Source: an optimization exercise on an open RTL-to-GDS flow (aim: small area and a short achievable clock period). Production flows keep margins and buffers that such runs may drop.
In this exercise RTL edits were held to simulation tests only and were not proved equivalent to the original.
The series may have gaps, and a smaller design here may also do less where the tests do not look.
No activity file was given, so power comes from the tool's default toggle rates.

$ cat flow/config.mk
export PLATFORM = sky130hd
export DESIGN_NAME = mips32_pipeline
export DESIGN_NICKNAME = mips32_pipeline
export VERILOG_FILES = /design/flow/design.v
export SDC_FILE = /design/flow/constraint.sdc
export NUM_CORES = 4
export LEC_CHECK = 0
export CAP_MARGIN = 20
export CORE_MARGIN = 2
export CORE_UTILIZATION = 30
export SLEW_MARGIN = 20
$ cat flow/constraint.sdc
create_clock -name core_clock -period 95.0 [get_ports {clk}]
set_input_delay 19.0000 -clock core_clock [delete_from_list [all_inputs] [get_ports {clk}]]
set_output_delay 19.0000 -clock core_clock [all_outputs]
set_load 0.01 [all_outputs]
$ cat flow/design.v
module mips32_pipeline #(parameter WIDTH = 32, REGBITS = 5) (
	input			clk, reset,
	input [WIDTH-1:0] 	imem_data,
	input			imem_ready,
	output [WIDTH-1:0] 	imem_addr,
	input [WIDTH-1:0] 	dmem_rdata,
	output			dmem_we,
	output [WIDTH-1:0] 	dmem_addr,
	output [WIDTH-1:0] 	dmem_wdata,
	output [31:0]		cycle_count,
	output [31:0]		inst_count,
	output [31:0]		branch_predict_correct,
	output [31:0]		branch_predict_total
);
reg [31:0] pc;
reg [31:0] ifid_pc;
reg [31:0] ifid_instr;
reg        ifid_valid;
reg        ifid_pt;           
reg [1:0]  ifid_cnt;          
reg [31:0] idex_pc;
reg [31:0] idex_rd1, idex_rd2;
reg [25:0] idex_ins;          
reg        idex_sx;           
reg        idex_regwrite, idex_memtoreg, idex_memwrite, idex_memread;
reg        idex_alusrc, idex_regdst;
reg [3:0]  idex_alucont;
reg        idex_branch, idex_jump, idex_jr, idex_jal;
reg        idex_valid;
reg        idex_pt;
reg [1:0]  idex_cnt;
reg        idex_multiply, idex_divide;
reg        idex_bne;
reg        idex_lui;
reg [31:0] exmem_aluresult;
reg [31:0] exmem_writedata;
reg [4:0]  exmem_writereg;
reg        exmem_rw;          
reg        exmem_memtoreg;
reg        exmem_we;          
reg        exmem_valid;
reg        exmem_isbr;        
reg        exmem_tk;          
reg        exmem_pt;
reg [9:0]  exmem_idx;
reg [1:0]  exmem_cnt;
reg [31:0] memwb_wdata;
reg [4:0]  memwb_writereg;
reg        memwb_rw;
reg        memwb_valid;
reg [31:0] cycle_counter;
reg [31:0] instruction_counter;
reg [31:0] branch_correct_counter;
reg [31:0] branch_total_counter;
reg [31:0] hi_reg, lo_reg;
reg [31:0] md_op;             
reg        md_x;              
reg        mult_busy, div_busy;
reg [3:0]  md_cnt;
reg [31:0] rf [1:31];
wire [2047:0] bp;
wire [5:0] op = ifid_instr[31:26];
wire [5:0] fn = ifid_instr[5:0];
wire [4:0] ra1 = ifid_instr[25:21];
wire [4:0] ra2 = ifid_instr[20:16];
reg        regwrite, memtoreg, memwrite, memread, alusrc, regdst;
reg [3:0]  alucont;
reg        branch, jump, jr, jal, multiply, divide, mfhi, mflo, bne, lui;
always @(*) begin
	regwrite = 0; memtoreg = 0; memwrite = 0; memread = 0;
	alucont = 4'b0000; alusrc = 0; regdst = 0;
	branch = 0; jump = 0; jr = 0; jal = 0;
	multiply = 0; divide = 0; mfhi = 0; mflo = 0; bne = 0; lui = 0;
	case (op)
		6'b000000: begin
			regdst = 1;
			case (fn)
				6'b100000: begin regwrite = 1; alucont = 4'b0010; end
				6'b100010: begin regwrite = 1; alucont = 4'b0110; end
				6'b100100: begin regwrite = 1; alucont = 4'b0000; end
				6'b100101: begin regwrite = 1; alucont = 4'b0001; end
				6'b100110: begin regwrite = 1; alucont = 4'b0011; end
				6'b100111: begin regwrite = 1; alucont = 4'b0100; end
				6'b101010: begin regwrite = 1; alucont = 4'b0111; end
				6'b000000: begin regwrite = 1; alucont = 4'b1000; end
				6'b000010: begin regwrite = 1; alucont = 4'b1001; end
				6'b000011: begin regwrite = 1; alucont = 4'b1010; end
				6'b001000: jr = 1;
				6'b011000: multiply = 1;
				6'b011010: divide = 1;
				6'b010000: begin regwrite = 1; mfhi = 1; alucont = 4'b1100; end
				6'b010010: begin regwrite = 1; mflo = 1; alucont = 4'b1101; end
				default: ;
			endcase
		end
		6'b100011: begin regwrite = 1; memtoreg = 1; memread = 1; alusrc = 1; alucont = 4'b0010; end
		6'b101011: begin memwrite = 1; alusrc = 1; alucont = 4'b0010; end
		6'b000100: begin branch = 1; alucont = 4'b0110; end
		6'b000101: begin branch = 1; alucont = 4'b0110; bne = 1; end
		6'b001000: begin regwrite = 1; alusrc = 1; alucont = 4'b0010; end
		6'b001100: begin regwrite = 1; alusrc = 1; alucont = 4'b0000; end
		6'b001101: begin regwrite = 1; alusrc = 1; alucont = 4'b0001; end
		6'b001110: begin regwrite = 1; alusrc = 1; alucont = 4'b0011; end
		6'b001111: begin regwrite = 1; lui = 1; alucont = 4'b1111; end
		6'b000010: jump = 1;
		6'b000011: begin jump = 1; jal = 1; regwrite = 1; end
		default: ;
	endcase
end
wire zero_extend = (op == 6'b001101) || (op == 6'b001100) || (op == 6'b001110);
wire [31:0] write_data = memwb_wdata;
wire [31:0] rf_rd1 = (ra1 != 0) ? rf[ra1] : 32'd0;
wire [31:0] rf_rd2 = (ra2 != 0) ? rf[ra2] : 32'd0;
wire [31:0] rd1 = (memwb_rw && memwb_writereg == ra1) ? write_data : rf_rd1;
wire [31:0] rd2 = (memwb_rw && memwb_writereg == ra2) ? write_data : rf_rd2;
always @(posedge clk)
	if (memwb_rw) rf[memwb_writereg] <= write_data;
wire [4:0]  idex_rs_w  = idex_ins[25:21];
wire [4:0]  idex_rt_w  = idex_ins[20:16];
wire [4:0]  idex_rd_w  = idex_ins[15:11];
wire [4:0]  idex_sh_w  = idex_ins[10:6];
wire [31:0] idex_imm   = {{16{idex_sx}}, idex_ins[15:0]};
wire load_use = idex_memread && (idex_rt_w != 0) &&
                ((idex_rt_w == ra1) || (idex_rt_w == ra2));
wire id_uses_hilo = mfhi || mflo || multiply || divide;
wire stall = load_use ||
             (((idex_multiply || idex_divide) || mult_busy || div_busy) && id_uses_hilo);
wire fa_ex = exmem_rw && (exmem_writereg == idex_rs_w);
wire fa_wb = memwb_rw && (memwb_writereg == idex_rs_w);
wire fb_ex = exmem_rw && (exmem_writereg == idex_rt_w);
wire fb_wb = memwb_rw && (memwb_writereg == idex_rt_w);
wire [31:0] fwd1 = fa_ex ? exmem_aluresult : fa_wb ? write_data : idex_rd1;
wire [31:0] fwd2 = fb_ex ? exmem_aluresult : fb_wb ? write_data : idex_rd2;
wire [31:0] a = fwd1;
wire [31:0] b = idex_alusrc ? idex_imm : fwd2;
wire        sub = idex_alucont[2];
wire [31:0] sum = a + (sub ? ~b : b) + {31'd0, sub};
wire        sh_left = (idex_alucont[1:0] == 2'b00);
wire        sh_fill = (idex_alucont[1:0] == 2'b10) & b[31];
reg  [31:0] b_rev, sh_out_rev;
integer k;
always @(*)
	for (k = 0; k < 32; k = k + 1) b_rev[k] = b[31-k];
wire [31:0] sh_in  = sh_left ? b_rev : b;
wire [31:0] sh_r   = $signed({sh_fill, sh_in}) >>> idex_sh_w;
always @(*)
	for (k = 0; k < 32; k = k + 1) sh_out_rev[k] = sh_r[31-k];
wire [31:0] sh_out = sh_left ? sh_out_rev : sh_r;
reg [31:0] alu_result;
always @(*)
	if (idex_lui)
		alu_result = {idex_ins[15:0], 16'h0000};
	else
		case (idex_alucont)
			4'b0000: alu_result = a & b;
			4'b0001: alu_result = a | b;
			4'b0010: alu_result = sum;
			4'b0011: alu_result = a ^ b;
			4'b0100: alu_result = ~(a | b);
			4'b0110: alu_result = sum;
			4'b0111: alu_result = {31'b0, sum[31]};
			4'b1000: alu_result = sh_out;
			4'b1001: alu_result = sh_out;
			4'b1010: alu_result = sh_out;
			4'b1100: alu_result = hi_reg;
			4'b1101: alu_result = lo_reg;
			default: alu_result = 32'd0;
		endcase
wire zero = (alu_result == 0);
wire br_cond = idex_bne ? !zero : zero;
wire branch_taken_ex = idex_branch & idex_valid & br_cond;
wire [31:0] idex_pc4 = idex_pc + 32'd4;
wire [31:0] branch_target = idex_pc4 + {idex_imm[29:0], 2'b00};
wire [31:0] jump_target = {idex_pc4[31:28], idex_ins, 2'b00};
wire jal_v = idex_jal && idex_valid;
wire [4:0]  write_reg = jal_v ? 5'd31 : (idex_regdst ? idex_rd_w : idex_rt_w);
wire [31:0] alu_result_final = jal_v ? idex_pc4 : alu_result;
wire jump_flush = (idex_jump || idex_jr) && idex_valid;
wire flush = branch_taken_ex || jump_flush;
wire [9:0] pidx = pc[11:2];
wire [9:0] ifid_idx = ifid_pc[11:2];
wire [9:0] idex_idx = idex_pc[11:2];
wire [1:0] bp_rd = bp[{pidx, 1'b0} +: 2];
wire       bp_upd = exmem_isbr;
wire [1:0] bp_new = exmem_tk ? ((exmem_cnt == 2'b11) ? 2'b11 : exmem_cnt + 2'd1)
                             : ((exmem_cnt == 2'b00) ? 2'b00 : exmem_cnt - 2'd1);
wire [1:0] fetch_cnt = (bp_upd && exmem_idx == pidx) ? bp_new : bp_rd;
wire [1:0] ifid_cnt_c = (bp_upd && exmem_idx == ifid_idx) ? bp_new : ifid_cnt;
wire [1:0] idex_cnt_c = (bp_upd && exmem_idx == idex_idx) ? bp_new : idex_cnt;
genvar g;
generate
	for (g = 0; g < 1024; g = g + 1) begin : bpe
		reg [1:0] c;
		always @(posedge clk)
			if (reset || (bp_upd && exmem_idx == g))
				c <= reset ? 2'b10 : bp_new;
		assign bp[2*g +: 2] = c;
	end
endgenerate
wire [31:0] pc_plus4 = pc + 32'd4;
wire        fetch_br = (imem_data[31:26] == 6'b000100) || (imem_data[31:26] == 6'b000101);
always @(posedge clk) begin
	if (reset)
		pc <= 0;
	else if (branch_taken_ex)
		pc <= branch_target;
	else if (idex_jr && idex_valid)
		pc <= fwd1;
	else if (idex_jump && idex_valid)
		pc <= jump_target;
	else if (!stall && imem_ready)
		pc <= pc_plus4;
end
always @(posedge clk) begin
	if (reset || flush) begin
		ifid_instr <= 0;
		ifid_valid <= 0;
		ifid_pt <= 0;
	end else if (!stall) begin
		ifid_instr <= imem_ready ? imem_data : 32'd0;
		ifid_valid <= imem_ready;
		ifid_pt <= imem_ready & fetch_br & bp_rd[1];
	end
	if (!stall) begin
		ifid_pc <= pc;
		ifid_cnt <= fetch_cnt;
	end else
		ifid_cnt <= ifid_cnt_c;
end
always @(posedge clk) begin
	idex_pc <= ifid_pc;
	idex_cnt <= ifid_cnt_c;
	if (reset || flush) begin
		idex_rd1 <= 0;
		idex_rd2 <= 0;
		idex_ins <= 0;
		idex_sx <= 0;
		idex_regwrite <= 0;
		idex_memtoreg <= 0;
		idex_memwrite <= 0;
		idex_memread <= 0;
		idex_alusrc <= 0;
		idex_regdst <= 0;
		idex_alucont <= 0;
		idex_branch <= 0;
		idex_jump <= 0;
		idex_jr <= 0;
		idex_jal <= 0;
		idex_valid <= 0;
		idex_pt <= 0;
		idex_multiply <= 0;
		idex_divide <= 0;
		idex_bne <= 0;
		idex_lui <= 0;
	end else if (stall) begin
		idex_regwrite <= 0;
		idex_memtoreg <= 0;
		idex_memwrite <= 0;
		idex_memread <= 0;
		idex_branch <= 0;
		idex_jump <= 0;
		idex_jr <= 0;
		idex_jal <= 0;
		idex_valid <= 0;
		idex_multiply <= 0;
		idex_divide <= 0;
		idex_lui <= 0;
	end else begin
		idex_rd1 <= rd1;
		idex_rd2 <= rd2;
		idex_ins <= ifid_instr[25:0];
		idex_sx <= ~zero_extend & ifid_instr[15];
		idex_regwrite <= regwrite;
		idex_memtoreg <= memtoreg;
		idex_memwrite <= memwrite;
		idex_memread <= memread;
		idex_alusrc <= alusrc;
		idex_regdst <= regdst;
		idex_alucont <= alucont;
		idex_branch <= branch;
		idex_jump <= jump;
		idex_jr <= jr;
		idex_jal <= jal;
		idex_valid <= ifid_valid;
		idex_pt <= ifid_pt;
		idex_multiply <= multiply;
		idex_divide <= divide;
		idex_bne <= bne;
		idex_lui <= lui;
	end
end
always @(posedge clk) begin
	exmem_writereg <= write_reg;
	exmem_memtoreg <= idex_memtoreg;
	exmem_tk <= br_cond;
	exmem_pt <= idex_pt;
	exmem_idx <= idex_idx;
	exmem_cnt <= idex_cnt_c;
	if (reset) begin
		exmem_aluresult <= 0;
		exmem_writedata <= 0;
		exmem_rw <= 0;
		exmem_we <= 0;
		exmem_valid <= 0;
		exmem_isbr <= 0;
	end else begin
		exmem_aluresult <= alu_result_final;
		exmem_writedata <= fwd2;
		exmem_rw <= idex_regwrite && idex_valid && (write_reg != 0);
		exmem_we <= idex_memwrite && idex_valid;
		exmem_valid <= idex_valid;
		exmem_isbr <= idex_branch && idex_valid;
	end
end
assign dmem_we = exmem_we;
assign dmem_addr = exmem_aluresult;
assign dmem_wdata = exmem_writedata;
always @(posedge clk) begin
	memwb_wdata <= exmem_memtoreg ? dmem_rdata : exmem_aluresult;
	memwb_writereg <= exmem_writereg;
	if (reset) begin
		memwb_rw <= 0;
		memwb_valid <= 0;
	end else begin
		memwb_rw <= exmem_rw;
		memwb_valid <= exmem_valid;
	end
end
always @(posedge clk) begin
	if (reset) begin
		cycle_counter <= 0;
		instruction_counter <= 0;
		branch_correct_counter <= 0;
		branch_total_counter <= 0;
	end else begin
		cycle_counter <= cycle_counter + 1;
		if (memwb_valid)
			instruction_counter <= instruction_counter + 1;
		if (exmem_isbr) begin
			branch_total_counter <= branch_total_counter + 1;
			if (exmem_tk == exmem_pt)
				branch_correct_counter <= branch_correct_counter + 1;
		end
	end
end
assign cycle_count = cycle_counter;
assign inst_count = instruction_counter;
assign branch_predict_correct = branch_correct_counter;
assign branch_predict_total = branch_total_counter;
assign imem_addr = pc;
wire        m_last = (md_cnt == 4'd0);
wire [5:0]  m_dig  = m_last ? {{4{lo_reg[1]}}, lo_reg[1:0]} : {1'b0, lo_reg[4:0]};
wire [37:0] m_sum  = $signed(hi_reg) + $signed(md_op) * $signed(m_dig);
reg [31:0] d_r;
reg [32:0] d_q;
reg [33:0] d_t;
integer j;
always @(*) begin
	d_r = hi_reg;
	d_q = {md_x, lo_reg};
	for (j = 0; j < 3; j = j + 1) begin
		d_t = {1'b0, d_r, d_q[32]} - {2'b00, md_op};
		if (!d_t[33])
			d_r = d_t[31:0];
		else
			d_r = {d_r[30:0], d_q[32]};
		d_q = {d_q[31:0], !d_t[33]};
	end
end
wire d_zero = (md_op == 0);
always @(posedge clk) begin
	if (reset) begin
		hi_reg <= 0;
		lo_reg <= 0;
		mult_busy <= 0;
		div_busy <= 0;
	end else begin
		if (idex_multiply && !mult_busy && !div_busy && idex_valid) begin
			mult_busy <= 1;
			md_cnt <= 4'd6;
			md_op <= fwd1;
			hi_reg <= 0;
			lo_reg <= fwd2;
		end else if (mult_busy) begin
			md_cnt <= md_cnt - 4'd1;
			if (m_last) begin
				hi_reg <= m_sum[33:2];
				lo_reg <= {m_sum[1:0], lo_reg[31:2]};
				mult_busy <= 0;
			end else begin
				hi_reg <= m_sum[36:5];
				lo_reg <= {m_sum[4:0], lo_reg[31:5]};
			end
		end
		if (idex_divide && !div_busy && !mult_busy && idex_valid) begin
			div_busy <= 1;
			md_cnt <= 4'd12;
			md_op <= fwd2;
			md_x <= 0;
			hi_reg <= 0;
			lo_reg <= fwd1;
		end else if (div_busy) begin
			md_cnt <= md_cnt - 4'd1;
			if (md_cnt <= 4'd10) begin
				if (m_last && d_zero) begin
					hi_reg <= 32'hDEADBEEF;
					lo_reg <= 32'hDEADBEEF;
				end else begin
					hi_reg <= d_r;
					lo_reg <= d_q[31:0];
				end
				md_x <= d_q[32];
			end
			if (m_last)
				div_busy <= 0;
		end
	end
end
endmodule
$ cat flow/run.sh
#!/bin/bash
# synth_recipe.tcl (not shown) runs the flow's synth.tcl, then flattens the netlist and writes it again
# the make line also repeats each setting of config.mk as NAME=value (left out here)
make -C /OpenROAD-flow-scripts/flow DESIGN_CONFIG=/design/flow/config.mk WORK_HOME=/design/flow/orfs CLKGATE_MAP_FILE= SYNTH_SCRIPT=/design/flow/synth_recipe.tcl finish
**Run 1: signal wires on met1**

Supply wires on this layer in grey.
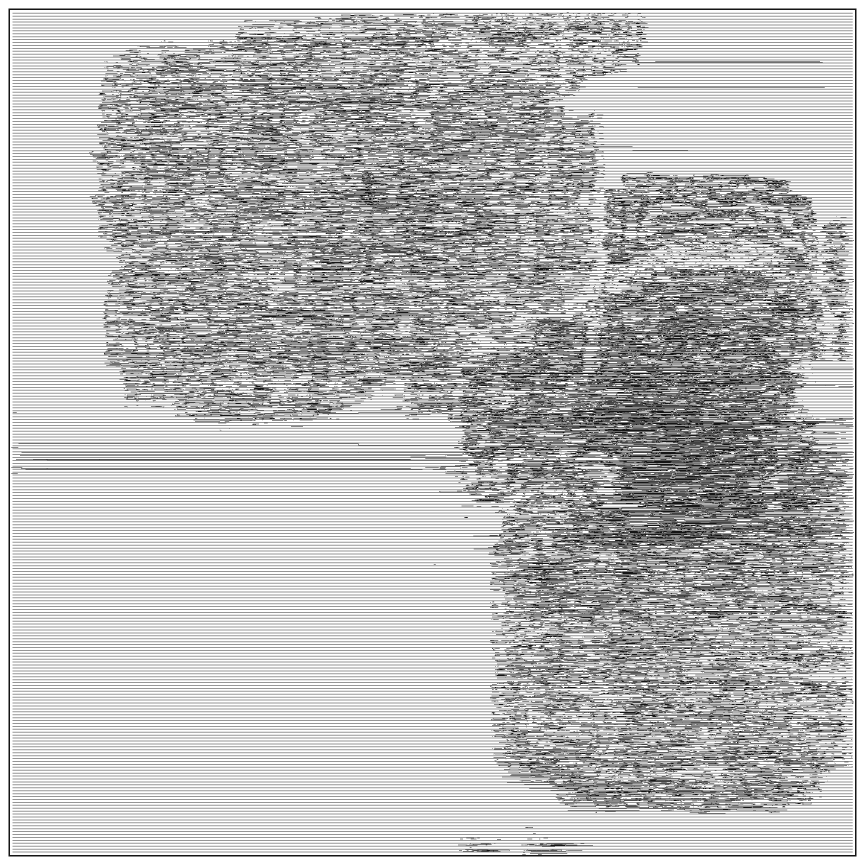
share of all routed wire = 40%
nets with wire on the layer = 13031
wire length on this layer = 241 mm
main direction = horizontal
longest straight run = 392 µm
Via Count: 120000
Routed WL: 606000 µm
grt met1 use: 24.8%

**Run 1: placement by cell class**

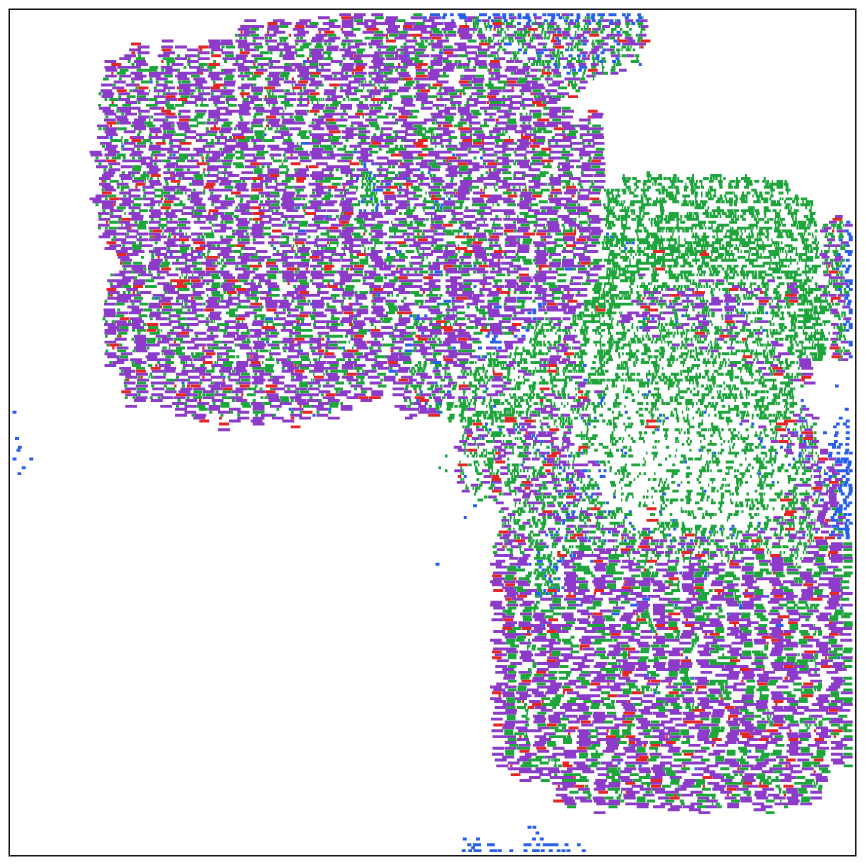
flip-flops -> purple  # cells 3662, share of their area 53%
other buffers and delay cells -> blue  # cells 620, share of their area 2.8%
all other logic -> green  # cells 8392, share of their area 38%
clock drivers and dummy loads -> red  # cells 713, share of their area 6.4%
Final Cell Area: 209000 µm²
utilization after layout: 34.3%
core area: 610000 µm²
row count: 287
sequential share of cell area: 49.9%

==> metrics.cfg, run 1 <==
[status]
status = timing/DRC/antenna clean

[floorplanning]
pin_count = 292
die-area_um2 = 619000
start_util_pct = 30.1
die_y_um = 786

[layout]
n_fill_cell = 58700
reg_top3 = bpe.c x2048, rf x992
max_flop_register = bpe.c
drive_gt1_share_pct = 18.7
stdcell_count = 21500
nets = 13600
seqCellArea_um2 = 105000
multiInputGateArea_um2 = 74800
syn2layout_area_growth_pct = 13.9

[synthesis]
ys_types = 107
yosysTopAreaCell = edfxtp_1
ys.flop_type = edfxtp_1
synth_area_leaders = edfxtp_1, mux4_2, dfxtp_1
ys_ff_latch = 3662
syn_area_per_cell_um2 = 14.1
synth.area.mux_share_pct = 16.6
synth_top_family_by_area = multiplexers
synth_fa_ha_area_share_pct = 3.90
yosysTopAreaCellShare_pct = 50.8
synthXorXnorAreaFrac_pct = 2.05
synth.net_count = 13600
syn_inst = 13000
synthTopCellsByCount = edfxtp_1, mux4_2, nand2_1
synth_compound_area_share_pct = 11.0
synth-simple-area-share_pct = 6.81
async_flop_share_pct = 0

[setup_path]
critical_path.max_fanout = 89
worst_setup_path_start_kind = input pin
worstPathRequired_ns = 95.71
end_kind = flop
worstPathArrival_ns = 22.80
r2r_setup_slack_ns = 80.92
critPathKind = in -> reg

[drt]
dr.pass1.iters = 7
drtAntennaViolNets = 0
viasPerCell = 5.56
wl_per_cell_um = 28.2
drt_iter0_markers = 15000

[power]
powerDensity_nw_per_um2 = 19.9
power_leakage_nw = 68.6
p_total_mw = 4.17
ir_drop_v = 0.0000161

[global_routing]
grtUsageMet3_pct = 4.65
grt_start_max_net_pins = 238
use_met2_pct = 29.7
grt_pass1_vias = 118000
gr-total-overflow = 0
grt_pass1_wl_um = 861000

[clock_tree]
cts_buffers = 382
cts_setup_buffers = 0
tritoncts = done
clock-sinks = 3662
clock-root-buffer = clkbuf_16
ctsHtreeMaxLevel = 5
cts_buffer_depth = 4
path_clk_slew_ns = 0.06

[timing]
setup_viol = 0
tns_ns = 0
slew_violations = 0
skew_ns = 0.136
timing.hold.ws_ns = 0.255
hold_viol_final = 0
rsz0062_at_grt = false
fin_crit_sh_pct = 23.3
tightest_slew_ns = 1.43
min_period_ns = 22.09
max_slew_margin_pct = 4.21
max_freq_ghz = 0.0453

[place]
gp_congestion = 1.04
postPlaceCellArea_um2 = 196000
place_inst = 20800

[hold_path]
hp-class = reg -> reg
hold_path_depth = 0

[job]
drv_cap = 0

**Run 1: IR drop over the die**

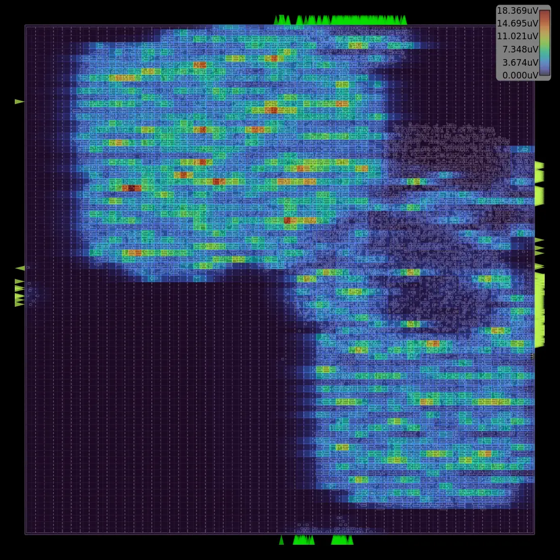
NetSw: 1.07 mW
cell-internal power: 3.10 mW

run 1: final timing paths:
path | startpoint | end
worst max-delay path | reset | bpe[393].c[1]
worst min-delay path | ifid_pc[15] | idex_pc[15]
worst max register to register | md_op[1] | hi_reg[19]
worst min register to register | ifid_pc[15] | idex_pc[15]
run 1: logic make-up after synthesis:
family,count (synthesis)
buffers and inverters,1319
XOR/XNOR,430
multiplexers,1494
adder cells (fa/ha/maj),474
AO/OA/AOI/OAI,2869
flip-flops,3662
AND/OR/NAND/NOR,2789
run 1: cell usage in the layout, fill, tap and decap left out, drive strengths merged, types with 26 or more instances in the layout:
master and instances:
edfxtp 3109, mux4 1243, nand2 943, nor2 922
o21bai 858, dfxtp 553, a21oi 495, clkbuf 472
inv 346, buf 330, o21ai 322, ha 306
clkdlybuf4s50 290, a21o 252, xnor2 232, nand3 227
a211oi 226, mux2i 202, xor2 198, clkinv 171
fa 166, nor3 153, o211ai 126, and2 104
a22oi 90, a31oi 85, and3 84, nand4 69
o22ai 66, nor4 58, mux2 49, or3 49
a221oi 43, nand2b 42, nor2b 42, bufinv 40
a31o 36, or2 36, o21a 32, o31ai 26
run 1: area by class of cell:
| cell class | instances | share of cell area (%) |
|---|---|---|
| clock buffers | 472 | 4.89 |
| multi-input cells | 8056 | 35.8 |
| diodes | 23 | 0.0275 |
| inverters | 336 | 0.606 |
| clock inverters | 241 | 1.25 |
| repair buffers | 620 | 2.69 |
| flip-flops and latches | 3662 | 49.9 |
| well taps | 8092 | 4.84 |
run 1: report_power, final:
group	total, mW	leakage, nW	internal, mW	switching, mW
registers	2.07	34.6	2.01	0.0653
logic	0.566	27.7	0.215	0.351
clock network	1.54	6.22	0.879	0.658
run 1: critical path: stages:
cell	delay, ns
buf_8	0.31
or2_4	0.86
buf_4	0.83
buf_4	0.83
buf_4	0.77
run 1: routing by layer:
metal,part of all wire [%],vias up
li1,-,51000
met1,40,61900
met2,46,5670
met3,9.6,1073
met4,5.1,14
met5,0.015,-
run 1: through the flow:
stage	setup WS, ns	utilization, %
final	72.91	34.3
after global routing	72.60	34.3
after CTS	72.90	34.3
after detailed placement	71.81	32.2
after global placement	71.78	32.1
after floorplan	45.76	-
**Run 1: metal 2**

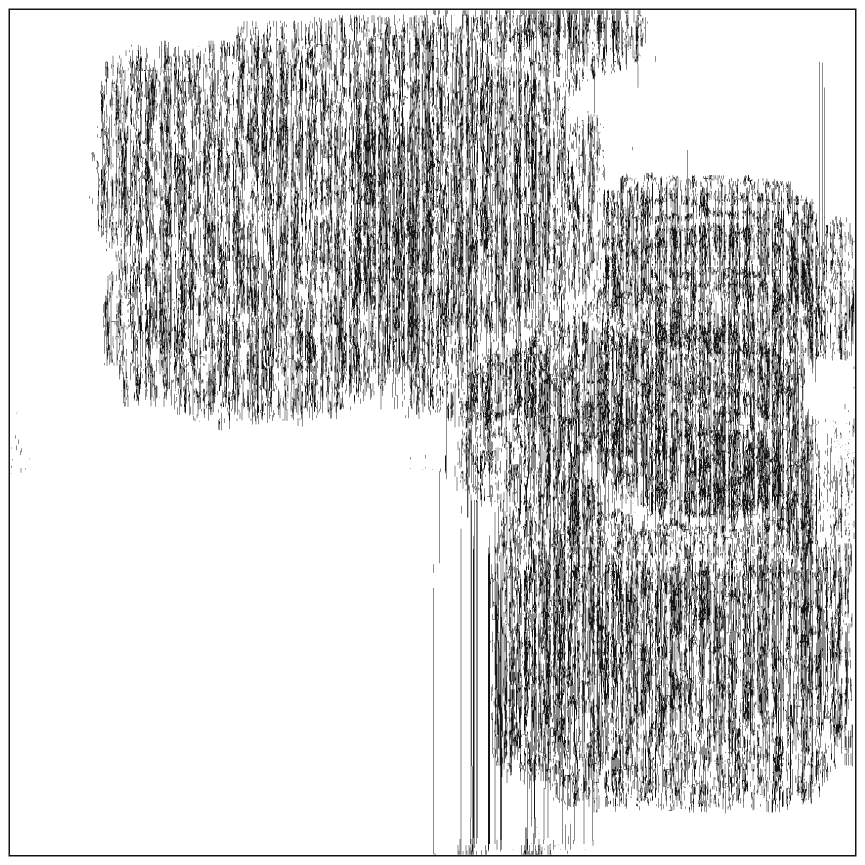

--- run 2 (diff from run 1) ---
--- a/flow/design.v
+++ b/flow/design.v
@@ -59,2 +59,4 @@
 reg [3:0]  md_cnt;
+reg        reset_q;
+always @(posedge clk) reset_q <= reset;
 reg [31:0] rf [1:31];
@@ -111,4 +113,12 @@
 wire [31:0] write_data = memwb_wdata;
-wire [31:0] rf_rd1 = (ra1 != 0) ? rf[ra1] : 32'd0;
-wire [31:0] rf_rd2 = (ra2 != 0) ? rf[ra2] : 32'd0;
+reg  [31:0] rf_rd1, rf_rd2;
+integer r;
+always @(*) begin
+	rf_rd1 = 0;
+	rf_rd2 = 0;
+	for (r = 1; r < 32; r = r + 1) begin
+		rf_rd1 = rf_rd1 | ({32{ra1 == r}} & rf[r]);
+		rf_rd2 = rf_rd2 | ({32{ra2 == r}} & rf[r]);
+	end
+end
 wire [31:0] rd1 = (memwb_rw && memwb_writereg == ra1) ? write_data : rf_rd1;
@@ -136,3 +146,4 @@
 wire        sub = idex_alucont[2];
-wire [31:0] sum = a + (sub ? ~b : b) + {31'd0, sub};
+wire [31:0] sum;
+rca #(32) alu_add(.a(a), .b(sub ? ~b : b), .ci(sub), .s(sum));
 wire        sh_left = (idex_alucont[1:0] == 2'b00);
@@ -171,4 +182,8 @@
 wire branch_taken_ex = idex_branch & idex_valid & br_cond;
-wire [31:0] idex_pc4 = idex_pc + 32'd4;
-wire [31:0] branch_target = idex_pc4 + {idex_imm[29:0], 2'b00};
+wire [31:0] idex_pc4;
+wire [31:0] branch_target;
+inc #(30) idex_pc_inc(.a(idex_pc[31:2]), .s(idex_pc4[31:2]));
+assign idex_pc4[1:0] = idex_pc[1:0];
+rca #(30) bt_add(.a(idex_pc4[31:2]), .b(idex_imm[29:0]), .ci(1'b0), .s(branch_target[31:2]));
+assign branch_target[1:0] = idex_pc[1:0];
 wire [31:0] jump_target = {idex_pc4[31:28], idex_ins, 2'b00};
@@ -182,3 +197,16 @@
 wire [9:0] idex_idx = idex_pc[11:2];
-wire [1:0] bp_rd = bp[{pidx, 1'b0} +: 2];
+wire [31:0] bp_csel = 32'd1 << pidx[4:0];
+wire [31:0] bp_rsel = 32'd1 << pidx[9:5];
+reg  [63:0] bp_row;
+reg  [1:0]  bp_rd;
+integer q, q2;
+always @(*) begin
+	bp_row = 0;
+	for (q = 0; q < 32; q = q + 1)
+		for (q2 = 0; q2 < 32; q2 = q2 + 1)
+			bp_row[2*q +: 2] = bp_row[2*q +: 2] | ({2{bp_csel[q2]}} & bp[2*(32*q+q2) +: 2]);
+	bp_rd = 0;
+	for (q = 0; q < 32; q = q + 1)
+		bp_rd = bp_rd | ({2{bp_rsel[q]}} & bp_row[2*q +: 2]);
+end
 wire       bp_upd = exmem_isbr;
@@ -186,5 +214,9 @@
                              : ((exmem_cnt == 2'b00) ? 2'b00 : exmem_cnt - 2'd1);
-wire [1:0] fetch_cnt = (bp_upd && exmem_idx == pidx) ? bp_new : bp_rd;
+wire [1:0] bp_rd_e = reset_q ? 2'b10 : bp_rd;
+wire [1:0] fetch_cnt = (bp_upd && exmem_idx == pidx) ? bp_new : bp_rd_e;
 wire [1:0] ifid_cnt_c = (bp_upd && exmem_idx == ifid_idx) ? bp_new : ifid_cnt;
 wire [1:0] idex_cnt_c = (bp_upd && exmem_idx == idex_idx) ? bp_new : idex_cnt;
+wire [31:0] bp_wa = reset_q ? 32'hffffffff : (bp_upd ? (32'd1 << exmem_idx[4:0]) : 32'd0);
+wire [31:0] bp_wb = reset_q ? 32'hffffffff : (32'd1 << exmem_idx[9:5]);
+wire [1:0]  bp_wd = reset_q ? 2'b10 : bp_new;
 genvar g;
@@ -194,4 +226,4 @@
 		always @(posedge clk)
-			if (reset || (bp_upd && exmem_idx == g))
-				c <= reset ? 2'b10 : bp_new;
+			if (bp_wa[g % 32] & bp_wb[g / 32])
+				c <= bp_wd;
 		assign bp[2*g +: 2] = c;
@@ -199,3 +231,5 @@
 endgenerate
-wire [31:0] pc_plus4 = pc + 32'd4;
+wire [31:0] pc_plus4;
+inc #(30) pc_inc(.a(pc[31:2]), .s(pc_plus4[31:2]));
+assign pc_plus4[1:0] = pc[1:0];
 wire        fetch_br = (imem_data[31:26] == 6'b000100) || (imem_data[31:26] == 6'b000101);
@@ -221,3 +255,3 @@
 		ifid_valid <= imem_ready;
-		ifid_pt <= imem_ready & fetch_br & bp_rd[1];
+		ifid_pt <= imem_ready & fetch_br & bp_rd_e[1];
 	end
@@ -233,6 +267,4 @@
 	if (reset || flush) begin
-		idex_rd1 <= 0;
 		idex_rd2 <= 0;
-		idex_ins <= 0;
-		idex_sx <= 0;
+		idex_ins[20:16] <= 0;
 		idex_regwrite <= 0;
@@ -328,2 +360,7 @@
 end
+wire [31:0] cycle_inc, inst_inc, bc_inc, bt_inc;
+inc #(32) cyc_i(.a(cycle_counter), .s(cycle_inc));
+inc #(32) ins_i(.a(instruction_counter), .s(inst_inc));
+inc #(32) bc_i(.a(branch_correct_counter), .s(bc_inc));
+inc #(32) bt_i(.a(branch_total_counter), .s(bt_inc));
 always @(posedge clk) begin
@@ -335,9 +372,9 @@
 	end else begin
-		cycle_counter <= cycle_counter + 1;
+		cycle_counter <= cycle_inc;
 		if (memwb_valid)
-			instruction_counter <= instruction_counter + 1;
+			instruction_counter <= inst_inc;
 		if (exmem_isbr) begin
-			branch_total_counter <= branch_total_counter + 1;
+			branch_total_counter <= bt_inc;
 			if (exmem_tk == exmem_pt)
-				branch_correct_counter <= branch_correct_counter + 1;
+				branch_correct_counter <= bc_inc;
 		end
@@ -351,4 +388,27 @@
 wire        m_last = (md_cnt == 4'd0);
-wire [5:0]  m_dig  = m_last ? {{4{lo_reg[1]}}, lo_reg[1:0]} : {1'b0, lo_reg[4:0]};
-wire [37:0] m_sum  = $signed(hi_reg) + $signed(md_op) * $signed(m_dig);
+reg [4:0]  m_d;
+reg [36:0] m_op [0:6];
+reg [36:0] cs_s, cs_c, t_s;
+integer j;
+always @(*) begin
+	m_d = m_last ? {3'b000, lo_reg[1:0]} : lo_reg[4:0];
+	m_op[0] = {5'b00000, ~hi_reg[31], hi_reg[30:0]};
+	for (j = 0; j < 5; j = j + 1) begin
+		m_op[j+1] = 0;
+		if (j == 1)
+			m_op[j+1][j +: 32] = {~(m_d[j] & (md_op[31] ^ m_last)), {31{m_d[j]}} & (md_op[30:0] ^ {31{m_last}})};
+		else
+			m_op[j+1][j +: 32] = {~(m_d[j] & md_op[31]), {31{m_d[j]}} & md_op[30:0]};
+	end
+	m_op[6] = {1'b1, 34'd0, m_last & m_d[1], 1'b0};
+	cs_s = m_op[0];
+	cs_c = m_op[1];
+	for (j = 2; j < 7; j = j + 1) begin
+		t_s  = cs_s ^ cs_c ^ m_op[j];
+		cs_c = ((cs_s & cs_c) | (cs_s & m_op[j]) | (cs_c & m_op[j])) << 1;
+		cs_s = t_s;
+	end
+end
+wire [36:0] m_sum;
+rca #(37) m_add(.a(cs_s), .b(cs_c), .ci(1'b0), .s(m_sum));
 reg [31:0] d_r;
@@ -356,3 +416,2 @@
 reg [33:0] d_t;
-integer j;
 always @(*) begin
@@ -371,3 +430,8 @@
 always @(posedge clk) begin
-	if (reset) begin
+	if (((idex_multiply && idex_valid) || (idex_divide && idex_valid)) && !mult_busy && !div_busy) begin
+		md_op <= fwd2;
+		md_x <= 0;
+	end else if (div_busy && md_cnt <= 4'd10)
+		md_x <= d_q[32];
+	if (reset_q) begin
 		hi_reg <= 0;
@@ -377,8 +441,7 @@
 	end else begin
-		if (idex_multiply && !mult_busy && !div_busy && idex_valid) begin
+		if ((idex_multiply && idex_valid) && !mult_busy && !div_busy) begin
 			mult_busy <= 1;
 			md_cnt <= 4'd6;
-			md_op <= fwd1;
 			hi_reg <= 0;
-			lo_reg <= fwd2;
+			lo_reg <= fwd1;
 		end else if (mult_busy) begin
@@ -394,7 +457,5 @@
 		end
-		if (idex_divide && !div_busy && !mult_busy && idex_valid) begin
+		if ((idex_divide && idex_valid) && !div_busy && !mult_busy) begin
 			div_busy <= 1;
 			md_cnt <= 4'd12;
-			md_op <= fwd2;
-			md_x <= 0;
 			hi_reg <= 0;
@@ -411,3 +472,2 @@
 				end
-				md_x <= d_q[32];
 			end
@@ -419 +479,30 @@
 endmodule
+module rca #(parameter N = 32) (
+	input  [N-1:0] a, b,
+	input          ci,
+	output [N-1:0] s
+);
+wire [N:0] c;
+assign c[0] = ci;
+genvar i;
+generate
+	for (i = 0; i < N; i = i + 1) begin : fa
+		assign s[i] = a[i] ^ b[i] ^ c[i];
+		assign c[i+1] = (a[i] & b[i]) | (c[i] & (a[i] ^ b[i]));
+	end
+endgenerate
+endmodule
+module inc #(parameter N = 32) (
+	input  [N-1:0] a,
+	output [N-1:0] s
+);
+wire [N:0] c;
+assign c[0] = 1'b1;
+genvar i;
+generate
+	for (i = 0; i < N; i = i + 1) begin : ha
+		assign s[i] = a[i] ^ c[i];
+		assign c[i+1] = a[i] & c[i];
+	end
+endgenerate
+endmodule
**Run 2: metal 2**

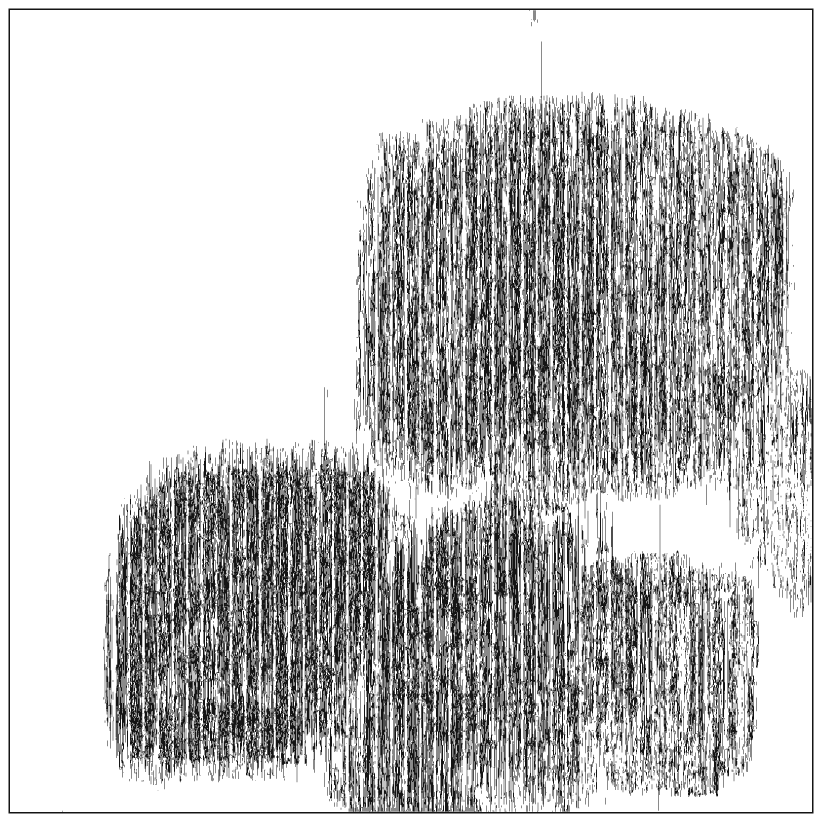
main direction = vertical
longest straight run = 209 µm
Routed WL: 697000 µm
Via Count: 128000
Global Route met2 Usage: 36.0%

**Run 2: IR drop over the die**

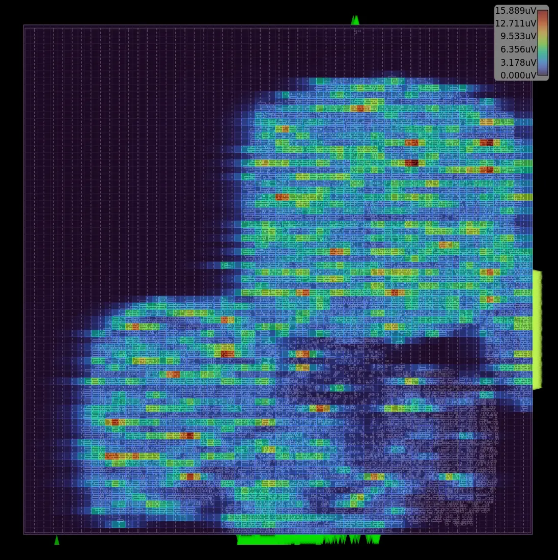
cell-internal power: 2.79 mW
NetSw: 0.957 mW
PnR Total Power: 3.75 mW
PwrDens: 19.6 nW/µm²

**Run 2: congestion heat map**

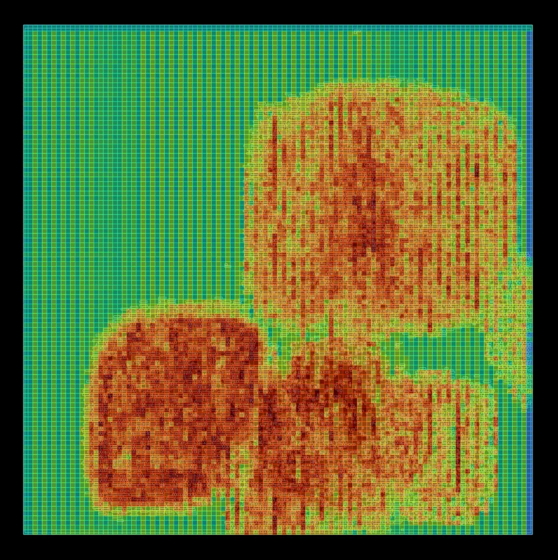
all-layer global routing usage: 23.8%
grt met1 use: 30.8%
utilization after layout: 34.9%
met3 usage: 6.91%
gr busiest metal: met2

==> run 2 against run 1 <==
Against the previous run: still clean; die area decreased by 9.7%; synthesized area decreased by 9.8%; cell area decreased by 8.3%; sequential share of layout area increased by 4.7 points; register-to-register slack worse by 7.2 ns; cell count fell by 3.3%; sequential power decreased by 8%; non-clock buffer count rose by 168; hold slack gained 0.085 ns; clock-buffer cell count is 1 higher; first-iteration DRC count grew 52%; critical path depth shrank 4.
==> metrics.cfg, run 2 <==
[clock_tree]
ctsHtreeMaxLevel = 5
cts_buffers = 382
path_clk_slew_ns = 0.06
clock-sinks = 3653
cts_hold_buffers = 0
cts_buffer_depth = 4
cts_setup_buffers = 0
cts_resized = 0
clock-root-buffer = clkbuf_16
insertion_delay_ns = 1.03
tritoncts = done

[timing]
hold_viol_final = 0
max_slew_margin_pct = 14.8
setup_viol = 0
rsz0062_at_grt = false
fin_crit_sh_pct = 23.1
tightest_slew_ns = 1.27
skew_ns = 0.0940
tns_ns = 0
max_freq_ghz = 0.0456
slew_violations = 0
min_period_ns = 21.94
timing.hold.ws_ns = 0.340

[hold_path]
hp-class = reg -> reg

[place]
dp_hpwl_um = 421000
io_buffers = 291
gp_congestion = 1.00
postPlaceCellArea_um2 = 179000

[synthesis]
yosys_warnings = 2
ys_ff_latch = 3653
ys_types = 100
yosysTopAreaCell = edfxtp_1
syn_area_per_cell_um2 = 12.7
synth_area_leaders = edfxtp_1, dfxtp_1, a22oi_1
ys.flop_type = edfxtp_1
syn_inst = 13000
async_flop_share_pct = 0
synth.net_count = 13700
synth_most_common_cell = edfxtp_1
yosysTopAreaCellShare_pct = 57.3
synth_edf_count = 3162
synthTopCellsByCount = edfxtp_1, nor2_1, a22oi_1
syn-cell-area_um2 = 166000
ys_seq_area_share_pct = 63.2

[setup_path]
worst_path_dominant_cell_family = buffers and inverters
max_stage_delay_ns = 1.02
worst-path-buf-inv = 1
end_kind = output port
worst_setup_path_start_kind = flop
cp_cell_sequence = clkdlybuf4s50_1
crit_slowest_cell = clkdlybuf4s50_1
critical_path.max_fanout = 20
worstPathArrival_ns = 2.94
r2r_setup_slack_ns = 73.77
worstPathRequired_ns = 76.00
critPathKind = reg -> out

[power]
p_comb_share_pct = 9.2
swShare_pct = 25.5
pwr-share-clk_pct = 40.2
power_leakage_nw = 65.8
p_seq_share_pct = 50.6
ir_drop_v = 0.0000143

[drt]
dr.pass1.iters = 11
wl_per_cell_um = 33.5
drtAntennaViolNets = 0
viasPerCell = 6.13
drc = 0
drt_iter0_markers = 22800

[layout]
max_flop_register = bpe.c
multi_input_cells = 8034
clock_buffers = 473
clockNetworkAreaShare_pct = 6.42
multiInputGateArea_um2 = 57400
mostFrequentLayoutCells = edfxtp_1, nor2_1, a22oi_1, nand2_1, a221oi_1
nets = 13900
signal_buffers = 788
sh_seq_area_pct = 54.6
nFlopsAndLatches = 3653
n_fill_cell = 53400
seqCellArea_um2 = 105000
largest_cell_class = registers
stdcell_area_um2 = 192000
drive_gt1_share_pct = 11.4
syn2layout_area_growth_pct = 15.8
multi_input_area_share_pct = 29.9
largest_register_ffs = 2048
buffer_area_share_pct = 3.57
diodes = 32
inv_count = 333
reg_top3 = bpe.c x2048, rf x992
final_common_cell = edfxtp_1

[global_routing]
grt_pass1_wl_um = 957000
antenna_found_initial = 51
grt_pass1_vias = 122000
grt_start_max_net_pins = 242
gr-total-overflow = 0

[floorplanning]
taps = 7261
die_y_um = 747
die_x_um = 747
start_util_pct = 30.2
pin_count = 292
core_um2 = 549000
rows = 272
die-area_um2 = 558000

[job]
drv_cap = 0

[status]
status = timing/DRC/antenna clean

-- run 2: cell count changes after synthesis, sizes merged, moves of 478 or more --
cell    previous run  this run
a221oi            43       527
nor2             922      1573
a22o               5       483
o21bai           858        15
a22oi             90       881
mux4            1243         5
-- run 2: logic make-up after synthesis --
family | after synthesis | synth area share, %
AO/OA/AOI/OAI | 3426 | 15.6
XOR/XNOR | 227 | 1.20
adder cells (fa/ha/maj) | 608 | 5.56
buffers and inverters | 1334 | 3.09
flip-flops | 3653 | 63.2
multiplexers | 277 | 1.83
AND/OR/NAND/NOR | 3496 | 9.53
-- run 2: stage by stage --
| stage | util (%) | std cells | setup WS [ns] | power, mW |
|---|---|---|---|---|
| detailed placement | 32.6 | 20100 | 73.05 | 2.26 |
| floorplan | - | 13000 | 64.17 | 2.12 |
| global route | 34.9 | 20800 | 72.91 | 3.83 |
| CTS | 34.9 | 20800 | 73.03 | 3.74 |
| finish | 34.9 | 20800 | 73.06 | 3.75 |
| global placement | 32.6 | 20100 | 73.08 | 2.26 |
-- run 2: power by group through the flow --
| stage | clock [mW] | combinational, mW | sequential, mW |
|---|---|---|---|
| finish | 1.51 | 0.346 | 1.90 |
| floorplan | 0 | 0.157 | 1.96 |
| detailed placement | 0 | 0.329 | 1.93 |
| CTS | 1.51 | 0.330 | 1.90 |
| global route | 1.57 | 0.354 | 1.90 |
| global placement | 0 | 0.328 | 1.93 |
-- run 2: final timing paths --
path / end / cells after the start / from
worst min register to register: idex_pc[27] / 0 / ifid_pc[27]
worst max-delay path: imem_addr[5] / 1 / pc[5]
worst min-delay path: idex_pc[27] / 0 / ifid_pc[27]
worst max register to register: flop / 57 / idex_ins[20]
-- run 2: worst reg2reg max path, delay by kind of cell (launching register included) --
| kind | cells | cell delay, ns |
|---|---|---|
| adder cells (fa/ha/maj) | 31 | 13.99 |
| AND/OR/NAND/NOR | 9 | 2.52 |
| buffers and inverters | 5 | 1.81 |
| flip-flops | 1 | 0.63 |
| AO/OA/AOI/OAI | 7 | 1.36 |
| multiplexers | 1 | 0.24 |
| XOR/XNOR | 4 | 0.58 |
-- run 2: routing by layer --
metal | part of all wire, % | vias up | track usage (%)
li1 | - | 51100 | -
met1 | 37 | 63700 | 30.8
met2 | 43 | 10300 | 36.0
met3 | 13 | 2426 | 6.91
met4 | 6.6 | 32 | 12.6
met5 | 0.046 | - | 0.136
**Run 2: layout detail**

Window x 359 to 389, y 209 to 239 µm. Cells in grey, sequential cells in the stronger grey; small squares are vias.
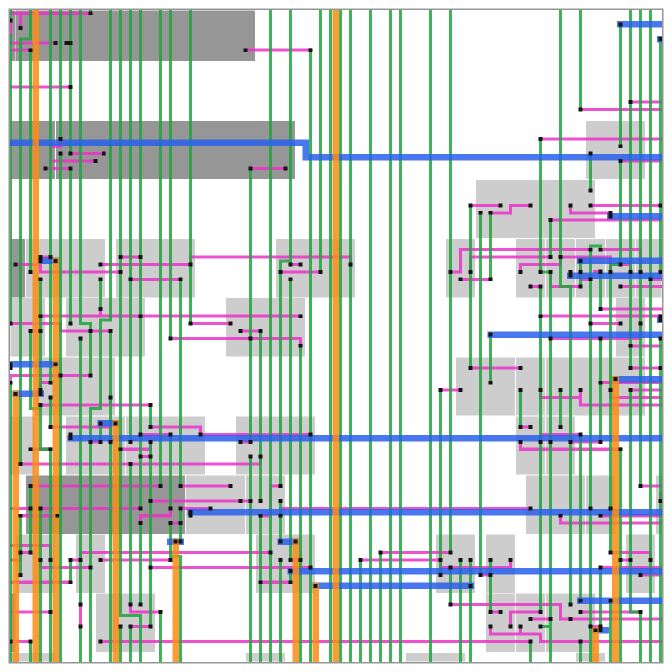

--- run 3 (diff from run 2) ---
--- a/flow/design.v
+++ b/flow/design.v
@@ -14,6 +14,8 @@
 );
-reg [31:0] pc;
+reg [31:0] pc;                
+reg [31:0] pc_n;              
+wire [31:0] pcv;              
 reg [31:0] ifid_pc;
-reg [31:0] ifid_instr;
-reg        ifid_valid;
+reg [31:0] ifid_instr_q;      
+reg        ifid_z;            
 reg        ifid_pt;           
@@ -21,2 +23,3 @@
 reg [31:0] idex_pc;
+reg        idex_live, idex_z;
 reg [31:0] idex_rd1, idex_rd2;
@@ -24,13 +27,28 @@
 reg        idex_sx;           
-reg        idex_regwrite, idex_memtoreg, idex_memwrite, idex_memread;
-reg        idex_alusrc, idex_regdst;
-reg [3:0]  idex_alucont;
-reg        idex_branch, idex_jump, idex_jr, idex_jal;
-reg        idex_valid;
+reg        idex_regwrite_q, idex_memtoreg, idex_memwrite_q, idex_memread_q;
+reg        idex_alusrc_q, idex_regdst;
+reg [3:0]  idex_alucont_q;
+reg        idex_branch_q, idex_jump_q, idex_jr_q, idex_jal_q;
+reg        idex_valid_q;
 reg        idex_pt;
 reg [1:0]  idex_cnt;
-reg        idex_multiply, idex_divide;
+reg        idex_multiply_q, idex_divide_q;
 reg        idex_bne;
-reg        idex_lui;
-reg [31:0] exmem_aluresult;
+reg        idex_lui_q;
+wire       idex_regwrite = idex_regwrite_q & idex_live;
+wire       idex_memwrite = idex_memwrite_q & idex_live;
+wire       idex_memread  = idex_memread_q & idex_live;
+wire       idex_branch   = idex_branch_q & idex_live;
+wire       idex_jump     = idex_jump_q & idex_live;
+wire       idex_jr       = idex_jr_q & idex_live;
+wire       idex_jal      = idex_jal_q & idex_live;
+wire       idex_valid    = idex_valid_q & idex_live;
+wire       idex_multiply = idex_multiply_q & idex_live;
+wire       idex_divide   = idex_divide_q & idex_live;
+wire       idex_lui      = idex_lui_q & idex_live;
+wire       idex_alusrc   = idex_alusrc_q & ~idex_z;
+wire [3:0] idex_alucont  = idex_alucont_q & {4{~idex_z}};
+reg [31:0] exmem_aluresult;   
+reg [31:0] exmem_alu_n;       
+wire [31:0] exmem_alu = ~exmem_alu_n;
 reg [31:0] exmem_writedata;
@@ -61,4 +79,8 @@
 always @(posedge clk) reset_q <= reset;
+reg        pc_z;
+assign pcv = pc_z ? 32'd0 : ~pc_n;
 reg [31:0] rf [1:31];
 wire [2047:0] bp;
+wire [31:0] ifid_instr = ifid_z ? 32'd0 : ifid_instr_q;
+wire       ifid_valid = ~ifid_z;
 wire [5:0] op = ifid_instr[31:26];
@@ -141,4 +163,4 @@
 wire fb_wb = memwb_rw && (memwb_writereg == idex_rt_w);
-wire [31:0] fwd1 = fa_ex ? exmem_aluresult : fa_wb ? write_data : idex_rd1;
-wire [31:0] fwd2 = fb_ex ? exmem_aluresult : fb_wb ? write_data : idex_rd2;
+wire [31:0] fwd1 = fa_ex ? exmem_alu : fa_wb ? write_data : idex_rd1;
+wire [31:0] fwd2 = idex_z ? 32'd0 : fb_ex ? exmem_alu : fb_wb ? write_data : idex_rd2;
 wire [31:0] a = fwd1;
@@ -147,3 +169,3 @@
 wire [31:0] sum;
-rca #(32) alu_add(.a(a), .b(sub ? ~b : b), .ci(sub), .s(sum));
+csa_add #(32, 16) alu_add(.a(a), .b(sub ? ~b : b), .ci(sub), .s(sum));
 wire        sh_left = (idex_alucont[1:0] == 2'b00);
@@ -179,4 +201,4 @@
 		endcase
-wire zero = (alu_result == 0);
-wire br_cond = idex_bne ? !zero : zero;
+wire ops_eq = (a == fwd2);
+wire br_cond = idex_bne ? !ops_eq : ops_eq;
 wire branch_taken_ex = idex_branch & idex_valid & br_cond;
@@ -186,3 +208,3 @@
 assign idex_pc4[1:0] = idex_pc[1:0];
-rca #(30) bt_add(.a(idex_pc4[31:2]), .b(idex_imm[29:0]), .ci(1'b0), .s(branch_target[31:2]));
+csa_add #(30, 15) bt_add(.a(idex_pc[31:2]), .b(idex_imm[29:0]), .ci(1'b1), .s(branch_target[31:2]));
 assign branch_target[1:0] = idex_pc[1:0];
@@ -194,3 +216,3 @@
 wire flush = branch_taken_ex || jump_flush;
-wire [9:0] pidx = pc[11:2];
+wire [9:0] pidx = pcv[11:2];
 wire [9:0] ifid_idx = ifid_pc[11:2];
@@ -232,29 +254,28 @@
 wire [31:0] pc_plus4;
-inc #(30) pc_inc(.a(pc[31:2]), .s(pc_plus4[31:2]));
-assign pc_plus4[1:0] = pc[1:0];
-wire        fetch_br = (imem_data[31:26] == 6'b000100) || (imem_data[31:26] == 6'b000101);
-always @(posedge clk) begin
+inc #(30) pc_inc(.a(pcv[31:2]), .s(pc_plus4[31:2]));
+assign pc_plus4[1:0] = pcv[1:0];
+wire        pc_ld = imem_ready ? (flush || !stall) : flush;
+wire [31:0] pc_d  = branch_taken_ex ? branch_target :
+                    (idex_jr && idex_valid) ? fwd1 :
+                    (idex_jump && idex_valid) ? jump_target :
+                    pc_plus4;
+always @(posedge clk)
+begin
 	if (reset)
-		pc <= 0;
-	else if (branch_taken_ex)
-		pc <= branch_target;
-	else if (idex_jr && idex_valid)
-		pc <= fwd1;
-	else if (idex_jump && idex_valid)
-		pc <= jump_target;
-	else if (!stall && imem_ready)
-		pc <= pc_plus4;
+		pc <= 32'd0;
+	else if (pc_ld)
+		pc <= pc_d;
+	if (pc_ld)
+		pc_n <= ~pc_d;
+	pc_z <= reset || (pc_z && !pc_ld);
 end
 always @(posedge clk) begin
-	if (reset || flush) begin
-		ifid_instr <= 0;
-		ifid_valid <= 0;
-		ifid_pt <= 0;
-	end else if (!stall) begin
-		ifid_instr <= imem_ready ? imem_data : 32'd0;
-		ifid_valid <= imem_ready;
-		ifid_pt <= imem_ready & fetch_br & bp_rd_e[1];
-	end
+	if (reset || flush)
+		ifid_z <= 1;
+	else if (!stall)
+		ifid_z <= !imem_ready;
 	if (!stall) begin
-		ifid_pc <= pc;
+		ifid_instr_q <= imem_data;
+		ifid_pt <= bp_rd_e[1];    
+		ifid_pc <= pcv;
 		ifid_cnt <= fetch_cnt;
@@ -266,36 +287,8 @@
 	idex_cnt <= ifid_cnt_c;
-	if (reset || flush) begin
-		idex_rd2 <= 0;
-		idex_ins[20:16] <= 0;
-		idex_regwrite <= 0;
-		idex_memtoreg <= 0;
-		idex_memwrite <= 0;
-		idex_memread <= 0;
-		idex_alusrc <= 0;
-		idex_regdst <= 0;
-		idex_alucont <= 0;
-		idex_branch <= 0;
-		idex_jump <= 0;
-		idex_jr <= 0;
-		idex_jal <= 0;
-		idex_valid <= 0;
-		idex_pt <= 0;
-		idex_multiply <= 0;
-		idex_divide <= 0;
-		idex_bne <= 0;
-		idex_lui <= 0;
-	end else if (stall) begin
-		idex_regwrite <= 0;
-		idex_memtoreg <= 0;
-		idex_memwrite <= 0;
-		idex_memread <= 0;
-		idex_branch <= 0;
-		idex_jump <= 0;
-		idex_jr <= 0;
-		idex_jal <= 0;
-		idex_valid <= 0;
-		idex_multiply <= 0;
-		idex_divide <= 0;
-		idex_lui <= 0;
-	end else begin
+	idex_live <= !(reset || flush || stall);
+	if (reset || flush)
+		idex_z <= 1;
+	else if (!stall)
+		idex_z <= 0;
+	if (!stall) begin
 		idex_rd1 <= rd1;
@@ -304,19 +297,19 @@
 		idex_sx <= ~zero_extend & ifid_instr[15];
-		idex_regwrite <= regwrite;
+		idex_regwrite_q <= regwrite;
 		idex_memtoreg <= memtoreg;
-		idex_memwrite <= memwrite;
-		idex_memread <= memread;
-		idex_alusrc <= alusrc;
+		idex_memwrite_q <= memwrite;
+		idex_memread_q <= memread;
+		idex_alusrc_q <= alusrc;
 		idex_regdst <= regdst;
-		idex_alucont <= alucont;
-		idex_branch <= branch;
-		idex_jump <= jump;
-		idex_jr <= jr;
-		idex_jal <= jal;
-		idex_valid <= ifid_valid;
+		idex_alucont_q <= alucont;
+		idex_branch_q <= branch;
+		idex_jump_q <= jump;
+		idex_jr_q <= jr;
+		idex_jal_q <= jal;
+		idex_valid_q <= ifid_valid;
 		idex_pt <= ifid_pt;
-		idex_multiply <= multiply;
-		idex_divide <= divide;
+		idex_multiply_q <= multiply;
+		idex_divide_q <= divide;
 		idex_bne <= bne;
-		idex_lui <= lui;
+		idex_lui_q <= lui;
 	end
@@ -325,2 +318,3 @@
 	exmem_writereg <= write_reg;
+	exmem_alu_n <= ~alu_result_final;
 	exmem_memtoreg <= idex_memtoreg;
@@ -350,3 +344,3 @@
 always @(posedge clk) begin
-	memwb_wdata <= exmem_memtoreg ? dmem_rdata : exmem_aluresult;
+	memwb_wdata <= exmem_memtoreg ? dmem_rdata : exmem_alu;
 	memwb_writereg <= exmem_writereg;
@@ -362,5 +356,6 @@
 inc #(32) cyc_i(.a(cycle_counter), .s(cycle_inc));
-inc #(32) ins_i(.a(instruction_counter), .s(inst_inc));
-inc #(32) bc_i(.a(branch_correct_counter), .s(bc_inc));
-inc #(32) bt_i(.a(branch_total_counter), .s(bt_inc));
+wire bc_en = exmem_isbr && (exmem_tk == exmem_pt);
+incc #(32) ins_i(.a(instruction_counter), .ci(memwb_valid), .s(inst_inc));
+incc #(32) bc_i(.a(branch_correct_counter), .ci(bc_en), .s(bc_inc));
+incc #(32) bt_i(.a(branch_total_counter), .ci(exmem_isbr), .s(bt_inc));
 always @(posedge clk) begin
@@ -373,9 +368,5 @@
 		cycle_counter <= cycle_inc;
-		if (memwb_valid)
-			instruction_counter <= inst_inc;
-		if (exmem_isbr) begin
-			branch_total_counter <= bt_inc;
-			if (exmem_tk == exmem_pt)
-				branch_correct_counter <= bc_inc;
-		end
+		instruction_counter <= inst_inc;
+		branch_total_counter <= bt_inc;
+		branch_correct_counter <= bc_inc;
 	end
@@ -412,3 +403,3 @@
 wire [36:0] m_sum;
-rca #(37) m_add(.a(cs_s), .b(cs_c), .ci(1'b0), .s(m_sum));
+csa_add #(37, 19) m_add(.a(cs_s), .b(cs_c), .ci(1'b0), .s(m_sum));
 reg [31:0] d_r;
@@ -420,3 +411,3 @@
 	for (j = 0; j < 3; j = j + 1) begin
-		d_t = {1'b0, d_r, d_q[32]} - {2'b00, md_op};
+		d_t = bk_sub({1'b0, d_r, d_q[32]}, {2'b00, md_op});
 		if (!d_t[33])
@@ -428,2 +419,26 @@
 end
+function [33:0] bk_sub(input [33:0] x, input [33:0] y);
+	reg [33:0] g, p, yb;
+	reg [34:0] G, P;    
+	reg [34:0] gg, pp;
+	integer i, d;
+	begin
+		yb = ~y;
+		g = x & yb;
+		p = x ^ yb;
+		gg[0] = 1'b1; pp[0] = 1'b0;
+		for (i = 0; i < 34; i = i + 1) begin gg[i+1] = g[i]; pp[i+1] = p[i]; end
+		for (d = 1; d < 35; d = d * 2)
+			for (i = 2*d - 1; i < 35; i = i + 2*d) begin
+				gg[i] = gg[i] | (pp[i] & gg[i-d]);
+				pp[i] = pp[i] & pp[i-d];
+			end
+		for (d = 16; d >= 1; d = d / 2)
+			for (i = 3*d - 1; i < 35; i = i + 2*d) begin
+				gg[i] = gg[i] | (pp[i] & gg[i-d]);
+				pp[i] = pp[i] & pp[i-d];
+			end
+		for (i = 0; i < 34; i = i + 1) bk_sub[i] = p[i] ^ gg[i];
+	end
+endfunction
 wire d_zero = (md_op == 0);
@@ -508 +523,42 @@
 endmodule
+module incc #(parameter N = 32) (
+	input  [N-1:0] a,
+	input          ci,
+	output [N-1:0] s
+);
+wire [N:0] c;
+assign c[0] = ci;
+genvar i;
+generate
+	for (i = 0; i < N; i = i + 1) begin : ha
+		assign s[i] = a[i] ^ c[i];
+		assign c[i+1] = a[i] & c[i];
+	end
+endgenerate
+endmodule
+module csa_add #(parameter N = 32, parameter L = 16) (
+	input  [N-1:0] a, b,
+	input          ci,
+	output [N-1:0] s
+);
+wire [L:0] cl;
+wire [N-L:0] c0, c1;
+wire [N-1:L] s0, s1;
+assign cl[0] = ci;
+assign c0[0] = 1'b0;
+assign c1[0] = 1'b1;
+genvar i;
+generate
+	for (i = 0; i < L; i = i + 1) begin : lo
+		assign s[i] = a[i] ^ b[i] ^ cl[i];
+		assign cl[i+1] = (a[i] & b[i]) | (cl[i] & (a[i] ^ b[i]));
+	end
+	for (i = L; i < N; i = i + 1) begin : hi
+		assign s0[i] = a[i] ^ b[i] ^ c0[i-L];
+		assign c0[i-L+1] = (a[i] & b[i]) | (c0[i-L] & (a[i] ^ b[i]));
+		assign s1[i] = a[i] ^ b[i] ^ c1[i-L];
+		assign c1[i-L+1] = (a[i] & b[i]) | (c1[i-L] & (a[i] ^ b[i]));
+	end
+endgenerate
+assign s[N-1:L] = cl[L] ? s1 : s0;
+endmodule
==> flow/flow/run.sh (new file) <==
#!/bin/bash
# Standard layout (standard.sh, unchanged synthesis) with two changes:
#  - plain buf_4 port buffers instead of the delay buffer buffer_ports picks
#  - clock tree: larger sink clusters and no dummy loads (fewer clock buffers)
set -o pipefail
export BUFFER_PORTS_ARGS="-buffer_cell sky130_fd_sc_hd__buf_4"
export CTS_ARGS="-sink_clustering_enable -repair_clock_nets -dont_use_dummy_load -buf_list sky130_fd_sc_hd__clkbuf_16 -sink_clustering_size 20 -sink_clustering_max_diameter 60"
bash standard.sh > standard.log 2>&1
==> flow/standard.sh (new file) <==
#!/bin/bash
# synth_recipe.tcl (not shown) runs the flow's synth.tcl, then flattens the netlist and writes it again
# the make line also repeats each setting of config.mk as NAME=value (left out here)
make -C /OpenROAD-flow-scripts/flow DESIGN_CONFIG=/design/flow/config.mk WORK_HOME=/design/flow/orfs CLKGATE_MAP_FILE= SYNTH_SCRIPT=/design/flow/synth_recipe.tcl "${@:-finish}"
--- a/flow/config.mk
+++ b/flow/config.mk
@@ -7,5 +7,5 @@
 export LEC_CHECK = 0
-export CAP_MARGIN = 20
+export CAP_MARGIN = 30
 export CORE_MARGIN = 2
-export CORE_UTILIZATION = 30
+export CORE_UTILIZATION = 65
 export SLEW_MARGIN = 20
removed: flow/run.sh
**Run 3: layout detail**

Window x 241 to 271, y 139 to 169 µm. Cells in grey, sequential cells in the stronger grey; small squares are vias.
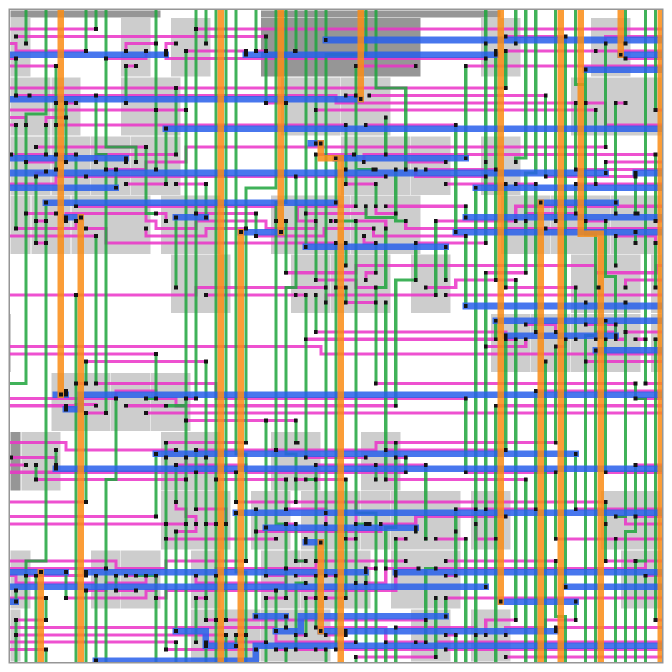
met4 -> orange
met2 -> green
met3 -> blue
met1 -> magenta
sequential cells in the window = 1
netlist names of flops here include = exmem_alu_n (1)
most frequent = o21ai_0 (12), nand3_1 (8), buf_4 (6)
cells with their middle in the window = 60

**Run 3: metal 2**

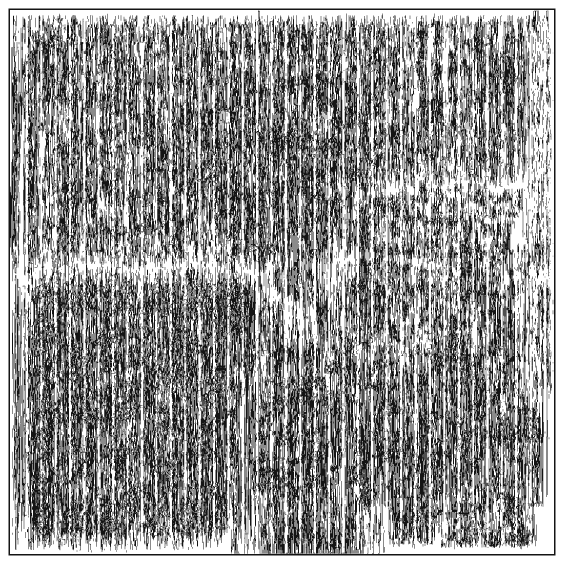
nets with wire on the layer = 12112
wire length on this layer = 268 mm
Via Count: 133000
Routed WL: 678000 µm
Global Route met2 Usage: 67.9%

**Run 3: I/O pins on the die edge**

The bar under the picture is 200 µm long. Pins as bars across the die edge, other pins in grey.
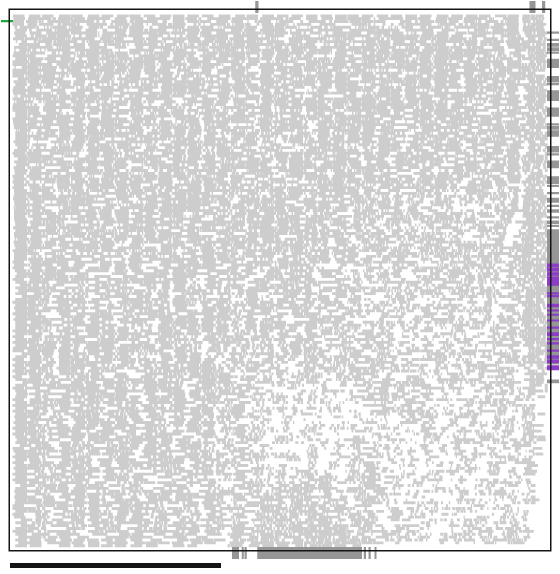
clk -> green  # pins 1, direction input, edge left
imem_addr -> purple  # pins 32, direction output, edge right
all pins by edge = 164 right, 118 bottom, 9 top, 1 left
number of port buffers: 291
Die Span X: 513 µm
die height: 513 µm

==> run 3 against run 2 <==
Against the previous run: worst setup slack improved by 1.5 ns; largest power group unchanged; flip-flop and latch count increased by 57; combinational power fell by 18%; maximum frequency is 7.3% higher; still clean.
==> metrics.cfg, run 3 <==
[layout]
n_fill_cell = 17000
stdcell_area_um2 = 183000
mostFrequentLayoutCells = edfxtp_1, nor2_1, a22oi_1, buf_4, nand2_1
reg_top3 = bpe.c x2048, rf x992
final_common_cell = edfxtp_1
nets = 13800
largest_register_ffs = 2048

[power]
p_seq_share_pct = 60.7
p_comb_share_pct = 9.1
swShare_pct = 24.5
pwr-share-clk_pct = 30.2
p_switching_mw = 0.765

[timing]
min_period_ns = 20.45
tns_ns = 0
rsz0062_at_grt = false
slew_violations = 0
tightest_slew_ns = 1.28
skew_ns = 0.161
timing.hold.ws_ns = 0.314

[clock_tree]
cts_buffer_depth = 3
clock-sinks = 3710

[floorplanning]
core_um2 = 257000

[synthesis]
synth_edf_count = 3283
synth_top_family_by_area = compound AO/OA/AOI/OAI gates
ys.flop_type = edfxtp_1
synth.area.mux_share_pct = 1.81
syn-cell-area_um2 = 168000
synth_most_common_cell = edfxtp_1
ys_ff_latch = 3710
synthTopCellsByCount = edfxtp_1, nor2_1, a22oi_1
async_flop_share_pct = 0
synth_compound_area_share_pct = 14.4
syn_area_per_cell_um2 = 12.9
yosys_warnings = 2
synth-simple-area-share_pct = 9.81
yosysTopAreaCell = edfxtp_1

[place]
place_inst = 16200
postPlaceCellArea_um2 = 176000
gp_congestion = 1.07

[drt]
drtAntennaViolNets = 0
viasPerCell = 8.03
dr.pass1.iters = 22
drt_iter0_markers = 32500

[setup_path]
worst_path_dominant_cell_family = flip-flops
cp_cell_sequence = buf_4
worstPathArrival_ns = 1.45
max_stage_delay_ns = 0.36
worst_setup_path_start_kind = flop
end_kind = output port

[hold_path]
hp-class = reg -> reg

[global_routing]
grt_pass1_wl_um = 932000
gr-usage-all-layers_pct = 50.5
gr-total-overflow = 0
grt_start_max_net_pins = 228

[status]
status = timing/DRC/antenna clean

==> run 3: final timing paths <==
check | startpoint | cells past startpoint | end | slack (ns)
min reg2reg | ifid_pc[28] | 0 | idex_pc[28] | 0.31
min | ifid_pc[28] | 0 | idex_pc[28] | 0.31
max reg2reg | md_cnt[0] | 57 | hi_reg[31] | 76.23
max | cycle_counter[0] | 1 | cycle_count[0] | 74.55
==> run 3: layout make-up <==
type	count	area [µm²]	share of cell area [%]
Antenna cell	37	92.6	0.0507
Clock buffer	232	5810	3.18
Inverter	411	1550	0.846
Multi-Input combinational cell	7929	57300	31.4
Sequential cell	3710	107000	58.7
Tap cell	3384	4230	2.32
Timing Repair Buffer	813	6450	3.53
==> run 3: power by group through the flow <==
stage	registers (mW)	logic [mW]	clock network (mW)
after global placement	1.93	0.253	0
after detailed placement	1.93	0.260	0
after floorplan	1.95	0.130	0
after CTS	1.90	0.261	0.930
final	1.90	0.285	0.943
after global routing	1.90	0.287	0.980
==> run 3: layer usage <==
layer / vias up / part of all wire [%] / track usage [%]
met5: - / 0.13 / 1.17
met4: 46 / 8.5 / 31.3
met3: 3828 / 20 / 23.9
met2: 15000 / 40 / 67.9
met1: 63400 / 32 / 65.8
li1: 50300 / - / -
==> run 3: logic make-up (layout without fill, tap and decap cells) <==
logic type,after synthesis,in the layout
buf+inv,1391,1456
flops,3710,3710
mux,252,252
fa+ha+maj,655,655
other cells,0,37
compound gates,3226,3226
simple gates,3585,3585
xor+xnor,211,211
==> run 3: stage by stage <==
stage	utilization (%)	worst slack, ns
finish	71.0	74.55
global route	71.0	74.48
CTS	70.7	74.52
detailed placement	68.5	73.78
global placement	68.4	73.88
floorplan	-	64.25
**Run 3: congestion heat map**

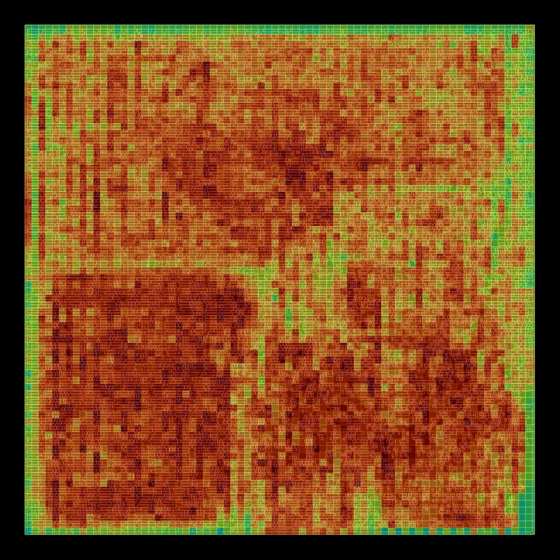

--- run 4 (diff from run 3) ---
--- a/flow/config.mk
+++ b/flow/config.mk
@@ -9,3 +9,3 @@
 export CORE_MARGIN = 2
-export CORE_UTILIZATION = 65
+export CORE_UTILIZATION = 55
 export SLEW_MARGIN = 20
**Run 4: congestion heat map**

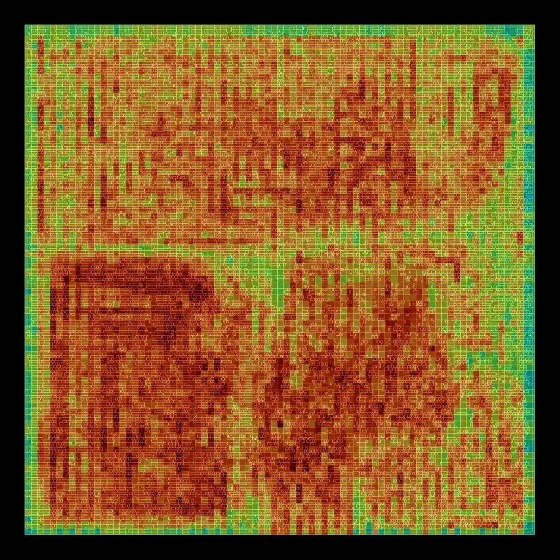
met3 usage: 17.2%
all-layer global routing usage: 44.1%
Global Route met2 Usage: 62.1%

**Run 4: signal wires on met1**

Supply wires on this layer in grey.
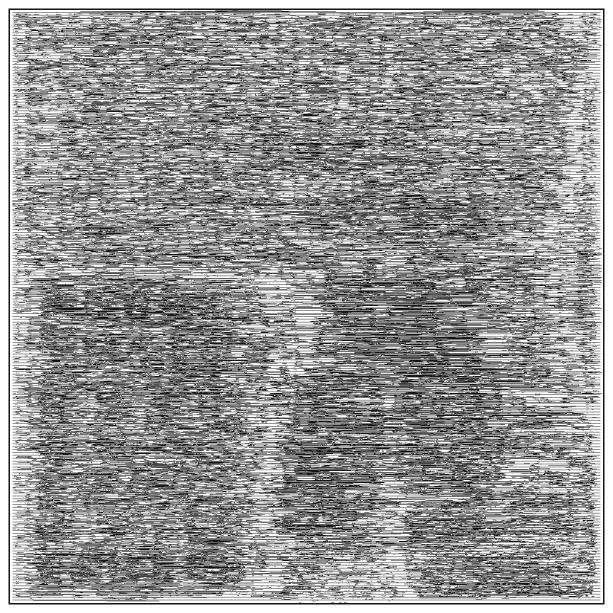
share of all routed wire = 36%
longest straight run = 146 µm
wire length on this layer = 250 mm
nets with wire on the layer = 13181
grt met1 use: 59.3%
Routed WL: 699000 µm
Via Count: 129000

==> run 4 against run 3 <==
Against the previous run: still clean on timing, DRC and antenna; clock-buffer cell count is 47 higher; combinational power about the same; hold slack better by 0.011 ns; clock skew is 0.030 ns lower; core utilization down 10 points; first-iteration DRC count down 16%; via count fell by 2.7%; register-to-register slack improved by 0.67 ns; routed wire length is 3.1% higher; global-route usage decreased by 6.4 points; die area up 18%; synthesized cell count stayed put; critical endpoint is now exmem_writedata[19]; largest power group unchanged.
==> metrics.cfg, run 4 <==
[status]
status = timing/DRC/antenna clean

[synthesis]
synthTopCellsByCount = edfxtp_1, nor2_1, a22oi_1
syn_inst = 13000
yosysTopAreaCell = edfxtp_1
synth_edf_count = 3283
synth_most_common_cell = edfxtp_1
yosys_warnings = 2
async_flop_share_pct = 0
yosysTopAreaCellShare_pct = 58.6
syn-cell-area_um2 = 168000
ys_types = 103
synth.net_count = 13800

[setup_path]
cp_common_cell = buf_4
worstPathRequired_ns = 95.76
cp_cell_sequence = buf_6, buf_4, buf_4, nor2_1, and2_1
r2r_end = hi_reg[31]
critPathKind = in -> reg
worst_setup_path_start_kind = input pin
r2r-start = md_cnt[0]
crit_slowest_cell = buf_4
end_kind = flop
critical_path.max_fanout = 88
r2r_setup_slack_ns = 76.90

[clock_tree]
tritoncts = done
insertion_delay_ns = 0.96
path_clk_slew_ns = 0.08
cts_setup_buffers = 0
clock-root-buffer = clkbuf_16
clock-sinks = 3710
cts_buffers = 279

[timing]
setup_viol = 0
max_freq_ghz = 0.0485
slew_violations = 0
skew_ns = 0.131
rsz0062_at_grt = false

[floorplanning]
die-area_um2 = 310000
die_x_um = 557
die_y_um = 557
core_um2 = 305000

[global_routing]
grt_pass1_vias = 121000
antenna_found_initial = 46
gr-total-overflow = 0
busiest_layer = met2
grt_pass1_wl_um = 956000

[layout]
mostFrequentLayoutCells = edfxtp_1, nor2_1, a22oi_1, buf_4, nand2_1
max_flop_register = bpe.c
largest_register_ffs = 2048

[drt]
drtAntennaViolNets = 0
viasPerCell = 7.48
drt_iter0_markers = 27400
wl_per_cell_um = 40.5

[place]
place_ws_ns = 73.55

[hold_path]
hold_path_depth = 0

**Run 4: layout detail**

Window x 264 to 294, y 152 to 182 µm. Cells in grey, sequential cells in the stronger grey; small squares are vias.
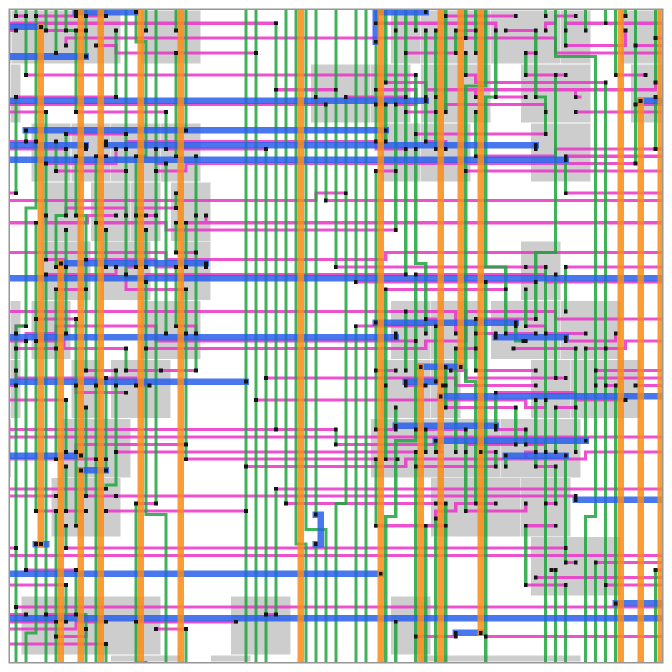
met1 -> magenta
met4 -> orange
met2 -> green
met3 -> blue
most frequent = nand3_1 (7), nor3_1 (5), a311oi_1 (5)
cells with their middle in the window = 52
sequential cells in the window = 0

run 4: critical path: cells and delay by family:
family | cells | cell delay (ns)
buffers and inverters | 3 | 1.84
and+or+nand+nor | 2 | 0.34
run 4: logic make-up (layout without fill, tap and decap cells):
family / after synthesis / count (layout) / synth area share [%]
compound gates: 3226 / 3226 / 14.4
xor+xnor: 211 / 211 / 1.10
fa+ha+maj: 655 / 655 / 6.00
buf+inv: 1391 / 1486 / 3.18
flops: 3710 / 3710 / 63.7
mux: 252 / 252 / 1.81
other cells: 0 / 25 / 0
simple gates: 3585 / 3585 / 9.81
run 4: how the worst max path moves through the flow:
stage	start	endpoint	slack (ns)	cells past startpoint
floorplan	reset_q	bpe[0].c[0]	64.25	4
global placement	reset	exmem_writedata[11]	73.62	5
detailed placement	reset	exmem_writedata[11]	73.55	5
CTS	reset	exmem_writedata[19]	74.45	5
global route	reset	exmem_writedata[19]	74.22	5
finish	reset	exmem_writedata[19]	74.38	5
run 4: per-stage QoR:
| step | hold WS, ns | util (%) | cell area, µm² | std cells | power, mW |
|---|---|---|---|---|---|
| finish | 0.325 | 60.6 | 185000 | 17300 | 3.25 |
| global route | 0.339 | 60.6 | 185000 | 17200 | 3.31 |
| CTS | 0.327 | 60.4 | 184000 | 17200 | 3.22 |
| detailed placement | 0.328 | 58.1 | 177000 | 16900 | 2.20 |
| global placement | 0.327 | 58.0 | 177000 | 16900 | 2.19 |
| floorplan | 0.323 | - | 168000 | 13000 | 2.08 |
run 4: cell type report:
cell class	instances	area [µm²]
inverter	411	1550
sequential	3710	107000
tap	4100	5130
antenna	25	62.6
timing repair buffer	796	6570
fill	23700	120000
multi-input combinational	7929	57400
clock buffer	279	6980
run 4: report_power, final:
group,leakage [nW],switching [mW],internal (mW),total (mW)
Sequential,34.6,0.0321,1.87,1.90
Clock,3.44,0.545,0.519,1.06
Combinational,28.5,0.217,0.0669,0.284
run 4: per-layer routing:
layer,vias to the layer above,share of wire (%)
li1,50400,-
met1,63900,36
met2,12000,41
met3,2571,16
met4,42,6.4
met5,-,0.073

==> notes/layouts.md <==
Pictures saved along the way, in no particular order.

I/O pins on the die edge.
The bar under the picture is 200 µm long. Pins as bars across the die edge, other pins in grey.
picture 1
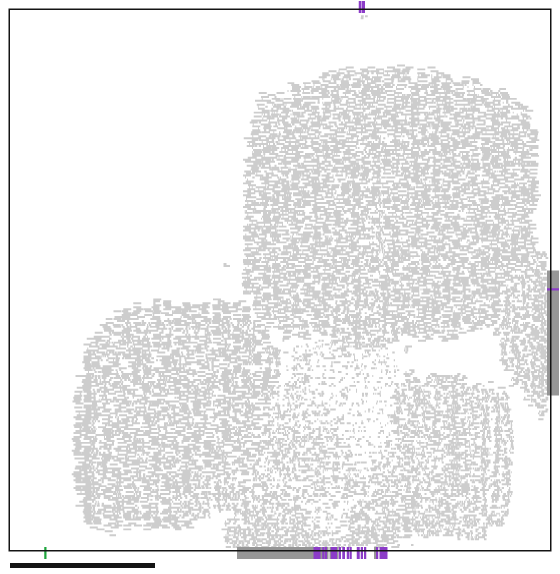
picture 2
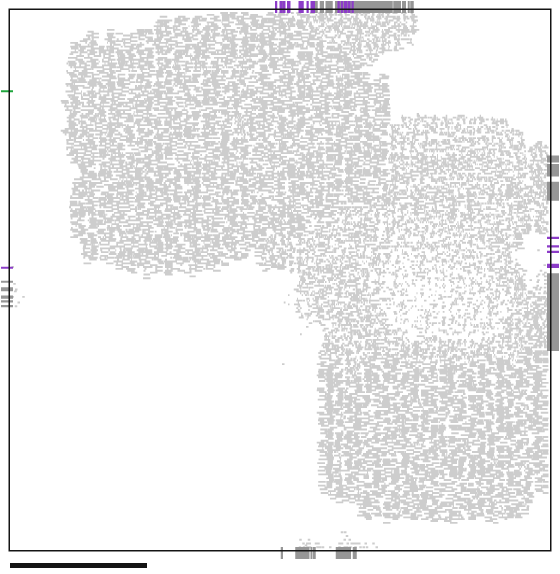
picture 3
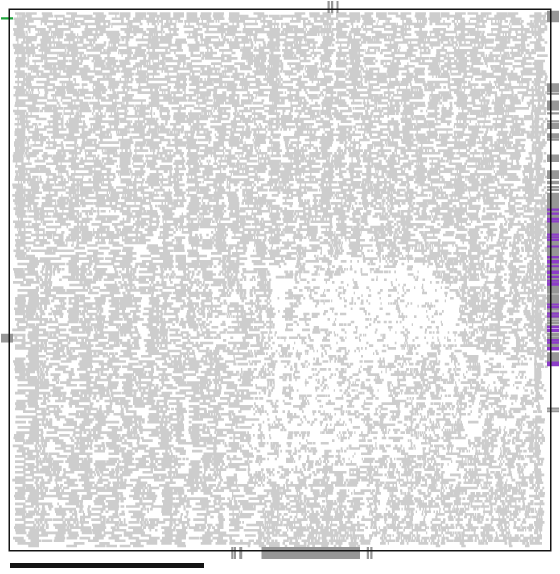
Run 2 is picture 1.
Run 4 is picture 3.
Run 1 is picture 2.
The one with the smallest die is picture 3.

==> static timing again, ports no longer ideal <==
In the flow no input, the clock included, has a driving cell. The finished layouts below were timed again as built, in two steps. Step 1 (the two cells are an assumption about what drives the block):
set clk [get_ports {clk}]
set_driving_cell -lib_cell sky130_fd_sc_hd__clkbuf_16 $clk
set_driving_cell -lib_cell sky130_fd_sc_hd__buf_2 [delete_from_list [all_inputs] $clk]
Step 2, shift: input delay + t, output delay - t, t = (earliest + latest rising clock arrival at the registers) / 2. This alone moves slack from input paths to output paths. Three values: no drivers, after step 1, after step 2; two values: the first two.
run | shift t [ns] | setup slack, ns | worst setup path at the end
run 1 | 1.068 | 72.907 / 72.828 / 71.892 | input to register
run 2 | 1.098 | 73.059 / 72.946 / 73.223 | input to register
run 3 | 1.008 | 74.553 / 74.441 / 73.678 | input to register
run 4 | 0.995 | 74.375 / 74.431 / 73.436 | input to register
After both steps setup and hold are still met in every run listed. For run 1, which loses most, drivers alone change the setup slack by -0.079 ns; drivers and shift together by -1.015 ns.
